Source: an optimization exercise on an open RTL-to-GDS flow (aim: small area). Production flows keep margins and buffers that such runs may drop.
RTL that was checked went through simulation tests only; none was proved equivalent to the original.
Some runs may be left out. An edit can pass the tests and still lose a function that they never use.
Function not checked in runs 4 to 6: the RTL went through the layout flow alone.
Power is estimated from default activity; no workload was simulated.

### flow/design.v
module register(rst, CLK, D, Q, en);
	input rst; 
	input CLK; 
	input en;  
	input [15:0] D; 
	output [15:0] Q;
	reg [15:0] Q;
	always @(posedge CLK or negedge rst)
		if (rst == 1'b0)
			Q <= 16'd0;
		else
			begin
				if (en)
					Q <= D;
				else	
					Q <= Q;
			end
endmodule
module ALU(rst, CLK, src1, src2, result, operation);
	input CLK, rst;  
	input [2:0] operation;
	input [15:0] src1, src2;
	output [15:0] result;
	reg [15:0] result;
	reg temp;
	always@(posedge CLK or negedge rst)  
	begin
		if (rst == 1'b0)
		begin
			result <= 16'd0;
			temp <= 1'b0;
		end
		else
		case (operation)
			3'b000:  
				begin
				result <= src1 & src2;
				end
			3'b001:  
				begin
				result <= src2 | src2;
				end
			3'b010:  
				begin
				result <= src1 + src2;
				end
			3'b110:  
				begin
				result <= src1 - src2;
				end
			3'b101:  
				begin
					temp <= temp;
				end
			default:  
				begin
				result <= 16'd1;
				end
			endcase
	end
endmodule
module pseudoMemory(rst, CLK, address, Mem_IN, Mem_OUT, wren);
	input rst, CLK;
	input wren;																								 
	input [15:0] address, Mem_IN;
	output [15:0] Mem_OUT;
	reg [15:0] Mem_OUT;
	reg [15:0] data0, data1, data2, data3, data4, data5;
	always@(posedge CLK, negedge rst)
	begin
		if (rst == 1'b0)
		begin
			data0 <= 16'd0;
			data1 <= 16'd0;
			data2 <= 16'd0;
			data3 <= 16'd0;
			data4 <= 16'd0;
			data5 <= 16'd0;
			Mem_OUT <= 16'd0;
		end
		else if (wren == 1'b0)
		begin
			case (address)
				16'd0: Mem_OUT <= 16'b0000000001001111; 		 
				16'd4: Mem_OUT <= 16'b0000000011001111;		 
				16'd8: Mem_OUT <= 16'b0000011110000000;		 
				16'd12: Mem_OUT <= 16'b0000110110000010; 		 
				16'd16: Mem_OUT <= 16'b0000000010001111; 		 
				16'd20: Mem_OUT <= 16'b0000000001001111; 		 
				16'd24: Mem_OUT <= 16'b0000000010001111;	    
				16'd28: Mem_OUT <= 16'b0000011111000000; 		 
				16'd32: Mem_OUT <= 16'b0000011111000000; 		 
				16'd36: Mem_OUT <= data0;					 		 
				16'd40: Mem_OUT <= data1;							 
				16'd44: Mem_OUT <= data2;							 
				16'd48: Mem_OUT <= data3;					 		 
				16'd52: Mem_OUT <= data4;					 		 
				16'd56: Mem_OUT <= data5;					 		 
				16'd60: Mem_OUT <= 16'b0000000000001000;	    
				16'd64: Mem_OUT <= 16'b0000000000001111; 		 
				default: Mem_OUT <= 16'b0000000000000000;		 
			endcase
		end
		else 
		begin
			case (address)												 
				16'd36: data0 <= Mem_IN;					 		 
				16'd40: data1 <= Mem_IN;							 
				16'd44: data2 <= Mem_IN;							 
				16'd48: data3 <= Mem_IN;					 		 
				16'd52: data4 <= Mem_IN;					 		 
				16'd56: data5 <= Mem_IN;					 		 
				default: Mem_OUT <= 16'b0000000000000000;		 
			endcase
			Mem_OUT <= 16'd0;
		end
	end
endmodule
module Processor(rst, CLK, regDisplay, proceed, LEDG, out);
	input rst, CLK;										 
	input [2:0] regDisplay;								 
	input [2:0] proceed;									 
	output [15:0] out;									 
	output [3:0] LEDG;									 
	reg [3:0] S, NS;
	reg [4:0] cycles;										 
	reg [15:0] PC_reg;
	wire [15:0] PC;
	reg RegDst;
	reg ALUSrc;
	reg MemtoReg;
	reg RegWrite;
	reg Branch;
	reg [1:0] dst;
	reg [15:0] out_reg;
	reg [3:0] LEDG;
	reg [3:0] OpCode;										 
	reg [1:0] rs, rt, rd;								 
	reg [1:0] shamt;										 
	reg [3:0] funct;										 
	reg [7:0] address;									 
	reg [15:0] in_reg;									 
	reg writeA_reg;										 
	reg writeB_reg;										 
	reg writeC_reg;										 
	wire [15:0] in;										 
	wire [15:0] outA;
	wire [15:0] outB;
	wire [15:0] outC;
	wire writeA;											 
	wire writeB;											 
	wire writeC;											 
	reg enIR_reg;											 
	reg enALU_reg;											 
	wire [15:0] instruction;
	wire enIR;												 
	wire [15:0] ALUOut;
	wire enALU;												 
	reg [15:0] src1_reg;
	reg [15:0] src2_reg;
	reg [2:0] operation_reg;
	wire [15:0] src1;
	wire [15:0] src2;
	wire [15:0] result; 
	wire [2:0] operation;
	reg [15:0] MAR_IN_reg;								 
	reg enMAR_reg	;										 
	reg [15:0] MDR_IN_reg;								 
	reg enMDR_reg;											 
	wire [15:0] MAR_IN;									 
	wire [15:0] MAR_OUT;									 
	wire enMAR;												 
	wire [15:0] MDR_IN;									 
	wire [15:0] MDR_OUT;									 
	wire enMDR;												 
	reg wren_reg;	
	wire wren;												
	parameter IF      	= 	  4'd0;
	parameter ID      	= 	  4'd1;
	parameter R_TYPE  	=    4'd2;
	parameter LOAD    	= 	  4'd3;
	parameter STORE   	= 	  4'd4;
	parameter BRANCH 	 	= 	  4'd5;
	parameter EX      	=	  4'd6;
	parameter MA      	=    4'd7;
	parameter WB     		=	  4'd8;
	parameter RST_CYCLES =    4'd9;
	parameter DANGER  	=    4'd10;
	always@(*)
	begin
		case (S)
			IF:																								 
			begin
				if (cycles == 5'd6 && proceed == 3'b000)
					NS = ID;
				else
					NS = IF;
			end
			ID:																								 
			begin
				if (cycles == 5'd8 && proceed == 3'b001)
				begin
					case (OpCode)
						4'd0: 	NS = R_TYPE;
						4'd8:    NS = LOAD;
						4'd12:   NS = STORE;
						4'd4: 	NS = BRANCH;
						default: NS = DANGER;
					endcase
				end
				else
				NS = ID;
			end
			R_TYPE:
			begin
				if (cycles == 5'd10 && proceed == 3'b010)											 
					NS = EX;
				else
					NS = R_TYPE;
			end
			LOAD:
			begin
				if (cycles == 5'd10 && proceed == 3'b010)											 
					NS = EX; 
				else
					NS = LOAD;
			end
			STORE:
			begin
				if (cycles == 5'd10 && proceed == 3'b010)											 
					NS = EX; 
				else
					NS = STORE;
			end
			BRANCH:
			begin
				if (cycles == 5'd10 && proceed == 3'b010)											 
					NS = EX;
				else
					NS = BRANCH;
			end
			EX:
			begin
				if (cycles == 5'd14 && proceed == 3'b011)											 
					NS = MA;
				else
					NS = EX;
			end
			MA:
			begin
				if (cycles == 5'd16 && proceed == 3'b100)											 
					NS = WB;
				else
					NS = MA;
			end
			WB:
			begin
				if (cycles == 5'd19 && proceed == 3'b101)											 
					NS = RST_CYCLES;
				else
					NS = WB;
			end
			RST_CYCLES:
			begin
				if (cycles == 5'd0 && proceed == 3'b110)											 
					NS = IF;
				else
					NS = RST_CYCLES;
			end
			DANGER:																							 
			begin
				NS = DANGER;
			end
			default: NS = DANGER;
		endcase
	end
	always@(posedge CLK or negedge rst)
	begin
		if (rst == 1'b0)
			S <= IF;
		else
			S <= NS;
	end
	always@(posedge CLK or negedge rst)
	begin
		if (rst == 1'b0)
		begin
			cycles <= 5'd0;
			PC_reg <= 16'd0;
			LEDG <= 4'b0000;
			enMAR_reg <= 1'b0;
			MAR_IN_reg <= 16'd0;
			enMDR_reg <= 1'b0;
			enIR_reg <= 1'b0;
			wren_reg <= 1'b0;
			OpCode <= 4'd0;
			rs <= 2'd0;
			rt <= 2'd0;
			rd <= 2'd0;
			shamt <= 2'd0;
			funct <= 4'd0;
			address <= 8'd0;
			src1_reg <= 16'd0;
			src2_reg <= 16'd0;
			RegDst <= 1'b0;
			ALUSrc <= 1'b0;
			MemtoReg <= 1'b0;
			RegWrite <= 1'b0;
			Branch <= 1'b0;
			operation_reg <= 3'd0;
			enALU_reg <= 1'b0;
			in_reg <= 16'd0;
			dst <= 2'd0;
			writeA_reg <= 1'b0;
			writeB_reg <= 1'b0;
			writeC_reg <= 1'b0;
			out_reg <= 16'd0;
		end
		else
		begin
			case (S)
				IF:
				begin
					LEDG <= 4'b0000;
					if (cycles < 5'd5)	
						begin
						enMAR_reg 			<= 1'b1; 													 
						MAR_IN_reg 			<= PC;														 
						enMDR_reg 			<= 1'b1;														 
						enIR_reg				<= 1'b1;														 
						wren_reg				<= 1'b0;
						cycles 				<= cycles + 5'd1;											 
						end
					else if (cycles < 5'd6)																	
						begin
						enMAR_reg 			<= 1'b0; 													 
						enMDR_reg		 	<= 1'b0;														 
						enIR_reg 			<= 1'b0;														 
						PC_reg 				<= PC + 16'd4;												 
						cycles 				<= cycles + 5'd1;											 
						end
					else 
							cycles <= cycles;																 
				end
				ID:
				begin					
					LEDG <= 4'b0001;
					enIR_reg <= 1'b0;																		 
					OpCode  <= instruction[15:12];
					rs 	  <= instruction[11:10];
					rt 	  <= instruction[9:8];
					rd 	  <= instruction[7:6];
					shamt   <= instruction[5:4];
					funct   <= instruction[3:0];
					address <= instruction[7:0];
					if (cycles < 5'd8)
						cycles <= cycles + 5'd1;														 
					else cycles <= cycles;
				end
				R_TYPE:
				begin
					LEDG <= 4'b1000;
					case (rs)
						2'b00:																				 
						begin
							src1_reg <= 16'd0;
						end
						2'b01:																				 
						begin	
							src1_reg <= outA;
						end
						2'b10:																				 
						begin	
							src1_reg <= outB;
						end
						2'b11:																				 
						begin
							src1_reg <= outC;
						end
					endcase
					case (rt)
						2'b00:																				 
						begin
							src2_reg <= 16'd0;
						end
						2'b01:																				 
						begin
							src2_reg <= outA;
						end
						2'b10:																				 
						begin
							src2_reg <= outB;
						end
						2'b11:																				 
						begin
							src2_reg <= outC;
						end
					endcase
					RegDst				<= 1'b1;
					ALUSrc				<= 1'b0;
					MemtoReg 			<= 1'b0;
					RegWrite 			<= 1'b1;
					wren_reg   			<= 1'b0;
					Branch				<= 1'b0;
					case (funct)
						4'b0000:
							begin
							operation_reg <= 3'b010; 													 
							end
						4'b0010:
							begin
							operation_reg <= 3'b110; 													 
							end
						4'b0100:
							begin
							operation_reg <= 3'b000; 													 
							end
						4'b0101:
							begin
							operation_reg <= 3'b001; 													 
							end
						4'b1010:
							begin
							operation_reg <= 3'b111; 													 
							end
						default:
							begin
							operation_reg <= 3'b011; 													 
							end
					endcase
					if (cycles < 5'd10)
						cycles <= cycles + 5'd1;						   							 
					else cycles <= cycles;
				end
				LOAD:
				begin
					LEDG <= 4'b1001;
					case (rs)
						2'b00:																				 
						begin
							src1_reg <= 16'd0;
						end
						2'b01:																				 
						begin
							src1_reg <= outA;
						end
						2'b10:																				 
						begin
							src1_reg <= outB;
						end
						2'b11:																				 
						begin
							src1_reg <= outC;
						end
					endcase
					RegDst		<= 1'b0;
					ALUSrc		<= 1'b1;
					MemtoReg 	<= 1'b1;
					RegWrite 	<= 1'b1;
					wren_reg		<= 1'b0;																	 
					Branch		<= 1'b0;
					operation_reg <= 3'b010;															 
					if (cycles < 5'd10)
						cycles <= cycles + 5'd1;														 
					else cycles <= cycles;
				end
				STORE:
				begin
					LEDG <= 4'b1010;
					case (rs)
						2'b00:																				 
						begin
							src1_reg <= 16'd0;
						end
						2'b01:																				 
						begin
							src1_reg <= outA;
						end
						2'b10:																				 
						begin
							src1_reg <= outB;
						end
						2'b11:																				 
						begin
							src1_reg <= outC;
						end
					endcase
					RegDst	<= 1'b0;
					ALUSrc	<= 1'b1;
					MemtoReg <= 1'b0;
					RegWrite <= 1'b0;
					wren_reg	<= 1'b1;																		 
					Branch	<= 1'b0;	
					operation_reg <= 3'b010;															 
					if (cycles < 5'd10)
						cycles <= cycles + 5'd1;														 
					else cycles <= cycles;
				end
				BRANCH:
				begin
					LEDG <= 4'b1100;
					RegDst	<= 1'b0;
					ALUSrc	<= 1'b0;
					MemtoReg <= 1'b0;
					RegWrite <= 1'b0;
					wren_reg	<= 1'b0;																		 
					Branch	<= 1'b1;
					operation_reg <= 3'b110;															 
					if (cycles < 5'd10)
						cycles <= cycles + 5'd1;														 
					else cycles <= cycles;
				end
				EX:
				begin
					LEDG <= 4'b0011;
					if (cycles == 5'd10 || cycles == 5'd11)
					begin				
							src2_reg <= src2_reg; 														 
					end
					else if (cycles == 5'd12 || cycles == 5'd13)
					begin
						enALU_reg <= 1'b1;																 
					end
					else 
					begin
						enALU_reg <= 1'b0;																 
					end
					if (cycles < 5'd14)
						cycles <= cycles + 5'd1;														 
					else cycles <= cycles;
				end
				MA:
				begin
					enALU_reg <= 1'b0;																	 
					LEDG <= 4'b0100;
					case (OpCode)
						4'd0:																					 
						begin
							if (cycles < 5'd16)
								cycles <= cycles + 5'd1; 												 
							else cycles <= cycles;
						end
						4'd8:    																			 
						begin
							cycles <= cycles;	
						end
						4'd12:   																			 
						begin
							cycles <= cycles;						
						end
						4'd4:																					 
							begin
							if (cycles <= 5'd16)
								cycles <= cycles + 5'd1;												 
							else cycles <= cycles;
							end
						default: 
							begin
							if (cycles < 5'd16)
								cycles <= cycles + 5'd1;												 
							else cycles <= cycles;
							end
					endcase	
				end
				WB:  
				begin
					LEDG <= 4'b0101;
					if(cycles == 5'd16)
					begin
						enALU_reg <= 1'b0;																 
					end
					else
					begin
					in_reg <= ALUOut;  
					dst <= RegDst ? rd : rt;
					case (dst)
					2'b00:																					 
						begin	
						writeA_reg <= 1'b0;
						writeB_reg <= 1'b0;
						writeC_reg <= 1'b0;
						end
					2'b01:																					 
						begin	
						writeA_reg <= RegWrite;
						writeB_reg <= 1'b0;
						writeC_reg <= 1'b0;
						end
					2'b10:																					 
						begin		
						writeA_reg <= 1'b0;
						writeB_reg <= RegWrite;
						writeC_reg <= 1'b0;
						end
					2'b11:																					 
						begin
						writeA_reg <= 1'b0;
						writeB_reg <= 1'b0;
						writeC_reg <= RegWrite;
						end
					endcase
				end
					if (cycles < 5'd19)
						cycles <= cycles + 5'd1;														 
					else cycles <= cycles;
				end
				RST_CYCLES:
				begin
					LEDG <= 4'b0110;					
					writeA_reg	  			<= 1'b0;
					writeB_reg	  			<= 1'b0;
					writeC_reg	  			<= 1'b0;
					enIR_reg 	  			<= 1'b0;
					enALU_reg     			<= 1'b0;
					enMAR_reg	   		<= 1'b0;
					enMDR_reg	   		<= 1'b0;
					in_reg					<= 1'b0;
					if (cycles < 5'd20)
						cycles <= cycles + 5'd1;
					else
						cycles <= 5'd0;																	 
				end
				DANGER: LEDG <= 4'b1111;
			endcase
			case (regDisplay)
			3'b000: out_reg <= instruction;
			3'b001: out_reg <= ALUOut;
			3'b010: out_reg <= outA;
			3'b011: out_reg <= outB;
			3'b100: out_reg <= outC;
			3'b101: out_reg <= writeA;
			3'b110: out_reg <= writeB;
			3'b111: out_reg <= writeC; 						
			endcase
		end
	end
	assign in = in_reg;
	assign src1 = src1_reg;
	assign src2 = src2_reg;
	assign PC = PC_reg;
	assign MAR_IN = MAR_IN_reg;
	assign writeA = writeA_reg;
	assign writeB = writeB_reg;
	assign writeC = writeC_reg;
	assign enIR = enIR_reg;
	assign enALU = enALU_reg;
	assign enMAR = enMAR_reg;
	assign enMDR = enMDR_reg;
	assign wren = wren_reg;
	assign operation = operation_reg;
	register inst_A(rst, CLK, in, outA, writeA);
	register inst_B(rst, CLK, in, outB, writeB);
	register inst_C(rst, CLK, in, outC, writeC);
	register inst_IR(rst, CLK, MDR_OUT, instruction, enIR);
	register inst_ALUOut(rst, CLK, result, ALUOut, enALU);
	register inst_MAR(rst, CLK, MAR_IN, MAR_OUT, enMAR); 					
	register isnt_MDR(rst, CLK, MDR_IN, MDR_OUT, enMDR);					 
	ALU inst_ALU(rst, CLK, src1, src2, result, operation);
	pseudoMemory inst_Mem(rst, CLK, MAR_OUT, MDR_OUT, MDR_IN, wren);
	assign out = out_reg;
endmodule
### flow/run.sh
#!/bin/bash
# synth_recipe.tcl (not shown) runs the flow's synth.tcl, then flattens the netlist and writes it again
# the make line also repeats each setting of config.mk as NAME=value (left out here)
make -C /OpenROAD-flow-scripts/flow DESIGN_CONFIG=/design/flow/config.mk WORK_HOME=/design/flow/orfs CLKGATE_MAP_FILE= SYNTH_SCRIPT=/design/flow/synth_recipe.tcl finish
### flow/config.mk
export PLATFORM = sky130hd
export DESIGN_NAME = Processor
export DESIGN_NICKNAME = Processor
export VERILOG_FILES = /design/flow/design.v
export SDC_FILE = /design/flow/constraint.sdc
export NUM_CORES = 4
export LEC_CHECK = 0
export CAP_MARGIN = 20
export CORE_MARGIN = 2
export CORE_UTILIZATION = 40
export SLEW_MARGIN = 20
### flow/constraint.sdc
create_clock -name core_clock -period 5.0 [get_ports {CLK}]
set_input_delay 1.0000 -clock core_clock [delete_from_list [all_inputs] [get_ports {CLK}]]
set_output_delay 1.0000 -clock core_clock [all_outputs]
set_load 0.01 [all_outputs]
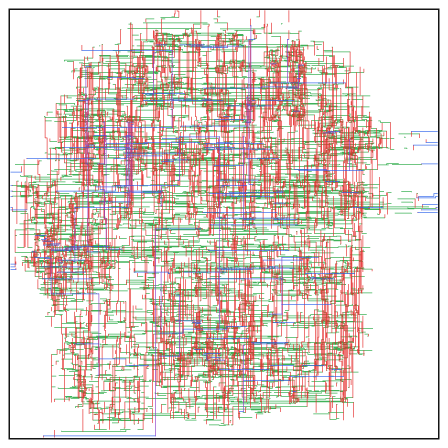
(run_1/metal_stack.png)
Key: green = met1 [wire length 21.2 mm]; red = met2 [wire length 20.6 mm]; purple = met4 [wire length 1070 um]; blue = met3 [wire length 2370 um]
Detailed Route WL: 45200 um
vias post-DR: 12413
WL per Instance: 20.9 um
Overall Global Routing Usage: 19.8%

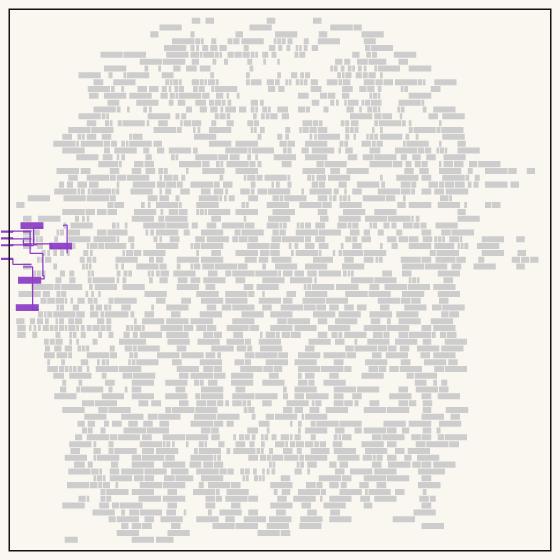
(run_1/port_nets.png)
Key: purple = `LEDG` [direction output, edge left, end cells 4, buffers 4, wire 138 um]
number of top-level pins: 28
number of port buffers: 27

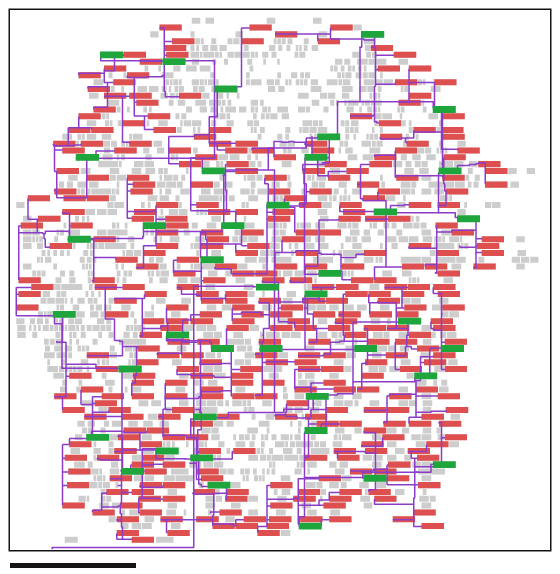
(run_1/clock_map.png)
Bar = 50 um.
Key: red = flip-flops [count 371]; purple = clock wires [length 4840 um]; green = cells driving clock nets [count 40]
Position of the flops: all over the die. There are 41 routed clock nets.
P_clk: 3000 uW
Clock Skew: 0.0112 ns
clock share of power: 32.0%
Clock Latency Late Sink: 0.54 ns

-- run 1: synth_stat cells (11+ instances only) --
library cell  count
o22ai_1          16
ha_1             22
inv_1            33
nor2b_1          23
xnor2_1          23
nand2b_1         12
mux2_2          264
dfrtp_1         371
o21ai_0          80
a22oi_1          47
mux2i_1          18
nor2_1           93
buf_2            12
a32oi_1          14
clkbuf_1         67
nand3_1          28
nand4_1          17
buf_1            11
xor2_1           12
a31oi_1          14
a21oi_1          93
nand2_1         100
a222oi_1         14
-- run 1: power by group through the flow --
stage | sequential, uW | clock (uW) | combinational [uW]
floorplan | 3500 | 0 | 2120
global placement | 3720 | 0 | 2650
detailed placement | 3720 | 0 | 2670
CTS | 3670 | 3060 | 2700
global route | 3710 | 3200 | 3030
finish | 3670 | 3000 | 2710
-- run 1: metal layers --
layer  GRT usage (%)  vias up  part of all wire [%]
met1            29.1     6390                    47
li1                -     5640                     -
met2            30.5      316                    45
met4            5.93        0                   2.4
met3            2.86       67                   5.2
met5               0        -                     0
-- run 1: worst reg2reg max path: cells and delay by family (launching register included) --
family	cells	cell delay, ns
adders and majority gates	1	0.28
DFF	1	0.49
and+or+nand+nor	5	1.47
buffers and inverters	1	0.09
AOI/OAI and AO/OA	4	1.31
==> results.cfg, run 1 <==
[clock_tree]
cts_setup_buffers = 0
cts_root_buffer = clkbuf_16
cts_resized = 0
cts_tree = done
h-tree-depth = 2
numCtsBuffers = 40
cts.clk_slew.worst_paths_ns = 0.06
cts_hold_buf = 0

[power_and_ir_drop]
internal_power_uw = 6240
sw_frac_of_total_pct = 33.5
power_frac_comb_pct = 28.9

[sta]
fin_crit_sh_pct = 75.1
tightest_slew_ns = 1.05
whs_ns = 0.476

[worst_setup_path]
crit_path_max_incr_delay_ns = 0.54
cp_cell_sequence = nor2b_1, nand2_1, o21ai_0, inv_1, ha_1, nor2b_1, o31a_1, o31a_1, a211o_1, nand4_1, or3b_1
cp_slowest_cell = nor2b_1
worstPathRequired_ns = 5.42
critPathBufInv = 1

[min_path]
hold_start = inst_Mem.Mem_OUT[9]

[layout]
regArea_mm2 = 0.00929
multi_input_area_share_pct = 40.0
buf_share_pct = 2.68
nNonClkBuffers = 56
largest_cell_class = registers
seq_cells = 371
nClkBuffers = 63
stdcell_area_mm2 = 0.0200

[routing]
drtIter0Drc = 1052

[global_routing]
antenna_found_initial = 0
grt_start_max_net_pins = 115
first_global_vias = 12397

[synth]
synthMuxAreaShare_pct = 19.6
synth.top_cell.area_share_pct = 52.1
syn_area_mm2 = 0.0178

[floorplanning]
n_tap_cell = 592
die_w_um = 215
initial_core_util_pct = 40.4

[run_status]
status = complete, no violations
==> run_1/wire_density.png <==
The die is cut into 22 by 22 equal tiles; dark blue is low, red is high, scaled to the fullest tile. Values are wire area over tile area, all layers added.
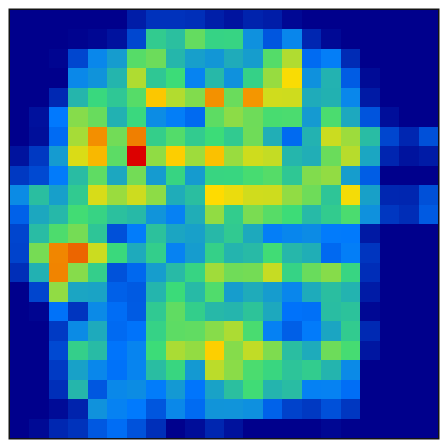

--- run 2 (changed files replaced; the others as in run 1) ---
==> flow/design.v <==
module Processor(rst, CLK, regDisplay, proceed, LEDG, out);
	input rst, CLK;
	input [2:0] regDisplay;
	input [2:0] proceed;
	output [15:0] out;
	output [3:0] LEDG;
	localparam [5:0]
		R0   = 6'd0,
		C1   = 6'd1,  C2 = 6'd2,  C3 = 6'd3,  C4 = 6'd4,  C5 = 6'd5,
		F6A  = 6'd6,  F6W = 6'd7,
		D6   = 6'd8,  D7  = 6'd9,  D8  = 6'd10,
		T8   = 6'd11, T9  = 6'd12, T10 = 6'd13,
		E10  = 6'd14, E11 = 6'd15, E12 = 6'd16, E13 = 6'd17, E14A = 6'd18, E14W = 6'd19,
		M14  = 6'd20, M15 = 6'd21, M16 = 6'd22,
		W16  = 6'd23, W17 = 6'd24, W18 = 6'd25, W19A = 6'd26, W19W1 = 6'd27, W19W2 = 6'd28,
		S19FA = 6'd29, S19FW = 6'd30, S20F = 6'd31, S20L = 6'd32,
		S0   = 6'd33;  
	reg [5:0] ph, nph;
	reg [13:0] k;
	reg nf;
	reg [2:0] rdp;
	always @(*) begin
		nph = ph + 6'd1;
		case (ph)
			F6A:   nph = (proceed == 3'b000) ? D6 : F6W;
			F6W:   nph = (proceed == 3'b000) ? D6 : F6W;
			D8:    nph = (proceed == 3'b001) ? T8 : D8;
			T10:   nph = (proceed == 3'b010) ? E10 : T10;
			E14A:  nph = (proceed == 3'b011) ? M14 : E14W;
			E14W:  nph = (proceed == 3'b011) ? M14 : E14W;
			M16:   nph = (proceed == 3'b100) ? W16 : M16;
			W19A:  nph = (proceed == 3'b101) ? S19FA : W19W1;
			W19W1: nph = (proceed == 3'b101) ? S19FW : W19W2;
			W19W2: nph = (proceed == 3'b101) ? S19FW : W19W2;
			S19FA: nph = S20F;
			S19FW: nph = S20F;
			S20F:  nph = S0;
			S20L:  nph = S0;
			S0:    nph = (proceed == 3'b110) ? C1 : S0 + 6'd1;
			S0 + 6'd19: nph = S20L;
			default: nph = ph + 6'd1;
		endcase
	end
	always @(posedge CLK or negedge rst)
		if (!rst) begin
			ph <= R0;
			k <= 14'd0;
			nf <= 1'b0;
		end else begin
			ph <= nph;
			if (ph == C5) k <= k + 14'd1;
			nf <= nf | k[2];
		end
	always @(posedge CLK)
		rdp <= regDisplay;
	function [15:0] I; input [13:0] m;
		if (m[13:5] != 0) I = 16'h0000;
		else case (m[4:0])
			5'd0: I = 16'h004F; 5'd1: I = 16'h00CF; 5'd2: I = 16'h0780;
			5'd3: I = 16'h0D82; 5'd4: I = 16'h008F; 5'd5: I = 16'h004F;
			5'd6: I = 16'h008F; 5'd7: I = 16'h07C0; 5'd8: I = 16'h07C0;
			5'd15: I = 16'h0008; 5'd16: I = 16'h000F;
			default: I = 16'h0000;
		endcase
	endfunction
	function [2:0] RES; input [13:0] m;
		if (m[13:5] != 0) RES = 3'd0;
		else case (m[4:0])
			5'd0, 5'd1, 5'd3, 5'd4, 5'd5, 5'd6, 5'd15, 5'd16: RES = 3'd1;
			5'd2: RES = 3'd2; 5'd7: RES = 3'd3; 5'd8: RES = 3'd4;
			default: RES = 3'd0;
		endcase
	endfunction
	function [2:0] RD; input [13:0] m;
		if (m[13:5] != 0) RD = 3'b000;
		else case (m[4:0])
			5'd0, 5'd5: RD = 3'b001;
			5'd2, 5'd3, 5'd4, 5'd6: RD = 3'b010;
			5'd1, 5'd7, 5'd8: RD = 3'b100;
			default: RD = 3'b000;
		endcase
	endfunction
	function [5:0] RF; input [13:0] m; input n;
		if (m == 14'h3FFF) RF = {n, n, n, 3'd0};
		else if (m[13:5] != 0) RF = {1'b1, 2'd3, 3'd0};
		else case (m[4:0])
			5'd0: RF = {1'b1, n, n, 3'd0};
			5'd1: RF = {1'b1, n, n, 3'd1};
			5'd2: RF = {1'b1, 2'd2, 3'd2};
			5'd3, 5'd4, 5'd5, 5'd6: RF = {1'b1, 2'd1, 3'd2};
			5'd7: RF = {1'b1, 2'd3, 3'd3};
			5'd8: RF = {1'b1, 2'd3, 3'd4};
			default: RF = {1'b1, 2'd3, 3'd0};
		endcase
	endfunction
	function [5:0] RP; input [13:0] m; input n;
		if (m[13:5] != 0) RP = {1'b1, 2'd3, 3'd0};
		else case (m[4:0])
			5'd0: RP = {n, n, n, 3'd0};
			5'd1: RP = {1'b1, n, n, 3'd0};
			5'd2: RP = {1'b1, n, n, 3'd2};
			5'd3, 5'd4, 5'd5, 5'd6: RP = {1'b1, 2'd1, 3'd2};
			5'd7: RP = {1'b1, 2'd3, 3'd2};
			5'd8: RP = {1'b1, 2'd3, 3'd4};
			default: RP = {1'b1, 2'd3, 3'd0};
		endcase
	endfunction
	wire [13:0] k1 = k - 14'd1;
	wire [13:0] k2 = k - 14'd2;
	wire rpath = ~nf & (k == 14'd0);    
	wire rpath1 = ~nf & (k == 14'd1);
	wire inC  = (ph >= C1) && (ph <= C5);
	wire preE14 = (ph >= F6A) && (ph <= E14A);      
	wire preW = (ph >= F6A) && (ph <= W19A);        
	reg [15:0] yIR;
	reg [2:0] yALU;
	reg [5:0] yR;
	reg [2:0] yW;
	reg [3:0] L;
	always @(*) begin
		if (inC && rpath && (ph == C4 || ph == C5)) yIR = I(14'd0);
		else if (ph == F6A) yIR = rpath1 ? I(14'd0) : I(k2);
		else yIR = I(k1);
		if (preE14) yALU = RES(k2);
		else yALU = RES(k1);
		if (preW) yR = RF(k2, nf);
		else if (ph == W19W1 || ph == S19FA) yR = RP(k1, nf);
		else yR = RF(k1, nf);
		if (ph == W19A) yW = RD(k2);
		else if (ph == W19W1 || ph == W19W2 || ph == S19FA || ph == S19FW || ph == S20F) yW = RD(k1);
		else yW = 3'b000;
		if (ph == R0) L = 4'b0000;
		else if (ph == C1) L = rpath ? 4'b0000 : 4'b0110;
		else if (ph <= D6) L = 4'b0000;
		else if (ph <= T8) L = 4'b0001;
		else if (ph <= E10) L = 4'b1000;
		else if (ph <= M14) L = 4'b0011;
		else if (ph <= W16) L = 4'b0100;
		else if (ph <= S19FW) L = 4'b0101;
		else L = 4'b0110;
	end
	reg [15:0] o;
	always @(*) begin
		case (rdp)
			3'd0: o = yIR;
			3'd1: o = {13'd0, yALU};
			3'd2: o = {15'd0, yR[5]};
			3'd3: o = {14'd0, yR[4:3]};
			3'd4: o = {13'd0, yR[2:0]};
			3'd5: o = {15'd0, yW[0]};
			3'd6: o = {15'd0, yW[1]};
			default: o = {15'd0, yW[2]};
		endcase
		if (ph == R0) o = 16'd0;
	end
	assign out = o;
	assign LEDG = L;
endmodule
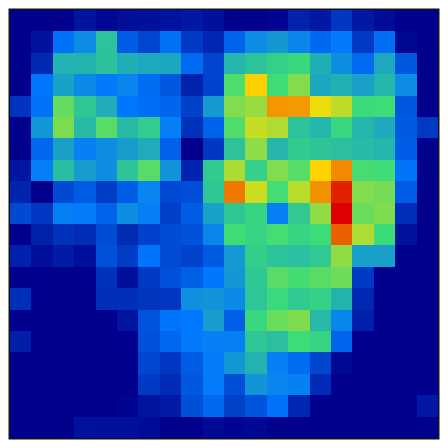
(run_2/wire_density.png)
The die is cut into 20 by 20 equal tiles; dark blue is low, red is high, scaled to the fullest tile. Values are wire area over tile area, all layers added.
The emptiest ninth of the die: lower left. The mean over all tiles is 0.19. 27% of the tiles are nearly empty. The densest ninth of the die: middle right. 13% of the tiles are over half the peak. The fullest tile reaches 0.82.
Detailed Route WL: 11500 um
vias post-DR: 3943
Overall Global Routing Usage: 23.2%
WL per Instance: 18.2 um

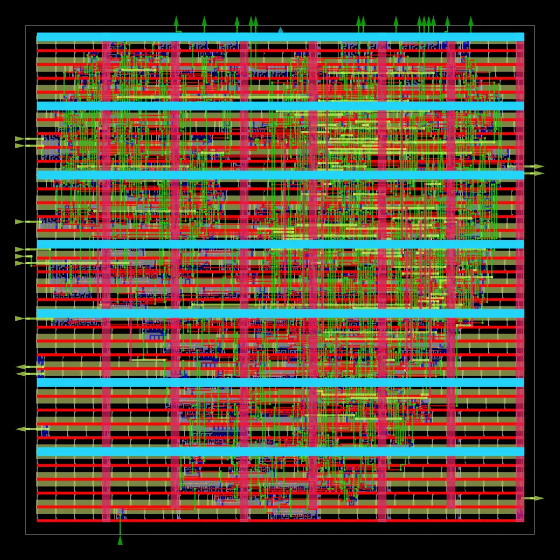
(run_2/final_all.png)
die height: 100 um
final std cell area, no fill: 0.00402 mm2
die area: 0.0100 mm2
FP Rows: 35

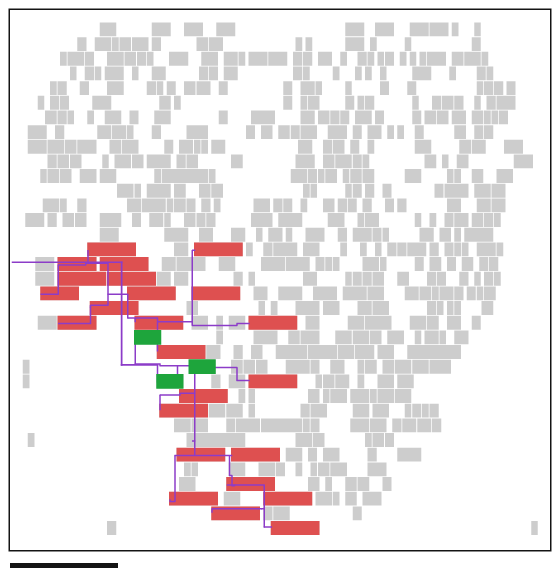
(run_2/clock_map.png)
Bar = 20 um.
Key: green = cells driving clock nets [count 3]; purple = clock wires [length 253 um]; red = flip-flops [count 24]
There are 4 routed clock nets.
Clock Latency Late Sink: 0.26 ns
P_clk: 163 uW
clock share of power: 7.2%

==> run 2 against run 1 <==
Against the previous run: global-route usage grew 3.3 points; die area is 78% lower; clock power is 95% lower; total power decreased by 76%; clock skew is 0.0096 ns lower; critical endpoint is now out[2]; sequential power down 92%; count of clock-buffer cells in the layout decreased by 60; wire length shrank 75%.
==> results.cfg, run 2 <==
[run_status]
status = complete, no violations

[placed_design]
portBuffers = 21
dp.cells = 626
place_area_mm2 = 0.00394
place_ws_ns = 0.652
gp_congestion = 0.962

[sta]
maxSlewViolCount = 0
skew_ns = 0.00159
period_needed_ns = 4.68
fin_crit_sh_pct = 93.6
tightest_slew_ns = 1.08
fmax_mhz = 214
worst_slack_ns = 0.321
whs_ns = 0.541
rsz0062_at_grt = no

[synth]
yosysMostFrequentCell = nor2_1
syn_area_mm2 = 0.00370
yosys-top-cells-count = 52 x nor2_1, 49 x nand2_1, 37 x o21ai_0
synth_ff_type = dfrtp_1
synth.top_cell.area_share_pct = 14.2
synth-adder-area-share_pct = 4.74
yosysWarnings = 1
yosys.area_share.simple_pct = 36.4
synthMuxAreaShare_pct = 1.39
yosys.area.top_type = dfrtp_1

[layout]
drive_gt1_share_pct = 9.06
fillerInstances = 975
areaGrowthSynthToFinish_pct = 8.59
finalNonFillerCells = 630
final_nets = 542

[clock_tree]
cts.clk_slew.worst_paths_ns = 0.08
cts_tree = done
cts_setup_buffers = 0
cts_hold_buf = 0
cts_root_buffer = clkbuf_8
cts_resized = 0
h-tree-depth = 1
numCtsBuffers = 3

[floorplanning]
die_w_um = 100
core_mm2 = 0.00911
ios = 28
initial_core_util_pct = 40.6

[power_and_ir_drop]
p_total_uw = 2260
p_per_area_mw_per_mm2 = 562

[worst_setup_path]
worstPathRequired_ns = 4.00
cp_cell_sequence = inv_1, ha_1, nor4b_2, buf_4, nand3_1, xor2_1, and4_1, nand2_2, o311ai_0, o211a_1, o21a_1, clkdlybuf4s50_1
crit_path_max_incr_delay_ns = 0.54
cp_slowest_cell = clkdlybuf4s50_1
arrival_ns = 3.68
critPathKind = reg -> out
critPathBufInv = 3

[min_path]
hp-class = reg -> reg

[global_routing]
grt_pass1_wl_um = 19000
grt_start_max_net_pins = 26
antenna_found_initial = 0
first_global_vias = 3796

[routing]
drtPass1Iterations = 5
drtIter0Drc = 217
## run 2: layout make-up
class                           instances  area [um2]  area share, %
Multi-Input combinational cell        440        2850           70.9
Sequential cell                        24         586           14.6
Timing Repair Buffer                   36         318           7.91
Tap cell                              111         139           3.46
Inverter                               15        56.3           1.40
Clock buffer                            3        41.3           1.03
Clock inverter                          1        30.0          0.748
## run 2: path summary, 6_finish.rpt
| kind | start | end | cells past startpoint | slack [ns] |
|---|---|---|---|---|
| setup / recovery | k[1] | out[2] | 12 | 0.32 |
| hold / removal | k[13] | k[13] | 1 | 0.54 |
| setup reg to reg | ph[2] | k[13] | 9 | 2.39 |
| hold reg to reg | k[13] | k[13] | 1 | 0.54 |
| max in group asynchronous | rst | k[0] | 1 | 3.99 |
| min in group asynchronous | rst | k[8] | 1 | 0.69 |
## run 2: layer usage
metal / global-route usage (%) / up-vias / routed length [um]
met4: 8.75 / 0 / 396
met3: 3.13 / 37 / 767
met2: 37.6 / 151 / 5210
met1: 31.3 / 1843 / 5100
li1: - / 1912 / -
met5: 0 / - / 0
## run 2: power breakdown
group | switching, uW | internal, uW
sequential | 59.3 | 233
clock | 56.3 | 107
combinational | 1130 | 670
==> run_2/metal_stack.png <==
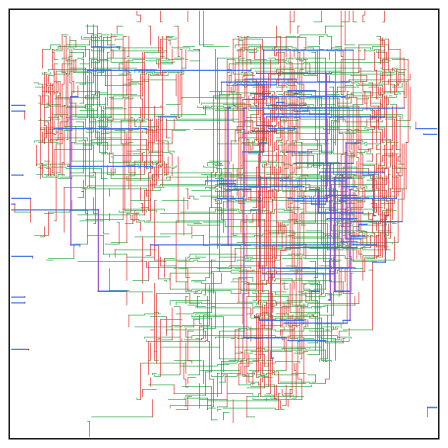

## Run 3: files that changed since run 2, shown whole
==> flow/design.v <==
module Processor(rst, CLK, regDisplay, proceed, LEDG, out);
	input rst, CLK;
	input [2:0] regDisplay;
	input [2:0] proceed;
	output [15:0] out;
	output [3:0] LEDG;
	localparam [5:0] R0 = 6'd0;
	localparam [5:0] C1 = 6'd1;
	localparam [5:0] C2 = 6'd2;
	localparam [5:0] C3 = 6'd3;
	localparam [5:0] C4 = 6'd4;
	localparam [5:0] C5 = 6'd5;
	localparam [5:0] F6A = 6'd6;
	localparam [5:0] F6W = 6'd7;
	localparam [5:0] D6 = 6'd8;
	localparam [5:0] D7 = 6'd9;
	localparam [5:0] D8 = 6'd10;
	localparam [5:0] T8 = 6'd11;
	localparam [5:0] T9 = 6'd12;
	localparam [5:0] T10 = 6'd13;
	localparam [5:0] E10 = 6'd14;
	localparam [5:0] E11 = 6'd15;
	localparam [5:0] E12 = 6'd16;
	localparam [5:0] E13 = 6'd17;
	localparam [5:0] E14A = 6'd18;
	localparam [5:0] E14W = 6'd19;
	localparam [5:0] M14 = 6'd20;
	localparam [5:0] M15 = 6'd21;
	localparam [5:0] M16 = 6'd22;
	localparam [5:0] W16 = 6'd23;
	localparam [5:0] W17 = 6'd24;
	localparam [5:0] W18 = 6'd25;
	localparam [5:0] W19A = 6'd26;
	localparam [5:0] W19W1 = 6'd27;
	localparam [5:0] W19W2 = 6'd28;
	localparam [5:0] S19FA = 6'd29;
	localparam [5:0] S19FW = 6'd30;
	localparam [5:0] S20F = 6'd31;
	localparam [5:0] S20L = 6'd32;
	localparam [5:0] S0 = 6'd33;
	localparam [5:0] S1 = 6'd34;
	localparam [5:0] S2 = 6'd35;
	localparam [5:0] S3 = 6'd36;
	localparam [5:0] S4 = 6'd37;
	localparam [5:0] S5 = 6'd38;
	localparam [5:0] S6 = 6'd39;
	localparam [5:0] S7 = 6'd40;
	localparam [5:0] S8 = 6'd41;
	localparam [5:0] S9 = 6'd42;
	localparam [5:0] S10 = 6'd43;
	localparam [5:0] S11 = 6'd44;
	localparam [5:0] S12 = 6'd45;
	localparam [5:0] S13 = 6'd46;
	localparam [5:0] S14 = 6'd47;
	localparam [5:0] S15 = 6'd48;
	localparam [5:0] S16 = 6'd49;
	localparam [5:0] S17 = 6'd50;
	localparam [5:0] S18 = 6'd51;
	localparam [5:0] S19 = 6'd52;
	reg [5:0] ph, nph;
	reg [13:0] k;
	reg nf;
	reg [2:0] rdp;
	always @(*) begin
		case (ph)
			R0: nph = C1;
			C1: nph = C2;
			C2: nph = C3;
			C3: nph = C4;
			C4: nph = C5;
			C5: nph = F6A;
			F6A: nph = (proceed == 3'd0) ? D6 : F6W;
			F6W: nph = (proceed == 3'd0) ? D6 : F6W;
			D6: nph = D7;
			D7: nph = D8;
			D8: nph = (proceed == 3'd1) ? T8 : D8;
			T8: nph = T9;
			T9: nph = T10;
			T10: nph = (proceed == 3'd2) ? E10 : T10;
			E10: nph = E11;
			E11: nph = E12;
			E12: nph = E13;
			E13: nph = E14A;
			E14A: nph = (proceed == 3'd3) ? M14 : E14W;
			E14W: nph = (proceed == 3'd3) ? M14 : E14W;
			M14: nph = M15;
			M15: nph = M16;
			M16: nph = (proceed == 3'd4) ? W16 : M16;
			W16: nph = W17;
			W17: nph = W18;
			W18: nph = W19A;
			W19A: nph = (proceed == 3'd5) ? S19FA : W19W1;
			W19W1: nph = (proceed == 3'd5) ? S19FW : W19W2;
			W19W2: nph = (proceed == 3'd5) ? S19FW : W19W2;
			S19FA: nph = S20F;
			S19FW: nph = S20F;
			S20F: nph = S0;
			S20L: nph = S0;
			S0: nph = (proceed == 3'd6) ? C1 : S1;
			S1: nph = S2;
			S2: nph = S3;
			S3: nph = S4;
			S4: nph = S5;
			S5: nph = S6;
			S6: nph = S7;
			S7: nph = S8;
			S8: nph = S9;
			S9: nph = S10;
			S10: nph = S11;
			S11: nph = S12;
			S12: nph = S13;
			S13: nph = S14;
			S14: nph = S15;
			S15: nph = S16;
			S16: nph = S17;
			S17: nph = S18;
			S18: nph = S19;
			S19: nph = S20L;
			default: nph = R0;
		endcase
	end
	always @(posedge CLK or negedge rst)
		if (!rst) begin
			ph <= R0;
			k <= 14'd0;
			nf <= 1'b0;
		end else begin
			ph <= nph;
			if (ph == F6A) k <= k + 14'd1;
			nf <= nf | k[2];
		end
	always @(posedge CLK)
		rdp <= regDisplay;
	function [15:0] IR1; input hz; input [4:0] q; input n;
		if (!hz) IR1 = 16'd0;
		else case (q)
			5'd0, 5'd10, 5'd11, 5'd12, 5'd13, 5'd14, 5'd15, 5'd18, 5'd19, 5'd20, 5'd21, 5'd22, 5'd23, 5'd24, 5'd25, 5'd26, 5'd27, 5'd28, 5'd29, 5'd30, 5'd31: IR1 = 16'd0;
			5'd1, 5'd6: IR1 = 16'd79;
			5'd2: IR1 = 16'd207;
			5'd3: IR1 = 16'd1920;
			5'd4: IR1 = 16'd3458;
			5'd5, 5'd7: IR1 = 16'd143;
			5'd8, 5'd9: IR1 = 16'd1984;
			5'd16: IR1 = 16'd8;
			5'd17: IR1 = 16'd15;
			default: IR1 = 0;
		endcase
	endfunction
	function [2:0] AL1; input hz; input [4:0] q; input n;
		if (!hz) AL1 = 3'd0;
		else case (q)
			5'd0, 5'd10, 5'd11, 5'd12, 5'd13, 5'd14, 5'd15, 5'd18, 5'd19, 5'd20, 5'd21, 5'd22, 5'd23, 5'd24, 5'd25, 5'd26, 5'd27, 5'd28, 5'd29, 5'd30, 5'd31: AL1 = 3'd0;
			5'd1, 5'd2, 5'd4, 5'd5, 5'd6, 5'd7, 5'd16, 5'd17: AL1 = 3'd1;
			5'd3: AL1 = 3'd2;
			5'd8: AL1 = 3'd3;
			5'd9: AL1 = 3'd4;
			default: AL1 = 0;
		endcase
	endfunction
	function [2:0] AL2; input hz; input [4:0] q; input n;
		if (!hz) AL2 = 3'd0;
		else case (q)
			5'd0, 5'd1, 5'd11, 5'd12, 5'd13, 5'd14, 5'd15, 5'd16, 5'd19, 5'd20, 5'd21, 5'd22, 5'd23, 5'd24, 5'd25, 5'd26, 5'd27, 5'd28, 5'd29, 5'd30, 5'd31: AL2 = 3'd0;
			5'd2, 5'd3, 5'd5, 5'd6, 5'd7, 5'd8, 5'd17, 5'd18: AL2 = 3'd1;
			5'd4: AL2 = 3'd2;
			5'd9: AL2 = 3'd3;
			5'd10: AL2 = 3'd4;
			default: AL2 = 0;
		endcase
	endfunction
	function [5:0] RF1; input hz; input [4:0] q; input n;
		if (!hz) RF1 = 6'd56;
		else case (q)
			5'd0: RF1 = (n ? 6'd56 : 6'd0);
			5'd1: RF1 = (n ? 6'd56 : 6'd32);
			5'd2: RF1 = (n ? 6'd57 : 6'd33);
			5'd3: RF1 = 6'd50;
			5'd4, 5'd5, 5'd6, 5'd7: RF1 = 6'd42;
			5'd8: RF1 = 6'd59;
			5'd9: RF1 = 6'd60;
			5'd10, 5'd11, 5'd12, 5'd13, 5'd14, 5'd15, 5'd16, 5'd17, 5'd18, 5'd19, 5'd20, 5'd21, 5'd22, 5'd23, 5'd24, 5'd25, 5'd26, 5'd27, 5'd28, 5'd29, 5'd30, 5'd31: RF1 = 6'd56;
			default: RF1 = 0;
		endcase
	endfunction
	function [5:0] RF2; input hz; input [4:0] q; input n;
		if (!hz) RF2 = 6'd56;
		else case (q)
			5'd0, 5'd1: RF2 = (n ? 6'd56 : 6'd0);
			5'd2: RF2 = (n ? 6'd56 : 6'd32);
			5'd3: RF2 = (n ? 6'd57 : 6'd33);
			5'd4: RF2 = 6'd50;
			5'd5, 5'd6, 5'd7, 5'd8: RF2 = 6'd42;
			5'd9: RF2 = 6'd59;
			5'd10: RF2 = 6'd60;
			5'd11, 5'd12, 5'd13, 5'd14, 5'd15, 5'd16, 5'd17, 5'd18, 5'd19, 5'd20, 5'd21, 5'd22, 5'd23, 5'd24, 5'd25, 5'd26, 5'd27, 5'd28, 5'd29, 5'd30, 5'd31: RF2 = 6'd56;
			default: RF2 = 0;
		endcase
	endfunction
	function [5:0] RP1; input hz; input [4:0] q; input n;
		if (!hz) RP1 = 6'd56;
		else case (q)
			5'd0, 5'd10, 5'd11, 5'd12, 5'd13, 5'd14, 5'd15, 5'd16, 5'd17, 5'd18, 5'd19, 5'd20, 5'd21, 5'd22, 5'd23, 5'd24, 5'd25, 5'd26, 5'd27, 5'd28, 5'd29, 5'd30, 5'd31: RP1 = 6'd56;
			5'd1: RP1 = (n ? 6'd56 : 6'd0);
			5'd2: RP1 = (n ? 6'd56 : 6'd32);
			5'd3: RP1 = (n ? 6'd58 : 6'd34);
			5'd4, 5'd5, 5'd6, 5'd7: RP1 = 6'd42;
			5'd8: RP1 = 6'd58;
			5'd9: RP1 = 6'd60;
			default: RP1 = 0;
		endcase
	endfunction
	function [2:0] WD1; input hz; input [4:0] q; input n;
		if (!hz) WD1 = 3'd0;
		else case (q)
			5'd0, 5'd10, 5'd11, 5'd12, 5'd13, 5'd14, 5'd15, 5'd16, 5'd17, 5'd18, 5'd19, 5'd20, 5'd21, 5'd22, 5'd23, 5'd24, 5'd25, 5'd26, 5'd27, 5'd28, 5'd29, 5'd30, 5'd31: WD1 = 3'd0;
			5'd1, 5'd6: WD1 = 3'd1;
			5'd2, 5'd8, 5'd9: WD1 = 3'd4;
			5'd3, 5'd4, 5'd5, 5'd7: WD1 = 3'd2;
			default: WD1 = 0;
		endcase
	endfunction
	function [2:0] WD2; input hz; input [4:0] q; input n;
		if (!hz) WD2 = 3'd0;
		else case (q)
			5'd0, 5'd1, 5'd11, 5'd12, 5'd13, 5'd14, 5'd15, 5'd16, 5'd17, 5'd18, 5'd19, 5'd20, 5'd21, 5'd22, 5'd23, 5'd24, 5'd25, 5'd26, 5'd27, 5'd28, 5'd29, 5'd30, 5'd31: WD2 = 3'd0;
			5'd2, 5'd7: WD2 = 3'd1;
			5'd3, 5'd9, 5'd10: WD2 = 3'd4;
			5'd4, 5'd5, 5'd6, 5'd8: WD2 = 3'd2;
			default: WD2 = 0;
		endcase
	endfunction
	wire hz = (k[13:5] == 9'd0);
	wire rpath = ~nf & hz & (k[4:0] == 5'd0);    
	wire g_ir0 = (ph == C4) || (ph == C5) || (ph == F6A);
	wire g_al2 = (ph == F6W) || (ph == D6) || (ph == D7) || (ph == D8) || (ph == T8) || (ph == T9) || (ph == T10) || (ph == E10) || (ph == E11) || (ph == E12) || (ph == E13) || (ph == E14A);
	wire g_r2 = (ph == F6W) || (ph == D6) || (ph == D7) || (ph == D8) || (ph == T8) || (ph == T9) || (ph == T10) || (ph == E10) || (ph == E11) || (ph == E12) || (ph == E13) || (ph == E14A) || (ph == E14W) || (ph == M14) || (ph == M15) || (ph == M16) || (ph == W16) || (ph == W17) || (ph == W18) || (ph == W19A);
	wire g_p1 = (ph == W19W1) || (ph == S19FA);
	wire g_w1 = (ph == W19W1) || (ph == W19W2) || (ph == S19FA) || (ph == S19FW) || (ph == S20F);
	wire g_w2 = (ph == W19A);
	wire [15:0] yIR = (g_ir0 && rpath) ? 16'h004F : IR1(hz, k[4:0], nf);
	wire [2:0] yAL = g_al2 ? AL2(hz, k[4:0], nf) : AL1(hz, k[4:0], nf);
	wire [5:0] yR = g_r2 ? RF2(hz, k[4:0], nf) : g_p1 ? RP1(hz, k[4:0], nf) : RF1(hz, k[4:0], nf);
	wire [2:0] yW = g_w2 ? WD2(hz, k[4:0], nf) : g_w1 ? WD1(hz, k[4:0], nf) : 3'd0;
	reg [3:0] L;
	always @(*) begin
		case (ph)
			R0, C2, C3, C4, C5, F6A, F6W, D6: L = 4'd0;
			C1: L = rpath ? 4'd0 : 4'd6;
			D7, D8, T8: L = 4'd1;
			T9, T10, E10: L = 4'd8;
			E11, E12, E13, E14A, E14W, M14: L = 4'd3;
			M15, M16, W16: L = 4'd4;
			W17, W18, W19A, W19W1, W19W2, S19FA, S19FW: L = 4'd5;
			S20F, S20L, S0, S1, S2, S3, S4, S5, S6, S7, S8, S9, S10, S11, S12, S13, S14, S15, S16, S17, S18, S19: L = 4'd6;
			default: L = 4'd0;
		endcase
	end
	reg [15:0] o;
	always @(*)
		case (rdp)
			3'd0: o = yIR;
			3'd1: o = {13'd0, yAL};
			3'd2: o = {15'd0, yR[5]};
			3'd3: o = {14'd0, yR[4:3]};
			3'd4: o = {13'd0, yR[2:0]};
			3'd5: o = {15'd0, yW[0]};
			3'd6: o = {15'd0, yW[1]};
			default: o = {15'd0, yW[2]};
		endcase
	assign out = o;
	assign LEDG = L;
endmodule
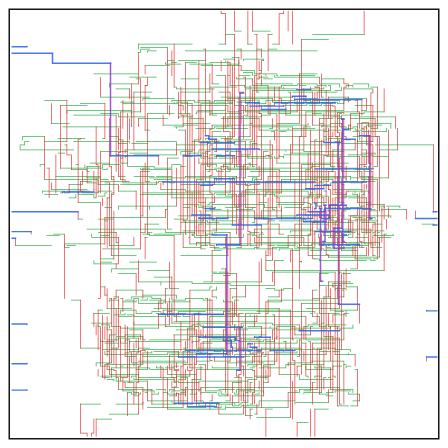
(run_3/metal_stack.png)
Key: purple = met4 [wire length 189 um]; green = met1 [wire length 4010 um]; red = met2 [wire length 3550 um]; blue = met3 [wire length 425 um]
WL per Instance: 16.7 um
vias post-DR: 3028
Overall Global Routing Usage: 21.8%
Detailed Route WL: 8170 um

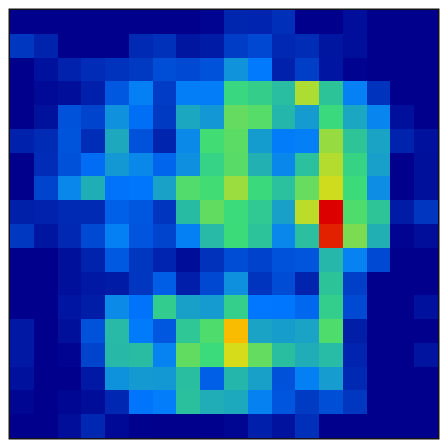
(run_3/wire_density.png)
The die is cut into 18 by 18 equal tiles; dark blue is low, red is high, scaled to the fullest tile. Values are wire area over tile area, all layers added.
The mean over all tiles is 0.17. The emptiest ninth of the die: upper left. 25% of the tiles are nearly empty.

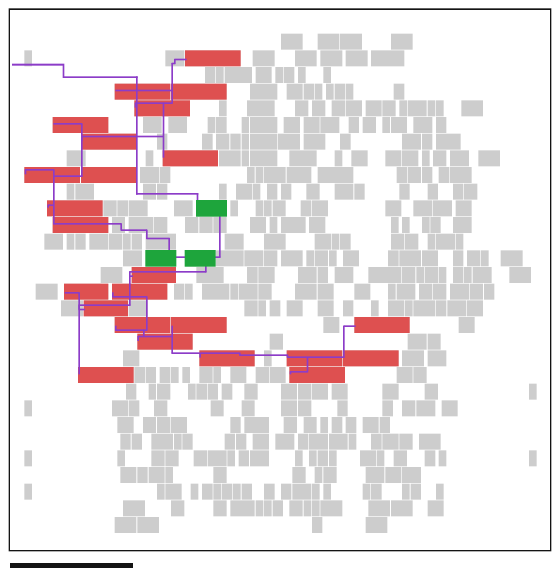
(run_3/clock_map.png)
Bar = 20 um.
Key: red = flip-flops [count 24]; green = cells driving clock nets [count 3]; purple = clock wires [length 297 um]
There are 4 routed clock nets.
P_clk: 130 uW
clock share of power: 7.3%
Clock Skew: 0.00254 ns

==> run 3 against run 2 <==
Against the previous run: flip-flop and latch count unchanged; register-to-register slack lost 0.05 ns; sequential power is 12% higher; still clean; highest routed layer unchanged; first-iteration DRC count rose by 53%; via count shrank 23%; non-clock buffer count fell by 2; core utilization grew 2.1 points; final area down 21%; count of clock-buffer cells in the layout up 1; setup slack better by 0.24 ns.
==> results.cfg, run 3 <==
[worst_setup_path]
cp_cell_sequence = inv_1, ha_1, nor4b_2, a22oi_1, a2111oi_0, buf_4, nand2_1, o311ai_0, nand4_1, clkdlybuf4s50_1
rr_startpoint = ph[1]
crit_path_max_incr_delay_ns = 0.53

[synth]
yosysMostFrequentCell = nand2_1
yosysWarnings = 1
synthMuxAreaShare_pct = 3.31
yosys.area.top_type = dfrtp_1
yosys-top-cells-count = 42 x nand2_1, 26 x a21oi_1, 23 x nor2_1, 23 x o21ai_0, 22 x clkbuf_1
syn_area_mm2 = 0.00283

[clock_tree]
cts_setup_buffers = 0

[sta]
period_needed_ns = 4.44
rsz0062_at_grt = no
maxSlewViolCount = 0

[floorplanning]
ios = 28
num_rows = 30
die_h_um = 88.1
die_w_um = 88.1
core_mm2 = 0.00683

[layout]
areaGrowthSynthToFinish_pct = 11.5
drive_gt1_share_pct = 9.16
regArea_um2 = 586
fillerInstances = 726

[global_routing]
antenna_found_initial = 0
grt_start_max_net_pins = 23
use_met3_pct = 2.64
busiest_layer = met1

[routing]
drtPass1Iterations = 5
top_layer = met4
drtIter0Drc = 333
route.met2.wl_um = 3550

[run_status]
status = complete, no violations

[min_path]
hp-class = reg -> reg
hold_start = k[13]

[power_and_ir_drop]
p_per_area_mw_per_mm2 = 561

[placed_design]
portBuffers = 21
run 3: cell families after synthesis:
family                   Yosys count
AND/OR/NAND/NOR                  159
adder cells (fa/ha/maj)           10
flip-flops                        24
other                              1
multiplexers                       9
XOR/XNOR                          13
AO/OA/AOI/OAI                    120
buffers and inverters             54
run 3: where the power goes:
part	switching [uW]	internal (uW)	total, uW
Sequential	93.7	234	327
Clock	59.7	70.2	130
Combinational	768	545	1310
Total	922	849	1770
run 3: layout make-up:
| cell class | instances | area share (%) |
|---|---|---|
| multi-input cells | 317 | 64.3 |
| repair buffers | 34 | 9.98 |
| clock buffers | 4 | 1.74 |
| well taps | 96 | 3.80 |
| flip-flops and latches | 24 | 18.5 |
| inverters | 14 | 1.66 |
run 3: per-stage QoR:
| step | worst slack [ns] | util [%] | cells | cell area [um2] |
|---|---|---|---|---|
| after floorplan | 1.38 | - | 395 | 2850 |
| after global routing | 0.190 | 46.2 | 489 | 3160 |
| after CTS | 0.577 | 46.0 | 488 | 3140 |
| final | 0.558 | 46.2 | 489 | 3160 |
| after global placement | 1.01 | 45.2 | 484 | 3090 |
| after detailed placement | 0.875 | 45.2 | 484 | 3090 |
==> run_3/port_nets.png <==
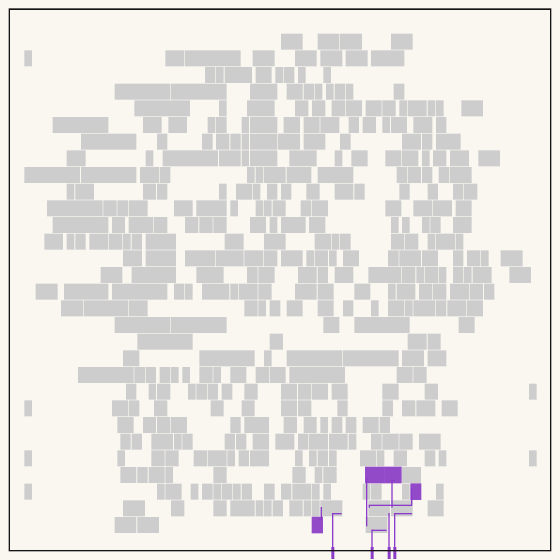

--- run 4 (changed files replaced; the others as in run 3) ---
removed: flow/run.sh
==> flow/design.v <==
module Processor(rst, CLK, regDisplay, proceed, LEDG, out);
	input rst, CLK;
	input [2:0] regDisplay;
	input [2:0] proceed;
	output [15:0] out;
	output [3:0] LEDG;
	localparam [5:0] R0 = 6'd0;
	localparam [5:0] C1R = 6'd1;
	localparam [5:0] C2R = 6'd2;
	localparam [5:0] C3R = 6'd3;
	localparam [5:0] C4R = 6'd4;
	localparam [5:0] C5R = 6'd5;
	localparam [5:0] F6AR = 6'd6;
	localparam [5:0] C1N = 6'd7;
	localparam [5:0] C2 = 6'd8;
	localparam [5:0] C3 = 6'd9;
	localparam [5:0] C4 = 6'd10;
	localparam [5:0] C5 = 6'd11;
	localparam [5:0] F6A = 6'd12;
	localparam [5:0] F6W = 6'd13;
	localparam [5:0] D6 = 6'd14;
	localparam [5:0] D7 = 6'd15;
	localparam [5:0] D8 = 6'd16;
	localparam [5:0] T8 = 6'd17;
	localparam [5:0] T9 = 6'd18;
	localparam [5:0] T10 = 6'd19;
	localparam [5:0] E10 = 6'd20;
	localparam [5:0] E11 = 6'd21;
	localparam [5:0] E12 = 6'd22;
	localparam [5:0] E13 = 6'd23;
	localparam [5:0] E14A = 6'd24;
	localparam [5:0] E14W = 6'd25;
	localparam [5:0] M14 = 6'd26;
	localparam [5:0] M15 = 6'd27;
	localparam [5:0] M16 = 6'd28;
	localparam [5:0] W16 = 6'd29;
	localparam [5:0] W17 = 6'd30;
	localparam [5:0] W18 = 6'd31;
	localparam [5:0] W19A = 6'd32;
	localparam [5:0] W19W1 = 6'd33;
	localparam [5:0] W19W2 = 6'd34;
	localparam [5:0] S19FA = 6'd35;
	localparam [5:0] S19FW = 6'd36;
	localparam [5:0] S20F = 6'd37;
	localparam [5:0] S20L = 6'd38;
	localparam [5:0] S0 = 6'd39;
	localparam [5:0] S1 = 6'd40;
	localparam [5:0] S2 = 6'd41;
	localparam [5:0] S3 = 6'd42;
	localparam [5:0] S4 = 6'd43;
	localparam [5:0] S5 = 6'd44;
	localparam [5:0] S6 = 6'd45;
	localparam [5:0] S7 = 6'd46;
	localparam [5:0] S8 = 6'd47;
	localparam [5:0] S9 = 6'd48;
	localparam [5:0] S10 = 6'd49;
	localparam [5:0] S11 = 6'd50;
	localparam [5:0] S12 = 6'd51;
	localparam [5:0] S13 = 6'd52;
	localparam [5:0] S14 = 6'd53;
	localparam [5:0] S15 = 6'd54;
	localparam [5:0] S16 = 6'd55;
	localparam [5:0] S17 = 6'd56;
	localparam [5:0] S18 = 6'd57;
	localparam [5:0] S19 = 6'd58;
	localparam [13:0] KRST = 14'd9;
	reg [5:0] ph, nph;
	reg [13:0] k;
	reg nf;
	reg [2:0] rdp;
	always @(*) begin
		case (ph)
			R0: nph = C1R;
			C1R: nph = C2R;
			C2R: nph = C3R;
			C3R: nph = C4R;
			C4R: nph = C5R;
			C5R: nph = F6AR;
			F6AR: nph = (proceed == 3'd0) ? D6 : F6W;
			C1N: nph = C2;
			C2: nph = C3;
			C3: nph = C4;
			C4: nph = C5;
			C5: nph = F6A;
			F6A: nph = (proceed == 3'd0) ? D6 : F6W;
			F6W: nph = (proceed == 3'd0) ? D6 : F6W;
			D6: nph = D7;
			D7: nph = D8;
			D8: nph = (proceed == 3'd1) ? T8 : D8;
			T8: nph = T9;
			T9: nph = T10;
			T10: nph = (proceed == 3'd2) ? E10 : T10;
			E10: nph = E11;
			E11: nph = E12;
			E12: nph = E13;
			E13: nph = E14A;
			E14A: nph = (proceed == 3'd3) ? M14 : E14W;
			E14W: nph = (proceed == 3'd3) ? M14 : E14W;
			M14: nph = M15;
			M15: nph = M16;
			M16: nph = (proceed == 3'd4) ? W16 : M16;
			W16: nph = W17;
			W17: nph = W18;
			W18: nph = W19A;
			W19A: nph = (proceed == 3'd5) ? S19FA : W19W1;
			W19W1: nph = (proceed == 3'd5) ? S19FW : W19W2;
			W19W2: nph = (proceed == 3'd5) ? S19FW : W19W2;
			S19FA: nph = S20F;
			S19FW: nph = S20F;
			S20F: nph = S0;
			S20L: nph = S0;
			S0: nph = (proceed == 3'd6) ? C1N : S1;
			S1: nph = S2;
			S2: nph = S3;
			S3: nph = S4;
			S4: nph = S5;
			S5: nph = S6;
			S6: nph = S7;
			S7: nph = S8;
			S8: nph = S9;
			S9: nph = S10;
			S10: nph = S11;
			S11: nph = S12;
			S12: nph = S13;
			S13: nph = S14;
			S14: nph = S15;
			S15: nph = S16;
			S16: nph = S17;
			S17: nph = S18;
			S18: nph = S19;
			S19: nph = S20L;
			default: nph = R0;
		endcase
	end
	always @(posedge CLK or negedge rst)
		if (!rst) begin
			ph <= R0;
			k <= KRST;
			nf <= 1'b0;
		end else begin
			ph <= nph;
			if (ph == W19A) k <= k + 14'd1;
			nf <= nf | k[4];
		end
	always @(posedge CLK)
		rdp <= regDisplay;
	wire hz = (k[13:5] == 9'd0);
	function [15:0] IR0; input hz; input [4:0] q; input n;
		if (!hz) IR0 = 16'd0;
		else case (q)
			5'd0, 5'd1, 5'd2, 5'd3, 5'd4, 5'd5, 5'd6, 5'd7, 5'd8, 5'd18, 5'd19, 5'd20, 5'd21, 5'd22, 5'd23, 5'd26, 5'd27, 5'd28, 5'd29, 5'd30, 5'd31: IR0 = 16'd0;
			5'd9, 5'd14: IR0 = 16'd79;
			5'd10: IR0 = 16'd207;
			5'd11: IR0 = 16'd1920;
			5'd12: IR0 = 16'd3458;
			5'd13, 5'd15: IR0 = 16'd143;
			5'd16, 5'd17: IR0 = 16'd1984;
			5'd24: IR0 = 16'd8;
			5'd25: IR0 = 16'd15;
			default: IR0 = 16'd0;
		endcase
	endfunction
	function [15:0] IR1; input hz; input [4:0] q; input n;
		if (!hz) IR1 = 16'd0;
		else case (q)
			5'd0, 5'd1, 5'd2, 5'd3, 5'd4, 5'd5, 5'd6, 5'd7, 5'd8, 5'd9, 5'd19, 5'd20, 5'd21, 5'd22, 5'd23, 5'd24, 5'd27, 5'd28, 5'd29, 5'd30, 5'd31: IR1 = 16'd0;
			5'd10, 5'd15: IR1 = 16'd79;
			5'd11: IR1 = 16'd207;
			5'd12: IR1 = 16'd1920;
			5'd13: IR1 = 16'd3458;
			5'd14, 5'd16: IR1 = 16'd143;
			5'd17, 5'd18: IR1 = 16'd1984;
			5'd25: IR1 = 16'd8;
			5'd26: IR1 = 16'd15;
			default: IR1 = 16'd0;
		endcase
	endfunction
	function [2:0] AL0; input hz; input [4:0] q; input n;
		if (!hz) AL0 = 3'd0;
		else case (q)
			5'd0, 5'd1, 5'd2, 5'd3, 5'd4, 5'd5, 5'd6, 5'd7, 5'd8, 5'd18, 5'd19, 5'd20, 5'd21, 5'd22, 5'd23, 5'd26, 5'd27, 5'd28, 5'd29, 5'd30, 5'd31: AL0 = 3'd0;
			5'd9, 5'd10, 5'd12, 5'd13, 5'd14, 5'd15, 5'd24, 5'd25: AL0 = 3'd1;
			5'd11: AL0 = 3'd2;
			5'd16: AL0 = 3'd3;
			5'd17: AL0 = 3'd4;
			default: AL0 = 3'd0;
		endcase
	endfunction
	function [2:0] AL1; input hz; input [4:0] q; input n;
		if (!hz) AL1 = 3'd0;
		else case (q)
			5'd0, 5'd1, 5'd2, 5'd3, 5'd4, 5'd5, 5'd6, 5'd7, 5'd8, 5'd9, 5'd19, 5'd20, 5'd21, 5'd22, 5'd23, 5'd24, 5'd27, 5'd28, 5'd29, 5'd30, 5'd31: AL1 = 3'd0;
			5'd10, 5'd11, 5'd13, 5'd14, 5'd15, 5'd16, 5'd25, 5'd26: AL1 = 3'd1;
			5'd12: AL1 = 3'd2;
			5'd17: AL1 = 3'd3;
			5'd18: AL1 = 3'd4;
			default: AL1 = 3'd0;
		endcase
	endfunction
	function [5:0] RF1; input hz; input [4:0] q; input n;
		if (!hz) RF1 = 6'd56;
		else case (q)
			5'd0, 5'd1, 5'd2, 5'd3, 5'd4, 5'd5, 5'd6, 5'd7, 5'd19, 5'd20, 5'd21, 5'd22, 5'd23, 5'd24, 5'd25, 5'd26, 5'd27, 5'd28, 5'd29, 5'd30, 5'd31: RF1 = 6'd56;
			5'd8, 5'd9: RF1 = (n ? 6'd56 : 6'd0);
			5'd10: RF1 = (n ? 6'd56 : 6'd32);
			5'd11: RF1 = (n ? 6'd57 : 6'd33);
			5'd12: RF1 = 6'd50;
			5'd13, 5'd14, 5'd15, 5'd16: RF1 = 6'd42;
			5'd17: RF1 = 6'd59;
			5'd18: RF1 = 6'd60;
			default: RF1 = 6'd0;
		endcase
	endfunction
	function [5:0] RP1; input hz; input [4:0] q; input n;
		if (!hz) RP1 = 6'd56;
		else case (q)
			5'd0, 5'd1, 5'd2, 5'd3, 5'd4, 5'd5, 5'd6, 5'd7, 5'd8, 5'd9, 5'd19, 5'd20, 5'd21, 5'd22, 5'd23, 5'd24, 5'd25, 5'd26, 5'd27, 5'd28, 5'd29, 5'd30, 5'd31: RP1 = 6'd56;
			5'd10: RP1 = (n ? 6'd56 : 6'd0);
			5'd11: RP1 = (n ? 6'd56 : 6'd32);
			5'd12: RP1 = (n ? 6'd58 : 6'd34);
			5'd13, 5'd14, 5'd15, 5'd16: RP1 = 6'd42;
			5'd17: RP1 = 6'd58;
			5'd18: RP1 = 6'd60;
			default: RP1 = 6'd0;
		endcase
	endfunction
	function [2:0] WD1; input hz; input [4:0] q; input n;
		if (!hz) WD1 = 3'd0;
		else case (q)
			5'd0, 5'd1, 5'd2, 5'd3, 5'd4, 5'd5, 5'd6, 5'd7, 5'd8, 5'd9, 5'd19, 5'd20, 5'd21, 5'd22, 5'd23, 5'd24, 5'd25, 5'd26, 5'd27, 5'd28, 5'd29, 5'd30, 5'd31: WD1 = 3'd0;
			5'd10, 5'd15: WD1 = 3'd1;
			5'd11, 5'd17, 5'd18: WD1 = 3'd4;
			5'd12, 5'd13, 5'd14, 5'd16: WD1 = 3'd2;
			default: WD1 = 3'd0;
		endcase
	endfunction
	reg [15:0] yIR;
	always @(*)
		case (ph)
			R0, C1R, C2R, C3R: yIR = 16'h0000;
			C4R, C5R, F6AR: yIR = 16'h004F;
			C1N, C2, C3, C4, C5, F6A, W19W1, W19W2, S19FA, S19FW, S20F, S20L, S0, S1, S2, S3, S4, S5, S6, S7, S8, S9, S10, S11, S12, S13, S14, S15, S16, S17, S18, S19: yIR = IR1(hz, k[4:0], nf);
			default: yIR = IR0(hz, k[4:0], nf);
		endcase
	reg [2:0] yAL;
	always @(*)
		case (ph)
			R0, C1R, C2R, C3R, C4R, C5R, F6AR: yAL = 3'd0;
			C1N, C2, C3, C4, C5, F6A, F6W, D6, D7, D8, T8, T9, T10, E10, E11, E12, E13, E14A, W19W1, W19W2, S19FA, S19FW, S20F, S20L, S0, S1, S2, S3, S4, S5, S6, S7, S8, S9, S10, S11, S12, S13, S14, S15, S16, S17, S18, S19: yAL = AL1(hz, k[4:0], nf);
			default: yAL = AL0(hz, k[4:0], nf);
		endcase
	reg [5:0] yR;
	always @(*)
		case (ph)
			R0, C1R, C2R, C3R, C4R, C5R, F6AR: yR = 6'd0;
			C1N, C2, C3, C4, C5, F6A, F6W, D6, D7, D8, T8, T9, T10, E10, E11, E12, E13, E14A, E14W, M14, M15, M16, W16, W17, W18, W19A, W19W2, S19FW, S20F, S20L, S0, S1, S2, S3, S4, S5, S6, S7, S8, S9, S10, S11, S12, S13, S14, S15, S16, S17, S18, S19: yR = RF1(hz, k[4:0], nf);
			default: yR = RP1(hz, k[4:0], nf);
		endcase
	reg [2:0] yW;
	always @(*)
		case (ph)
			R0, C1R, C2R, C3R, C4R, C5R, F6AR, C1N, C2, C3, C4, C5, F6A, F6W, D6, D7, D8, T8, T9, T10, E10, E11, E12, E13, E14A, E14W, M14, M15, M16, W16, W17, W18, S20L, S0, S1, S2, S3, S4, S5, S6, S7, S8, S9, S10, S11, S12, S13, S14, S15, S16, S17, S18, S19: yW = 3'd0;
			default: yW = WD1(hz, k[4:0], nf);
		endcase
	reg [3:0] L;
	always @(*)
		case (ph)
			R0, C1R, C2R, C3R, C4R, C5R, F6AR, C2, C3, C4, C5, F6A, F6W, D6: L = 4'd0;
			C1N, S20F, S20L, S0, S1, S2, S3, S4, S5, S6, S7, S8, S9, S10, S11, S12, S13, S14, S15, S16, S17, S18, S19: L = 4'd6;
			D7, D8, T8: L = 4'd1;
			T9, T10, E10: L = 4'd8;
			E11, E12, E13, E14A, E14W, M14: L = 4'd3;
			M15, M16, W16: L = 4'd4;
			default: L = 4'd5;
		endcase
	reg [15:0] o;
	always @(*)
		case (rdp)
			3'd0: o = yIR;
			3'd1: o = {13'd0, yAL};
			3'd2: o = {15'd0, yR[5]};
			3'd3: o = {14'd0, yR[4:3]};
			3'd4: o = {13'd0, yR[2:0]};
			3'd5: o = {15'd0, yW[0]};
			3'd6: o = {15'd0, yW[1]};
			default: o = {15'd0, yW[2]};
		endcase
	assign out = o;
	assign LEDG = L;
endmodule
==> flow/flow/run.sh <==
#!/bin/bash
# Own layout flow:
#  1. the standard synthesis (standard.sh synth);
#  2. the combinational logic of that netlist is re-optimised with ABC (&deepsyn with
#     a few seeds in parallel, area mapping); flip-flops are kept as they are, with
#     their names, cell types and connections; the smallest result is used;
#  3. the rest of the standard flow, with single-drive buffers on the ports.
set -euo pipefail
W=$(pwd)
YOSYS=$FLOW_HOME/../tools/install/yosys/bin/yosys
R=$W/orfs/results/$FLOW_PLATFORM/Processor/base
LIB=$FLOW_HOME/platforms/$FLOW_PLATFORM/lib/sky130_fd_sc_hd__tt_025C_1v80.lib
T=${RS_T:-240}
bash standard.sh synth > $W/flow_synth.log 2>&1
cp $R/1_2_yosys.v $W/std_1_2_yosys.v
mkdir -p $W/rs
pids=()
for S in 1 2 3 4; do
  RS_LIB=$LIB RS_IN=$W/std_1_2_yosys.v RS_OUT=$W/rs/out_$S.v RS_TAG=$S \
  RS_SCRIPT="strash; &get -n; &deepsyn -T $T -S $S; &dch -f; &nf -R 1000; &put; topo" \
    $YOSYS -c $W/flow/resynth.tcl > $W/rs/resynth_$S.log 2>&1 &
  pids+=($!)
done
for p in "${pids[@]}"; do wait $p || true; done
best=""; barea=""
for S in 1 2 3 4; do
  [[ -f $W/rs/out_$S.v && -f $W/stat_$S.txt ]] || continue
  a=$(grep "Chip area" $W/stat_$S.txt | awk '{print $NF}')
  if [[ -z "$best" ]] || awk "BEGIN{exit !($a < $barea)}"; then best=$S; barea=$a; fi
done
echo "resynthesis: seed $best, area $barea" > $W/flow_resynth_choice.log
if [[ -n "$best" ]]; then cp $W/rs/out_$best.v $R/1_2_yosys.v; fi
export BUFFER_PORTS_ARGS="-buffer_cell sky130_fd_sc_hd__buf_1"
export SKIP_REPAIR_TIE_FANOUT=1
bash standard.sh finish > $W/flow_finish.log 2>&1
==> flow/flow/resynth.tcl <==
# Re-optimise the combinational logic of the standard synthesis netlist, keeping
# every flip-flop instance (name, cell type and connections) as it is.
yosys -import
set lib $::env(RS_LIB)
set in  $::env(RS_IN)
set out $::env(RS_OUT)

set scr $::env(RS_SCRIPT)
set tag $::env(RS_TAG)
read_liberty -ignore_miss_func $lib
# flip-flops and tie cells stay as cells
foreach m [split [string trim [tee -q -s result.string select -list-mod sky130_fd_sc_hd__df* sky130_fd_sc_hd__conb_*]] "\n"] {
  blackbox $m
}
read_verilog $in
hierarchy -top Processor
flatten
opt -purge
set f [open abc_rs_$tag.script w]
puts $f $scr
close $f
abc -liberty $lib -dont_use *lpflow* -dont_use *probe* -script abc_rs_$tag.script
read_liberty -lib -overwrite -ignore_miss_func $lib
opt_clean -purge
hilomap -singleton -hicell sky130_fd_sc_hd__conb_1 HI -locell sky130_fd_sc_hd__conb_1 LO
insbuf -buf sky130_fd_sc_hd__buf_4 A X
splitnets
opt_clean -purge
tee -o stat_$tag.txt stat -liberty $lib
check -assert
write_verilog -noattr -nohex -nodec $out
==> flow/standard.sh <==
#!/bin/bash
# synth_recipe.tcl (not shown) runs the flow's synth.tcl, then flattens the netlist and writes it again
# the make line also repeats each setting of config.mk as NAME=value (left out here)
make -C /OpenROAD-flow-scripts/flow DESIGN_CONFIG=/design/flow/config.mk WORK_HOME=/design/flow/orfs CLKGATE_MAP_FILE= SYNTH_SCRIPT=/design/flow/synth_recipe.tcl "${@:-finish}"
==> flow/config.mk <==
export PLATFORM = sky130hd
export DESIGN_NAME = Processor
export DESIGN_NICKNAME = Processor
export VERILOG_FILES = /design/flow/design.v
export SDC_FILE = /design/flow/constraint.sdc
export NUM_CORES = 4
export LEC_CHECK = 0
export ABC_AREA = 1
export CAP_MARGIN = 20
export CORE_MARGIN = 2
export CORE_UTILIZATION = 40
export CTS_BUF_LIST = sky130_fd_sc_hd__clkbuf_4
export SLEW_MARGIN = 20
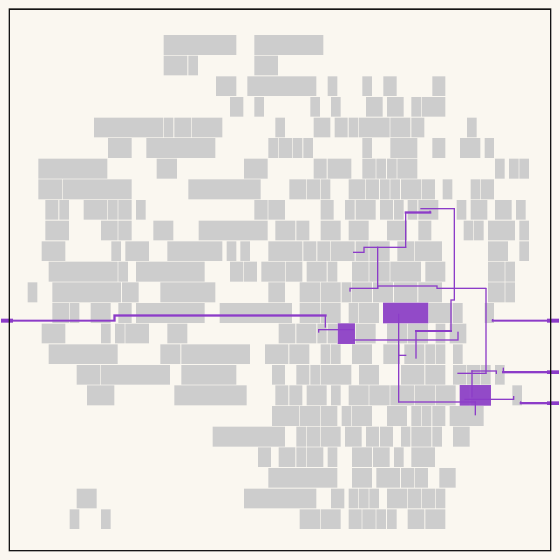
(run_4/port_nets.png)
Key: purple = `LEDG` [direction output, edge 3 right, 1 left, end cells 4, buffers 6, wire 203 um]
number of port buffers: 21

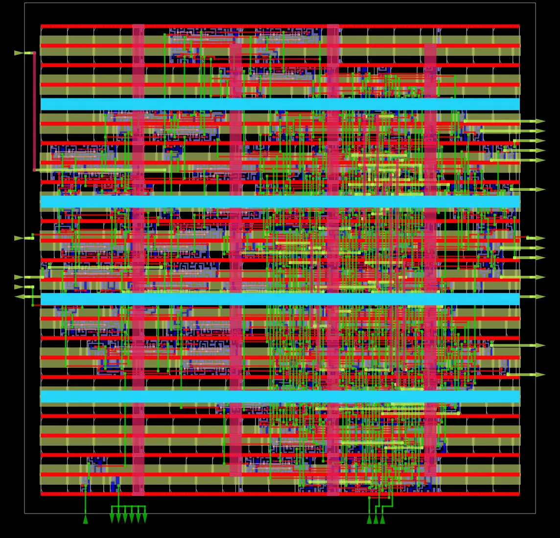
(run_4/final_all.png)
die area: 0.00508 mm2
Die X: 71.3 um
Layout Cells excl Fill: 326

==> run 4 against run 3 <==
Against the previous run: the layout now fails its checks (negative setup slack); register-to-register slack worse by 2.4 ns; flip-flop and latch count did not move; count of clock-buffer cells in the layout unchanged; fmax shrank 11%; synthesized cell count down 40%; highest routed layer unchanged; core utilization rose by 3.1 points.
==> results.cfg, run 4 <==
[floorplanning]
ios = 28
core_mm2 = 0.00435
initial_core_util_pct = 41.6
num_rows = 24

[power_and_ir_drop]
p_per_area_mw_per_mm2 = 707
leakage_uw = 0.000891
p_total_uw = 1520

[layout]
final_nets = 283
areaGrowthSynthToFinish_pct = 18.6
utilization_pct = 49.3
final_cell_mix = 34 x buf_4, 33 x nor2_1, 24 x nand2_1, 21 x buf_1, 17 x a21oi_1
stdcell_area_mm2 = 0.00215

[synth]
yosysWarnings = 1
syn_area_mm2 = 0.00181

[min_path]
hold_start = k[13]
hp-class = reg -> reg

[sta]
skew_ns = 0.00448
maxSlewViolCount = 0
whs_ns = 0.494
fin_crit_sh_pct = 100
fmax_mhz = 199
tightest_slew_ns = 0.515
worst_slack_ns = -0.0142
period_needed_ns = 5.01
fin_tns_setup_ns = -0.0142
setup-violations-final = 1

[placed_design]
place_ws_ns = 0.236
dp.cells = 295
place_area_mm2 = 0.00186
gp_congestion = 0.895

[routing]
drtPass1Iterations = 5
drtIter0Drc = 343

[worst_setup_path]
path_max_fanout = 7
arrival_ns = 5.22
rrSetupSlack_ns = -0.01
startpoint = ph[1]
rr_startpoint = ph[1]
cp_slowest_cell = dfrtp_2
worstPathRequired_ns = 5.20

[run_status]
so_faults = negative setup slack
status = complete, but fails checks

[clock_tree]
clk_latency_ns = 0.30
cts_hold_buf = 0
cts_tree = done
cts_root_buffer = clkbuf_4
h-tree-depth = 1
numCtsBuffers = 3
cts.clk_slew.worst_paths_ns = 0.12

[global_routing]
first_global_vias = 1724
antenna_found_initial = 0
grt_pass1_wl_um = 7820
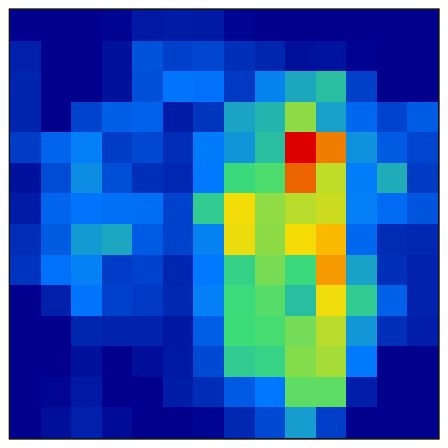
(run_4/wire_density.png)
The die is cut into 14 by 14 equal tiles; dark blue is low, red is high, scaled to the fullest tile. Values are wire area over tile area, all layers added.
13% of the tiles are over half the peak. The emptiest ninth of the die: lower left. The mean over all tiles is 0.17.
Detailed Route WL: 5140 um
vias post-DR: 1913
WL per Instance: 15.8 um
Overall Global Routing Usage: 18.8%

run 4: cell type report:
type                    instances  area, um2
clock buffers                   4       30.0
fillers                       436       2210
inverters                       5       18.8
multi-input cells             186       1100
flip-flops and latches         24        593
well taps                      52       65.1
repair buffers                 55        334
run 4: where the power goes:
part	internal [uW]	total, uW	switching [uW]
clock	36.5	89.2	52.7
sequential	256	365	109
combinational	469	1060	595
run 4: layer usage:
metal  part of all wire [%]  wire length [um]  track usage, %
met1                     45              2330            27.7
met5                      0                 0               0
met4                    3.0               155            7.55
met3                    6.6               340            2.39
met2                     45              2320            28.2
run 4: timing repair:
item,CTS,global route
buffers inserted,16,11
pin swaps,1,7
setup endpoints to repair,3,17
resized for setup,8,15
run 4: worst paths after layout:
| kind | end | cells after the start |
|---|---|---|
| max in group asynchronous | k[3] | 2 |
| hold / removal | k[13] | 1 |
| setup / recovery | k[13] | 32 |
| hold reg to reg | k[13] | 1 |
| min in group asynchronous | k[10] | 2 |
| setup reg to reg | k[13] | 32 |
==> run_4/clock_map.png <==
Bar = 20 um.
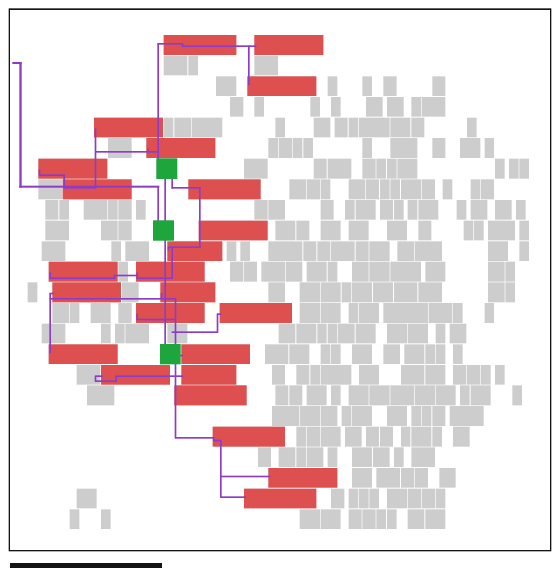

==> run 4 -> run 5 <==
--- a/flow/flow/run.sh
+++ b/flow/flow/run.sh
@@ -10,14 +10,14 @@
 YOSYS=$FLOW_HOME/../tools/install/yosys/bin/yosys
 R=$W/orfs/results/$FLOW_PLATFORM/Processor/base
 LIB=$FLOW_HOME/platforms/$FLOW_PLATFORM/lib/sky130_fd_sc_hd__tt_025C_1v80.lib
-T=${RS_T:-240}
+T=${RS_T:-300}
 bash standard.sh synth > $W/flow_synth.log 2>&1
 cp $R/1_2_yosys.v $W/std_1_2_yosys.v
 mkdir -p $W/rs
 pids=()
 for S in 1 2 3 4; do
   RS_LIB=$LIB RS_IN=$W/std_1_2_yosys.v RS_OUT=$W/rs/out_$S.v RS_TAG=$S \
-  RS_SCRIPT="strash; &get -n; &deepsyn -T $T -S $S; &dch -f; &nf -R 1000; &put; topo" \
+  RS_SCRIPT="strash; &get -n; &deepsyn -T $T -S $S; &put; dch -f; map -a; topo" \
     $YOSYS -c $W/flow/resynth.tcl > $W/rs/resynth_$S.log 2>&1 &
   pids+=($!)
 done
--- a/flow/flow/resynth.tcl
+++ b/flow/flow/resynth.tcl
@@ -23,7 +23,7 @@
 read_liberty -lib -overwrite -ignore_miss_func $lib
 opt_clean -purge
 hilomap -singleton -hicell sky130_fd_sc_hd__conb_1 HI -locell sky130_fd_sc_hd__conb_1 LO
-insbuf -buf sky130_fd_sc_hd__buf_4 A X
+insbuf -buf sky130_fd_sc_hd__buf_1 A X
 splitnets
 opt_clean -purge
 tee -o stat_$tag.txt stat -liberty $lib
--- a/flow/config.mk
+++ b/flow/config.mk
@@ -9,5 +9,4 @@
 export CAP_MARGIN = 20
 export CORE_MARGIN = 2
 export CORE_UTILIZATION = 40
-export CTS_BUF_LIST = sky130_fd_sc_hd__clkbuf_4
 export SLEW_MARGIN = 20
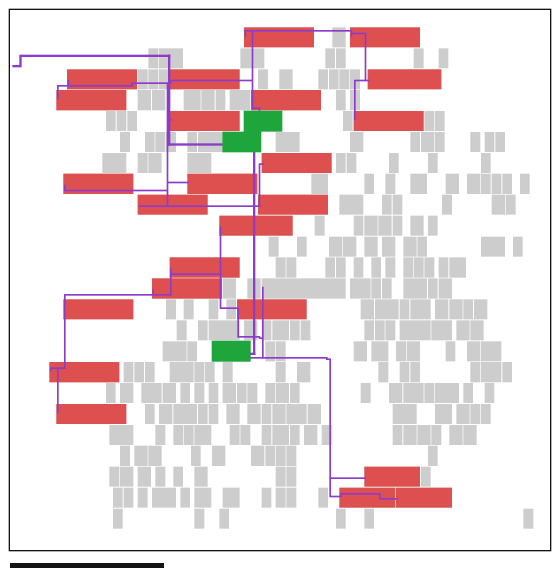
(run_5/clock_map.png)
Bar = 20 um.
Key: green = cells driving clock nets [count 3]; red = flip-flops [count 24]; purple = clock wires [length 319 um]
There are 4 routed clock nets.
P_clk: 173 uW
clock share of power: 17.6%

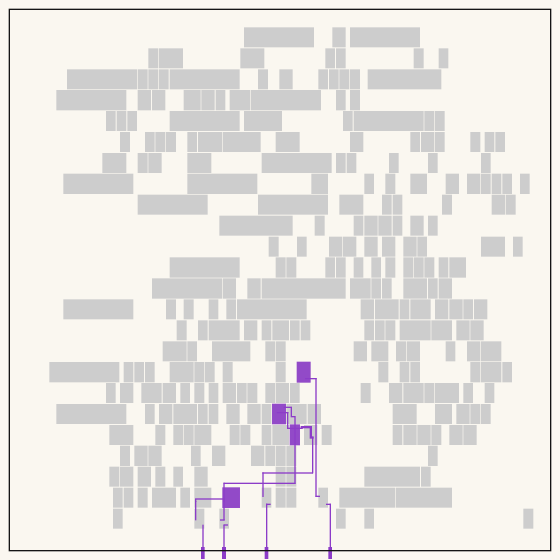
(run_5/port_nets.png)
Key: purple = `LEDG` [direction output, edge bottom, end cells 4, buffers 4, wire 90.2 um]

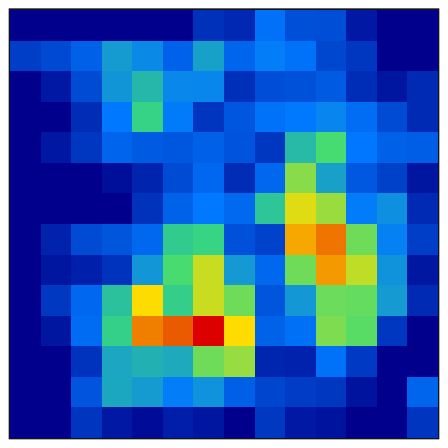
(run_5/wire_density.png)
The die is cut into 14 by 14 equal tiles; dark blue is low, red is high, scaled to the fullest tile. Values are wire area over tile area, all layers added.
The emptiest ninth of the die: middle left. The mean over all tiles is 0.13. 19% of the tiles are nearly empty.
Overall Global Routing Usage: 17.2%
WL per Instance: 12.7 um

==> run 5 against run 4 <==
Against the previous run: now clean on timing, DRC and antenna; wire length fell by 19%; clock skew fell by 0.00059 ns; fmax rose by 13%; final area fell by 12%; critical path depth fell by 12; cell count rose by 1.2%; via count fell by 8.4%; area after synthesis fell by 3.1%; global-route usage fell by 1.7 points; sequential power fell by 23%; flip-flop and latch count did not move; highest routed layer unchanged.
==> results.cfg, run 5 <==
[min_path]
hp-class = reg -> reg
hold_start = k[13]

[worst_setup_path]
rrSetupSlack_ns = 1.28
ff2ff_path_depth = 20
arrival_ns = 3.45
cp_cell_sequence = clkinv_1, nor2_1, clkinv_1, nor2_1, clkinv_1, nand2_1, clkinv_1, nor2_1, nand2_1, nand2_1, xor2_1, o2111ai_1, o31ai_1, a41oi_1, nand2_1, clkinv_1, o21ai_0, nand3b_1, o2111ai_1, buf_1
cp_slowest_cell = dfstp_2
critPathKind = reg -> out

[clock_tree]
h-tree-depth = 1
numCtsBuffers = 3
cts_setup_buffers = 0
cts_root_buffer = clkbuf_8
clk_latency_ns = 0.27
cts_tree = done

[power_and_ir_drop]
power_frac_seq_pct = 28.7
leakage_uw = 0.000777
p_comb_uw = 527
sw_frac_of_total_pct = 48.2
seq_power_uw = 281

[layout]
utilization_pct = 44.1
final_cell_mix = 64 x nor2_1, 43 x clkinv_1, 27 x nand2_1, 20 x buf_1, 19 x dfrtp_1
drive_gt1_share_pct = 4.68
areaGrowthSynthToFinish_pct = 8.07
final_nets = 287
finalNonFillerCells = 330

[routing]
wl_met1_um = 1960
top_layer = met4
route.met2.wl_um = 2000
wl_met3_um = 178
drtPass1Iterations = 4

[floorplanning]
core_mm2 = 0.00429
ios = 28
die_w_um = 70.2

[sta]
fin_crit_sh_pct = 88.9
whs_ns = 0.483
skew_ns = 0.00389
setup-violations-final = 0
period_needed_ns = 4.45

[synth]
yosysWarnings = 1
syn_area_mm2 = 0.00175

[global_routing]
met2_usage_pct = 28.6
first_global_vias = 1530
antenna_found_initial = 0
busiest_layer = met2

[run_status]
status = complete, no violations

[placed_design]
gp_congestion = 0.949
run 5: cell types whose count changed in the layout (fill, tap and decap cells not counted), sizes merged, moves of 4 or more:
cell and change:
buf -34, clkinv +38, nand2b -4, nand3 +7, nor2 +25, nor2b -5
nor3 +4, nor3b -5, xnor2 -11
run 5: metrics by stage:
| stage | setup WS (ns) | power, uW |
|---|---|---|
| floorplan | 1.31 | 692 |
| global placement | 0.789 | 815 |
| detailed placement | 0.892 | 803 |
| CTS | 0.567 | 978 |
| global route | 0.150 | 1070 |
| finish | 0.555 | 982 |
run 5: layout make-up:
class                   count  area, um2
multi-input cells         186        928
inverters                  43        161
repair buffers             21       80.1
well taps                  52       65.1
fillers                   464       2400
clock inverters             1       30.0
clock buffers               3       41.3
flip-flops and latches     24        588
run 5: worst max path at each step:
stage / startpoint / slack, ns / to / cells after the start
after floorplan: k[3] / 1.31 / out[2] / 17
after global placement: ph[3] / 0.79 / out[2] / 17
after detailed placement: ph[3] / 0.89 / out[2] / 17
after CTS: k[3] / 0.57 / out[1] / 20
after global routing: ph[3] / 0.15 / out[2] / 17
final: k[3] / 0.55 / out[1] / 20
==> run_5/metal_stack.png <==
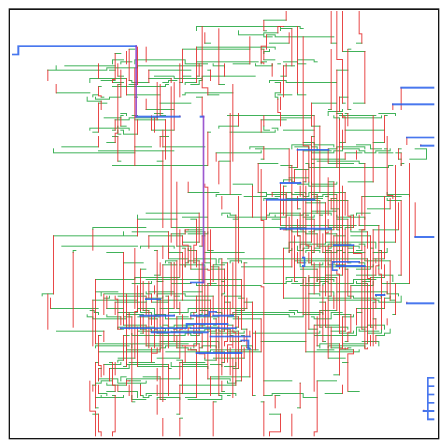

## Run 6: files that changed since run 5, shown whole
==> flow/design.v <==
module Processor(rst, CLK, regDisplay, proceed, LEDG, out);
	input rst, CLK;
	input [2:0] regDisplay;
	input [2:0] proceed;
	output [15:0] out;
	output [3:0] LEDG;
	localparam [5:0] R0 = 6'd0;
	localparam [5:0] C1R = 6'd1;
	localparam [5:0] C2R = 6'd2;
	localparam [5:0] C3R = 6'd3;
	localparam [5:0] C4R = 6'd4;
	localparam [5:0] C5R = 6'd5;
	localparam [5:0] F6AR = 6'd6;
	localparam [5:0] C1N = 6'd7;
	localparam [5:0] C2 = 6'd8;
	localparam [5:0] C3 = 6'd9;
	localparam [5:0] C4 = 6'd10;
	localparam [5:0] C5 = 6'd11;
	localparam [5:0] F6A = 6'd12;
	localparam [5:0] F6W = 6'd13;
	localparam [5:0] D6 = 6'd14;
	localparam [5:0] D7 = 6'd15;
	localparam [5:0] D8 = 6'd16;
	localparam [5:0] T8 = 6'd17;
	localparam [5:0] T9 = 6'd18;
	localparam [5:0] T10 = 6'd19;
	localparam [5:0] E10 = 6'd20;
	localparam [5:0] E11 = 6'd21;
	localparam [5:0] E12 = 6'd22;
	localparam [5:0] E13 = 6'd23;
	localparam [5:0] E14A = 6'd24;
	localparam [5:0] E14W = 6'd25;
	localparam [5:0] M14 = 6'd26;
	localparam [5:0] M15 = 6'd27;
	localparam [5:0] M16 = 6'd28;
	localparam [5:0] W16 = 6'd29;
	localparam [5:0] W17 = 6'd30;
	localparam [5:0] W18 = 6'd31;
	localparam [5:0] W19A = 6'd32;
	localparam [5:0] W19W1 = 6'd33;
	localparam [5:0] W19W2 = 6'd34;
	localparam [5:0] S19FA = 6'd35;
	localparam [5:0] S19FW = 6'd36;
	localparam [5:0] S20F = 6'd37;
	localparam [5:0] S20L = 6'd38;
	localparam [5:0] S0 = 6'd39;
	localparam [5:0] S1 = 6'd40;
	localparam [5:0] S2 = 6'd41;
	localparam [5:0] S3 = 6'd42;
	localparam [5:0] S4 = 6'd43;
	localparam [5:0] S5 = 6'd44;
	localparam [5:0] S6 = 6'd45;
	localparam [5:0] S7 = 6'd46;
	localparam [5:0] S8 = 6'd47;
	localparam [5:0] S9 = 6'd48;
	localparam [5:0] S10 = 6'd49;
	localparam [5:0] S11 = 6'd50;
	localparam [5:0] S12 = 6'd51;
	localparam [5:0] S13 = 6'd52;
	localparam [5:0] S14 = 6'd53;
	localparam [5:0] S15 = 6'd54;
	localparam [5:0] S16 = 6'd55;
	localparam [5:0] S17 = 6'd56;
	localparam [5:0] S18 = 6'd57;
	localparam [5:0] S19 = 6'd58;
	localparam [13:0] KRST = 14'd1;
	reg [5:0] ph, nph;
	reg [13:0] k;
	reg nf;
	reg [2:0] rdp;
	always @(*) begin
		case (ph)
			R0: nph = C1R;
			C1R: nph = C2R;
			C2R: nph = C3R;
			C3R: nph = C4R;
			C4R: nph = C5R;
			C5R: nph = F6AR;
			F6AR: nph = (proceed == 3'd0) ? D6 : F6W;
			C1N: nph = C2;
			C2: nph = C3;
			C3: nph = C4;
			C4: nph = C5;
			C5: nph = F6A;
			F6A: nph = (proceed == 3'd0) ? D6 : F6W;
			F6W: nph = (proceed == 3'd0) ? D6 : F6W;
			D6: nph = D7;
			D7: nph = D8;
			D8: nph = (proceed == 3'd1) ? T8 : D8;
			T8: nph = T9;
			T9: nph = T10;
			T10: nph = (proceed == 3'd2) ? E10 : T10;
			E10: nph = E11;
			E11: nph = E12;
			E12: nph = E13;
			E13: nph = E14A;
			E14A: nph = (proceed == 3'd3) ? M14 : E14W;
			E14W: nph = (proceed == 3'd3) ? M14 : E14W;
			M14: nph = M15;
			M15: nph = M16;
			M16: nph = (proceed == 3'd4) ? W16 : M16;
			W16: nph = W17;
			W17: nph = W18;
			W18: nph = W19A;
			W19A: nph = (proceed == 3'd5) ? S19FA : W19W1;
			W19W1: nph = (proceed == 3'd5) ? S19FW : W19W2;
			W19W2: nph = (proceed == 3'd5) ? S19FW : W19W2;
			S19FA: nph = S20F;
			S19FW: nph = S20F;
			S20F: nph = S0;
			S20L: nph = S0;
			S0: nph = (proceed == 3'd6) ? C1N : S1;
			S1: nph = S2;
			S2: nph = S3;
			S3: nph = S4;
			S4: nph = S5;
			S5: nph = S6;
			S6: nph = S7;
			S7: nph = S8;
			S8: nph = S9;
			S9: nph = S10;
			S10: nph = S11;
			S11: nph = S12;
			S12: nph = S13;
			S13: nph = S14;
			S14: nph = S15;
			S15: nph = S16;
			S16: nph = S17;
			S17: nph = S18;
			S18: nph = S19;
			S19: nph = S20L;
			default: nph = R0;
		endcase
	end
	always @(posedge CLK or negedge rst)
		if (!rst) begin
			ph <= R0;
			k <= KRST;
			nf <= 1'b0;
		end else begin
			ph <= nph;
			if (ph == W19A) k <= k + 14'd1;
			nf <= nf | k[4];
		end
	always @(posedge CLK)
		rdp <= regDisplay;
	wire hz = (k[13:5] == 9'd0);
	wire e_ir = ~((ph == C4R) || (ph == C5R) || (ph == F6AR) || (ph == F6W) || (ph == D6) || (ph == D7) || (ph == D8) || (ph == T8) || (ph == T9) || (ph == T10) || (ph == E10) || (ph == E11) || (ph == E12) || (ph == E13) || (ph == E14A) || (ph == E14W) || (ph == M14) || (ph == M15) || (ph == M16) || (ph == W16) || (ph == W17) || (ph == W18) || (ph == W19A));
	wire e_al = ~((ph == E14W) || (ph == M14) || (ph == M15) || (ph == M16) || (ph == W16) || (ph == W17) || (ph == W18) || (ph == W19A));
	wire e_rg = ~(1'b0);
	wire e_w = ~(1'b0);
	wire e = (rdp == 3'd0) ? e_ir : (rdp == 3'd1) ? e_al : (rdp[2] & (rdp[1] | rdp[0])) ? e_w : e_rg;
	wire [4:0] x = k[4:0] - KRST[4:0] - {4'd0, e};
	wire g_p = (ph == W19W1) || (ph == S19FA);
	wire g_w = (ph == W19A) || (ph == W19W1) || (ph == W19W2) || (ph == S19FA) || (ph == S19FW) || (ph == S20F);
	function [15:0] TIR; input hz; input [4:0] q; input n;
		if (!hz) TIR = 16'd0;
		else case (q)
			5'd0, 5'd5: TIR = 16'd79;
			5'd1: TIR = 16'd207;
			5'd2: TIR = 16'd1920;
			5'd3: TIR = 16'd3458;
			5'd4, 5'd6: TIR = 16'd143;
			5'd7, 5'd8: TIR = 16'd1984;
			5'd9, 5'd10, 5'd11, 5'd12, 5'd13, 5'd14, 5'd17, 5'd18, 5'd19, 5'd20, 5'd21, 5'd22, 5'd23, 5'd24, 5'd25, 5'd26, 5'd27, 5'd28, 5'd29, 5'd30, 5'd31: TIR = 16'd0;
			5'd15: TIR = 16'd8;
			5'd16: TIR = 16'd15;
			default: TIR = 16'd0;
		endcase
	endfunction
	function [2:0] TAL; input hz; input [4:0] q; input n;
		if (!hz) TAL = 3'd0;
		else case (q)
			5'd0, 5'd1, 5'd3, 5'd4, 5'd5, 5'd6, 5'd15, 5'd16: TAL = 3'd1;
			5'd2: TAL = 3'd2;
			5'd7: TAL = 3'd3;
			5'd8: TAL = 3'd4;
			5'd9, 5'd10, 5'd11, 5'd12, 5'd13, 5'd14, 5'd17, 5'd18, 5'd19, 5'd20, 5'd21, 5'd22, 5'd23, 5'd24, 5'd25, 5'd26, 5'd27, 5'd28, 5'd29, 5'd30, 5'd31: TAL = 3'd0;
			default: TAL = 3'd0;
		endcase
	endfunction
	function [5:0] TRF; input hz; input [4:0] q; input n;
		if (!hz) TRF = 6'd56;
		else case (q)
			5'd0: TRF = (n ? 6'd56 : 6'd32);
			5'd1: TRF = (n ? 6'd57 : 6'd33);
			5'd2: TRF = 6'd50;
			5'd3, 5'd4, 5'd5, 5'd6: TRF = 6'd42;
			5'd7: TRF = 6'd59;
			5'd8: TRF = 6'd60;
			5'd9, 5'd10, 5'd11, 5'd12, 5'd13, 5'd14, 5'd15, 5'd16, 5'd17, 5'd18, 5'd19, 5'd20, 5'd21, 5'd22, 5'd23, 5'd24, 5'd25, 5'd26, 5'd27, 5'd28, 5'd29: TRF = 6'd56;
			5'd30, 5'd31: TRF = (n ? 6'd56 : 6'd0);
			default: TRF = 6'd0;
		endcase
	endfunction
	function [5:0] TRP; input hz; input [4:0] q; input n;
		if (!hz) TRP = 6'd56;
		else case (q)
			5'd0: TRP = (n ? 6'd56 : 6'd0);
			5'd1: TRP = (n ? 6'd56 : 6'd32);
			5'd2: TRP = (n ? 6'd58 : 6'd34);
			5'd3, 5'd4, 5'd5, 5'd6: TRP = 6'd42;
			5'd7: TRP = 6'd58;
			5'd8: TRP = 6'd60;
			5'd9, 5'd10, 5'd11, 5'd12, 5'd13, 5'd14, 5'd15, 5'd16, 5'd17, 5'd18, 5'd19, 5'd20, 5'd21, 5'd22, 5'd23, 5'd24, 5'd25, 5'd26, 5'd27, 5'd28, 5'd29, 5'd30, 5'd31: TRP = 6'd56;
			default: TRP = 6'd0;
		endcase
	endfunction
	function [2:0] TWD; input hz; input [4:0] q; input n;
		if (!hz) TWD = 3'd0;
		else case (q)
			5'd0, 5'd5: TWD = 3'd1;
			5'd1, 5'd7, 5'd8: TWD = 3'd4;
			5'd2, 5'd3, 5'd4, 5'd6: TWD = 3'd2;
			5'd9, 5'd10, 5'd11, 5'd12, 5'd13, 5'd14, 5'd15, 5'd16, 5'd17, 5'd18, 5'd19, 5'd20, 5'd21, 5'd22, 5'd23, 5'd24, 5'd25, 5'd26, 5'd27, 5'd28, 5'd29, 5'd30, 5'd31: TWD = 3'd0;
			default: TWD = 3'd0;
		endcase
	endfunction
	wire [15:0] yIR = TIR(hz, x, nf);
	wire [2:0] yAL = TAL(hz, x, nf);
	wire [5:0] yR = g_p ? TRP(hz, x, nf) : TRF(hz, x, nf);
	wire [2:0] yW = g_w ? TWD(hz, x, nf) : 3'd0;
	reg [3:0] L;
	always @(*)
		case (ph)
			R0, C1R, C2R, C3R, C4R, C5R, F6AR, C2, C3, C4, C5, F6A, F6W, D6: L = 4'd0;
			C1N, S20F, S20L, S0, S1, S2, S3, S4, S5, S6, S7, S8, S9, S10, S11, S12, S13, S14, S15, S16, S17, S18, S19: L = 4'd6;
			D7, D8, T8: L = 4'd1;
			T9, T10, E10: L = 4'd8;
			E11, E12, E13, E14A, E14W, M14: L = 4'd3;
			M15, M16, W16: L = 4'd4;
			default: L = 4'd5;
		endcase
	reg [15:0] o;
	always @(*)
		case (rdp)
			3'd0: o = yIR;
			3'd1: o = {13'd0, yAL};
			3'd2: o = {15'd0, yR[5]};
			3'd3: o = {14'd0, yR[4:3]};
			3'd4: o = {13'd0, yR[2:0]};
			3'd5: o = {15'd0, yW[0]};
			3'd6: o = {15'd0, yW[1]};
			default: o = {15'd0, yW[2]};
		endcase
	assign out = o;
	assign LEDG = L;
endmodule
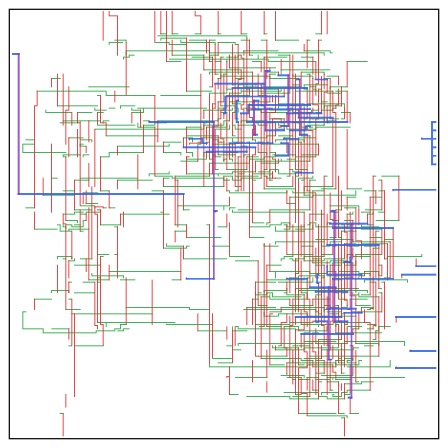
(run_6/metal_stack.png)
Key: blue = met3 [wire length 308 um]; green = met1 [wire length 1830 um]; red = met2 [wire length 1940 um]; purple = met4 [wire length 137 um]
WL per Instance: 13.2 um
Detailed Route WL: 4220 um
Overall Global Routing Usage: 17.8%
vias post-DR: 1794

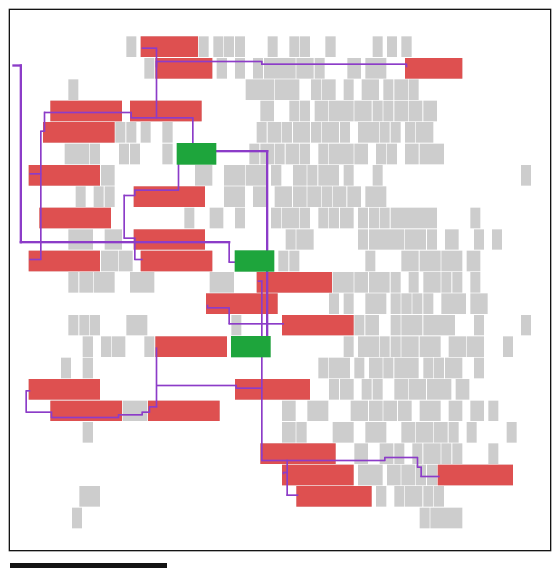
(run_6/clock_map.png)
Bar = 20 um.
Key: purple = clock wires [length 321 um]; red = flip-flops [count 24]; green = cells driving clock nets [count 3]
There are 4 routed clock nets.
Clock Skew: 0.00220 ns
clock share of power: 11.8%
Clock Latency Late Sink: 0.27 ns
P_clk: 118 uW

==> run 6 against run 5 <==
Against the previous run: via count is 2.3% higher; total power is 2.3% higher; non-clock buffer count is 13 higher; sequential power is 2% lower; die area is 4.5% lower; fmax is 7.3% lower.
==> results.cfg, run 6 <==
[worst_setup_path]
path_max_fanout = 5
ff2ff_path_depth = 16
worstPathRequired_ns = 4.00
cp.depth = 26
critPathBufInv = 8
crit_path_max_incr_delay_ns = 0.46
critPathKind = reg -> out
arrival_ns = 3.80
cp_slowest_cell = dfrtp_2

[floorplanning]
ios = 28
num_rows = 23

[clock_tree]
cts_root_buffer = clkbuf_8
cts_tree = done
numCtsBuffers = 3
h-tree-depth = 1
cts_hold_buf = 0
cts.clk_slew.worst_paths_ns = 0.08

[sta]
fin_crit_sh_pct = 95.9
setup-violations-final = 0
period_needed_ns = 4.80
whs_ns = 0.476
tightest_slew_ns = 0.541
fmax_mhz = 209
maxSlewViolCount = 0

[layout]
utilization_pct = 48.4
final_cell_mix = 50 x nor2_1, 36 x clkinv_1, 21 x buf_1, 19 x nand2_1, 18 x a21oi_1
final_nets = 280
areaGrowthSynthToFinish_pct = 15.9

[global_routing]
busiest_layer = met2
first_global_vias = 1541
antenna_found_initial = 0
use_met3_pct = 3.08
grt_pass1_wl_um = 6440
grtUsageMet1_pct = 23.8
grt_start_max_net_pins = 22

[power_and_ir_drop]
power_frac_comb_pct = 61.0
leakage_uw = 0.000831
switching_power_uw = 491
p_comb_uw = 613
power_frac_seq_pct = 27.2
power-top-group = combinational cells
internal_power_uw = 513
sw_frac_of_total_pct = 48.9
seq_power_uw = 274

[placed_design]
gp_congestion = 0.942

[routing]
wl_met1_um = 1830
drtPass1Iterations = 5
wl_met3_um = 307
route.met2.wl_um = 1940
top_layer = met4

[synth]
syn_area_mm2 = 0.00167

[run_status]
status = complete, no violations

[min_path]
min_path_cells = 1
hp-class = reg -> reg
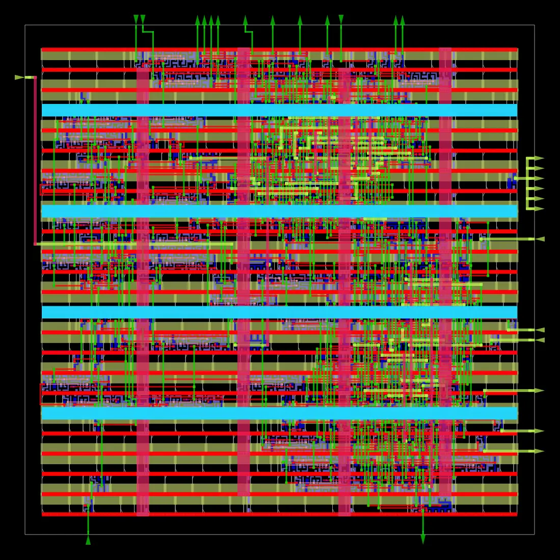
(run_6/final_all.png)
final std cell area, no fill: 0.00193 mm2
Die X: 68.6 um
die area: 0.00471 mm2

==> run 6: what timing repair did <==
action | in CTS | in global routing
pin swaps | 0 | 4
resized for setup | 2 | 20
buffers inserted | 0 | 10
setup endpoints to repair | 1 | 8
==> run 6: path summary, 6_finish.rpt <==
kind / from / end / slack, ns
max: ph[4] / out[1] / 0.20
min reg2reg: k[13] / k[13] / 0.48
max reg2reg: ph[4] / k[13] / 1.62
max in group asynchronous: rst / k[0] / 4.05
min in group asynchronous: rst / k[10] / 0.68
min: k[13] / k[13] / 0.48
==> run 6: cell type report <==
cell class                 instances  area, um2
fill                             415       2070
multi-input combinational        170        912
sequential                        24        592
timing repair buffer              34        176
inverter                          39        146
tap                               50       62.6
clock buffer                       4       45.0
==> run 6: stage by stage <==
stage / TNS, ns / instance area [um2] / power [uW] / std cells / setup slack, ns
2_1_floorplan: 0 / 1670 / 654 / 253 / 0.765
5_1_grt: -0.258 / 1930 / 1090 / 321 / -0.140
3_5_place_dp: 0 / 1760 / 758 / 307 / 0.296
3_3_place_gp: 0 / 1760 / 776 / 307 / 0.364
6_report: 0 / 1930 / 1000 / 321 / 0.205
4_1_cts: 0 / 1810 / 882 / 311 / 0.0267
==> run_6/port_nets.png <==
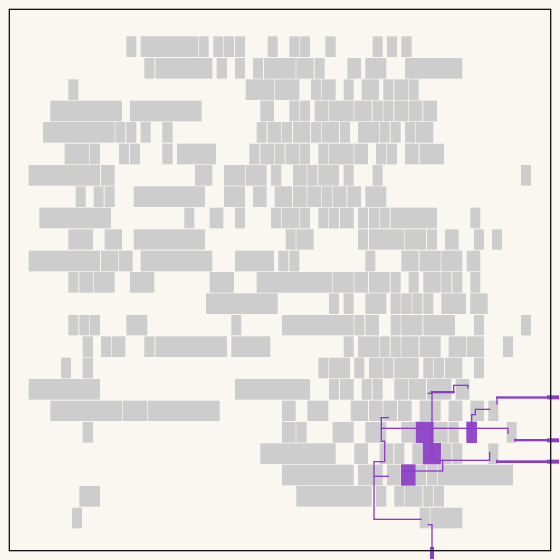

==> run 7: too many edits to list; what changed since run 6 <==
flow/design.v: 248 -> 149 lines; modules unchanged: 0
  Processor: edited, 248 -> 149 lines
--- a/flow/flow/run.sh
+++ b/flow/flow/run.sh
@@ -18,5 +18,5 @@
 for S in 1 2 3 4; do
   RS_LIB=$LIB RS_IN=$W/std_1_2_yosys.v RS_OUT=$W/rs/out_$S.v RS_TAG=$S \
-  RS_SCRIPT="strash; &get -n; &deepsyn -T $T -S $S; &put; dch -f; map -a; topo" \
+  RS_SCRIPT="strash; &get -n; &deepsyn -T $T -S $S; &put; dch -f; map -D ${RS_D:-1600}; topo; stime -c" \
     $YOSYS -c $W/flow/resynth.tcl > $W/rs/resynth_$S.log 2>&1 &
   pids+=($!)
@@ -33,3 +33,4 @@
 export BUFFER_PORTS_ARGS="-buffer_cell sky130_fd_sc_hd__buf_1"
 export SKIP_REPAIR_TIE_FANOUT=1
+export CTS_ARGS="-sink_clustering_enable -repair_clock_nets -dont_use_dummy_load -sink_clustering_size 30 -sink_clustering_max_diameter 100"
 bash standard.sh finish > $W/flow_finish.log 2>&1
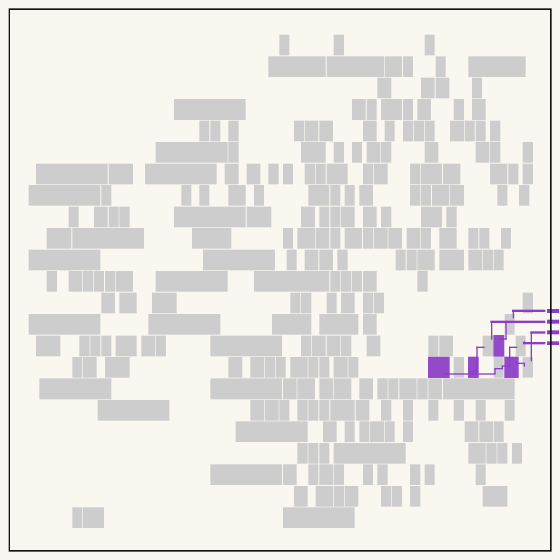
(run_7/port_nets.png)
Key: purple = `LEDG` [direction output, edge right, end cells 4, buffers 4, wire 43.2 um]

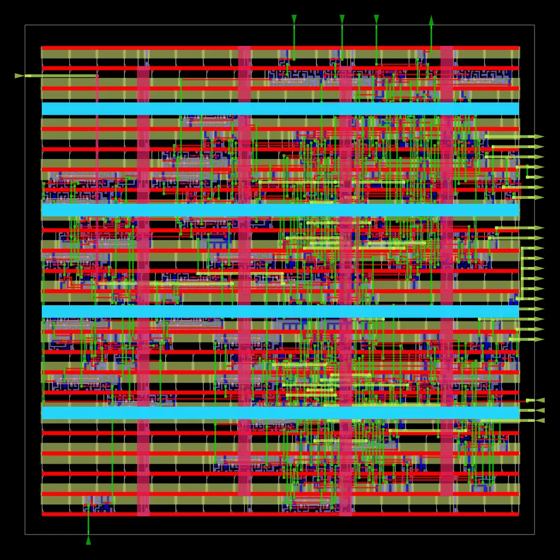
(run_7/final_all.png)
Layout Cells excl Fill: 307
post-layout util: 44.3%
FP Rows: 23
Die X: 68.4 um
die height: 68.4 um

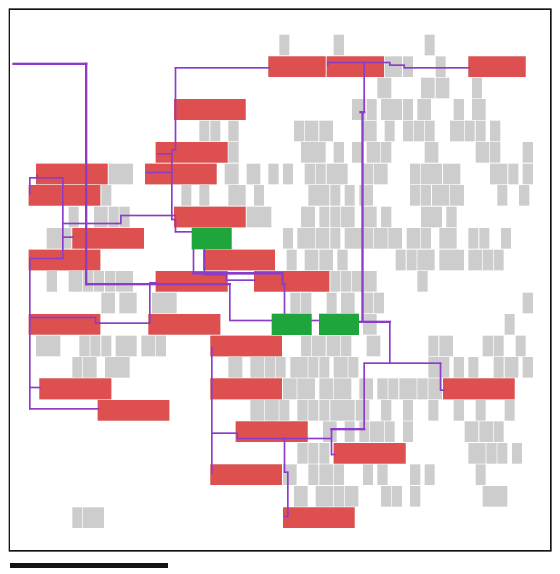
(run_7/clock_map.png)
Bar = 20 um.
Key: purple = clock wires [length 373 um]; red = flip-flops [count 25]; green = cells driving clock nets [count 3]
There are 4 routed clock nets.
clock share of power: 12.0%
P_clk: 119 uW
Clock Skew: 0.0131 ns

==> run 7 against run 6 <==
Against the previous run: still clean; synthesized cell count is 0.40% lower; non-clock buffer count fell by 12; core utilization shrank 4.1 points; sequential power is 14% higher; flip-flop and latch count up 1; fmax rose by 14%; clock skew up 0.011 ns; sequential share of layout area is 3.9 points higher; count of clock-buffer cells in the layout down 1; total power fell by 1.6%; wire length down 11%; combinational power down 9.0%; critical endpoint is now out[8].
==> results.cfg, run 7 <==
[run_status]
status = complete, no violations

[layout]
final_nets = 267
fillerInstances = 420
areaGrowthSynthToFinish_pct = 6.95

[power_and_ir_drop]
p_per_area_mw_per_mm2 = 558
switching_power_uw = 504
power-top-group = combinational cells
sw_frac_of_total_pct = 51.0
seq_power_uw = 311

[routing]
finalWirelength_um = 3770
drtIter0Drc = 167
vias = 1652

[sta]
fmax_mhz = 239
fin_tns_setup_ns = 0
rsz0062_at_grt = no
worst_slack_ns = 0.807
maxSlewViolCount = 0

[floorplanning]
dieArea_mm2 = 0.00467
initial_core_util_pct = 41.4
core_mm2 = 0.00400

[clock_tree]
numCtsBuffers = 3
cts.clk_slew.worst_paths_ns = 0.10
cts_root_buffer = clkbuf_8
h-tree-depth = 1

[global_routing]
grt_pass1_wl_um = 6320
grt_start_max_net_pins = 23
gr-usage-all-layers_pct = 17.7
first_global_vias = 1390

[worst_setup_path]
critPathBufInv = 2
worstPathRequired_ns = 4.00
cp_slowest_cell = dfrtp_1
crit_path_max_incr_delay_ns = 0.41
critPathKind = reg -> out

[placed_design]
gp_congestion = 0.899

[synth]
yosysWarnings = 1
run 7: changes by cell type in the layout (fill, tap and decap cells not counted), moves of 7 or more:
cell and change:
buf_4 -12, nand2_1 +20, nor2_1 -7, nand3_1 +10
run 7: final cells by class:
| type | instances | area, um2 | area share, % |
|---|---|---|---|
| Multi-Input combinational cell | 176 | 853 | 48.2 |
| Timing Repair Buffer | 22 | 86.3 | 4.87 |
| Tap cell | 50 | 62.6 | 3.53 |
| Sequential cell | 25 | 612 | 34.5 |
| Clock buffer | 3 | 41.3 | 2.33 |
| Inverter | 31 | 116 | 6.57 |
run 7: path summary, 6_finish.rpt:
path / slack [ns] / cells after the start / endpoint / startpoint
min in group asynchronous: 0.67 / 2 / k[10] / rst
max in group asynchronous: 4.05 / 2 / k[0] / rst
worst max register to register: 1.54 / 14 / k[13] / m[4]
worst min-delay path: 0.47 / 1 / k[13] / k[13]
worst max-delay path: 0.81 / 14 / out[8] / k[12]
worst min register to register: 0.47 / 1 / k[13] / k[13]
run 7: metal layers:
layer	wire (um)	vias up	share of wire (%)	track usage, %
li1	-	848	-	-
met1	1760	731	47	23.8
met2	1670	69	44	28.5
met3	287	4	7.6	3.78
met4	54	0	1.4	5.25
met5	0	-	0	0
==> run 7 -> run 8 <==
--- a/flow/flow/run.sh
+++ b/flow/flow/run.sh
@@ -32,5 +32,5 @@
 if [[ -n "$best" ]]; then cp $W/rs/out_$best.v $R/1_2_yosys.v; fi
 export BUFFER_PORTS_ARGS="-buffer_cell sky130_fd_sc_hd__buf_1"
 export SKIP_REPAIR_TIE_FANOUT=1
-export CTS_ARGS="-sink_clustering_enable -repair_clock_nets -dont_use_dummy_load -sink_clustering_size 30 -sink_clustering_max_diameter 100"
+export CTS_ARGS="-sink_clustering_enable -repair_clock_nets -dont_use_dummy_load"
 bash standard.sh finish > $W/flow_finish.log 2>&1
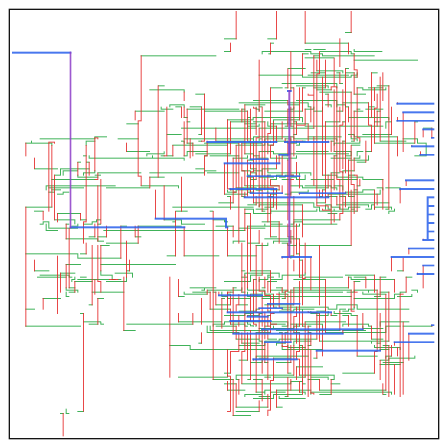
(run_8/metal_stack.png)
Key: green = met1 [wire length 1760 um]; blue = met3 [wire length 288 um]; purple = met4 [wire length 54.4 um]; red = met2 [wire length 1670 um]
Overall Global Routing Usage: 17.7%
WL per Instance: 12.3 um

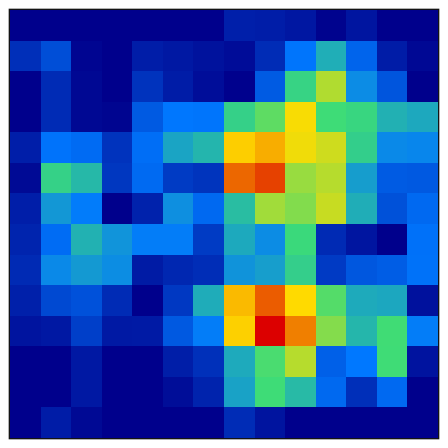
(run_8/wire_density.png)
The die is cut into 14 by 14 equal tiles; dark blue is low, red is high, scaled to the fullest tile. Values are wire area over tile area, all layers added.
The mean over all tiles is 0.13. 14% of the tiles are over half the peak. 22% of the tiles are nearly empty. The densest ninth of the die: centre. The fullest tile reaches 0.58.
vias post-DR: 1652
Detailed Route WL: 3770 um

==> run 8 against run 7 <==
Against the previous run: worst hold slack unchanged; synthesized cell count unchanged; largest cell class unchanged; non-clock buffer count unchanged; first-iteration DRC count unchanged; total power unchanged; final area unchanged; count of clock-buffer cells in the layout unchanged; wire length unchanged; fmax unchanged; via count unchanged.
==> results.cfg, run 8 <==
[layout]
stdcell_area_mm2 = 0.00177
fillerInstances = 420
drive_gt1_share_pct = 3.11
utilization_pct = 44.3
final_cell_mix = 43 x nor2_1, 39 x nand2_1, 31 x clkinv_1, 21 x buf_1, 21 x dfrtp_1
multi_input_area_um2 = 853

[sta]
fin_crit_sh_pct = 83.9
period_needed_ns = 4.19
fin_tns_setup_ns = 0
skew_ns = 0.0131
worst_slack_ns = 0.807
fmax_mhz = 239

[global_routing]
antenna_found_initial = 0

[worst_setup_path]
arrival_ns = 3.19
crit_path_max_incr_delay_ns = 0.41
path_max_fanout = 6
cp_slowest_cell = dfrtp_1
cp_cell_sequence = nor4_1, nand4_1, nor3_1, o21ai_0, nand2_1, nand3_1, nand2_1, a21oi_1, o21ai_0, nand3_1, clkinv_1, a21oi_1, or2_2, buf_1
worstPathRequired_ns = 4.00
critPathKind = reg -> out

[placed_design]
place_ws_ns = 1.16
dp.cells = 304
portBuffers = 21

[clock_tree]
clk_latency_ns = 0.27
cts_hold_buf = 0
cts_setup_buffers = 0
cts_tree = done
numCtsBuffers = 3

[routing]
wl_met1_um = 1760
drtPass1Iterations = 4

[power_and_ir_drop]
leakage_uw = 0.000782
p_total_uw = 988

[run_status]
status = complete, no violations

[floorplanning]
num_rows = 23
initial_core_util_pct = 41.4

[synth]
yosysWarnings = 1

[min_path]
hp-class = reg -> reg
==> run 8: path summary, 6_finish.rpt <==
| path | endpoint | startpoint | slack, ns | cells after the start |
|---|---|---|---|---|
| max | out[8] | k[12] | 0.81 | 14 |
| max reg2reg | k[13] | m[4] | 1.54 | 14 |
| max in group asynchronous | k[0] | rst | 4.05 | 2 |
| min in group asynchronous | k[10] | rst | 0.67 | 2 |
| min reg2reg | k[13] | k[13] | 0.47 | 1 |
| min | k[13] | k[13] | 0.47 | 1 |
==> run 8: per-layer routing <==
metal | vias up | global-route usage [%]
met2 | 69 | 28.5
li1 | 848 | -
met4 | 0 | 5.25
met3 | 4 | 3.78
met1 | 731 | 23.8
met5 | - | 0
==> run 8: power breakdown <==
group / switching (uW) / total (uW) / leakage (uW) / internal (uW)
logic: 375 / 558 / 0.000445 / 183
registers: 64.0 / 311 / 0.000315 / 247
clock network: 64.8 / 119 / 0.0000216 / 54.0
==> run 8: cell type report <==
cell class,instances,share of cell area (%)
clock buffers,3,2.33
repair buffers,22,4.87
multi-input cells,176,48.2
inverters,31,6.57
flip-flops and latches,25,34.5
well taps,50,3.53

==> screenshots <==
Top view of the die.
panel A
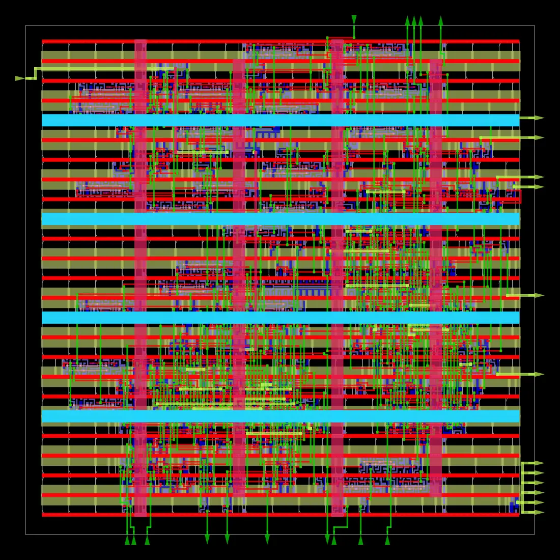
panel B
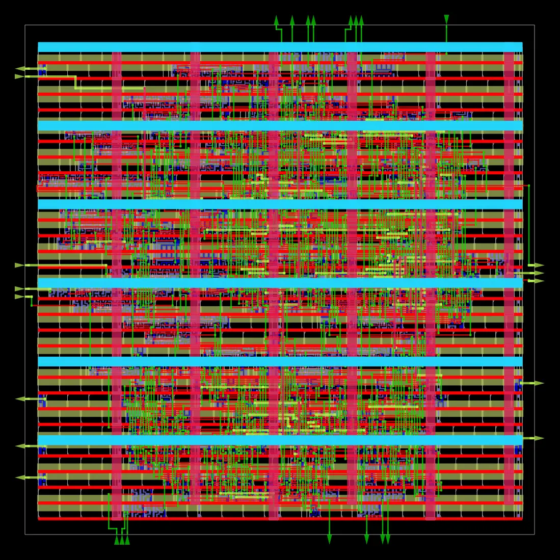
panel C
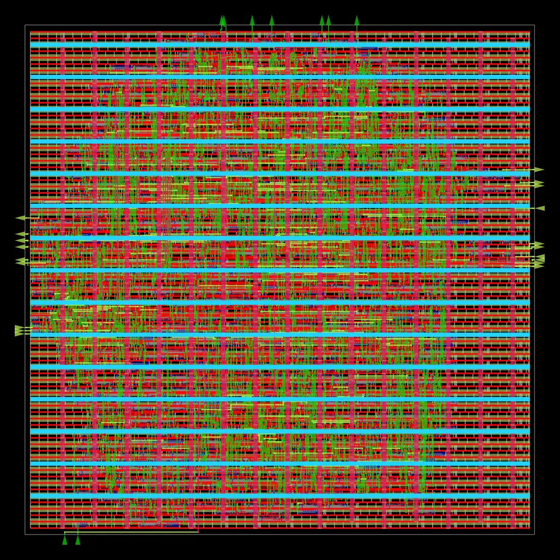
- panel B = run 3
- panel C = run 1
- panel A = run 5

re-timing with driven ports:
Ports are ideal in the flow. The routed layouts listed here were re-timed in OpenROAD. Step 1 assumes that a clkbuf_16 drives the clock port and a buf_2 every other input. Step 2 also shifts input and output timing later by t, the mid clock arrival at the registers, as if the neighbouring blocks saw the same clock. Three values: ideal, step 1, step 2; two values: the first two.
run | shift t [ns] | setup WS [ns] | latest minus earliest clock arrival (ns) | pins driven straight from the clock port
run 1 | 0.588 | 1.246 / 1.246 / 1.246 | 0.013 / 0.012 | 1
run 2 | 0.278 | 0.321 / 0.297 / 0.575 | 0.001 / 0.002 | 1
run 3 | 0.284 | 0.558 / 0.533 / 0.817 | 0.002 / 0.002 | 1
run 4 | 0.319 | -0.014 / -0.014 / -0.014 | 0.004 / 0.005 | 1
run 5 | 0.292 | 0.555 / 0.532 / 0.824 | 0.004 / 0.004 | 1
run 6 | 0.289 | 0.205 / 0.181 / 0.470 | 0.003 / 0.003 | 1
run 7 | 0.291 | 0.807 / 0.781 / 1.072 | 0.014 / 0.013 | 1
run 8 | 0.291 | 0.807 / 0.781 / 1.072 | 0.014 / 0.013 | 1
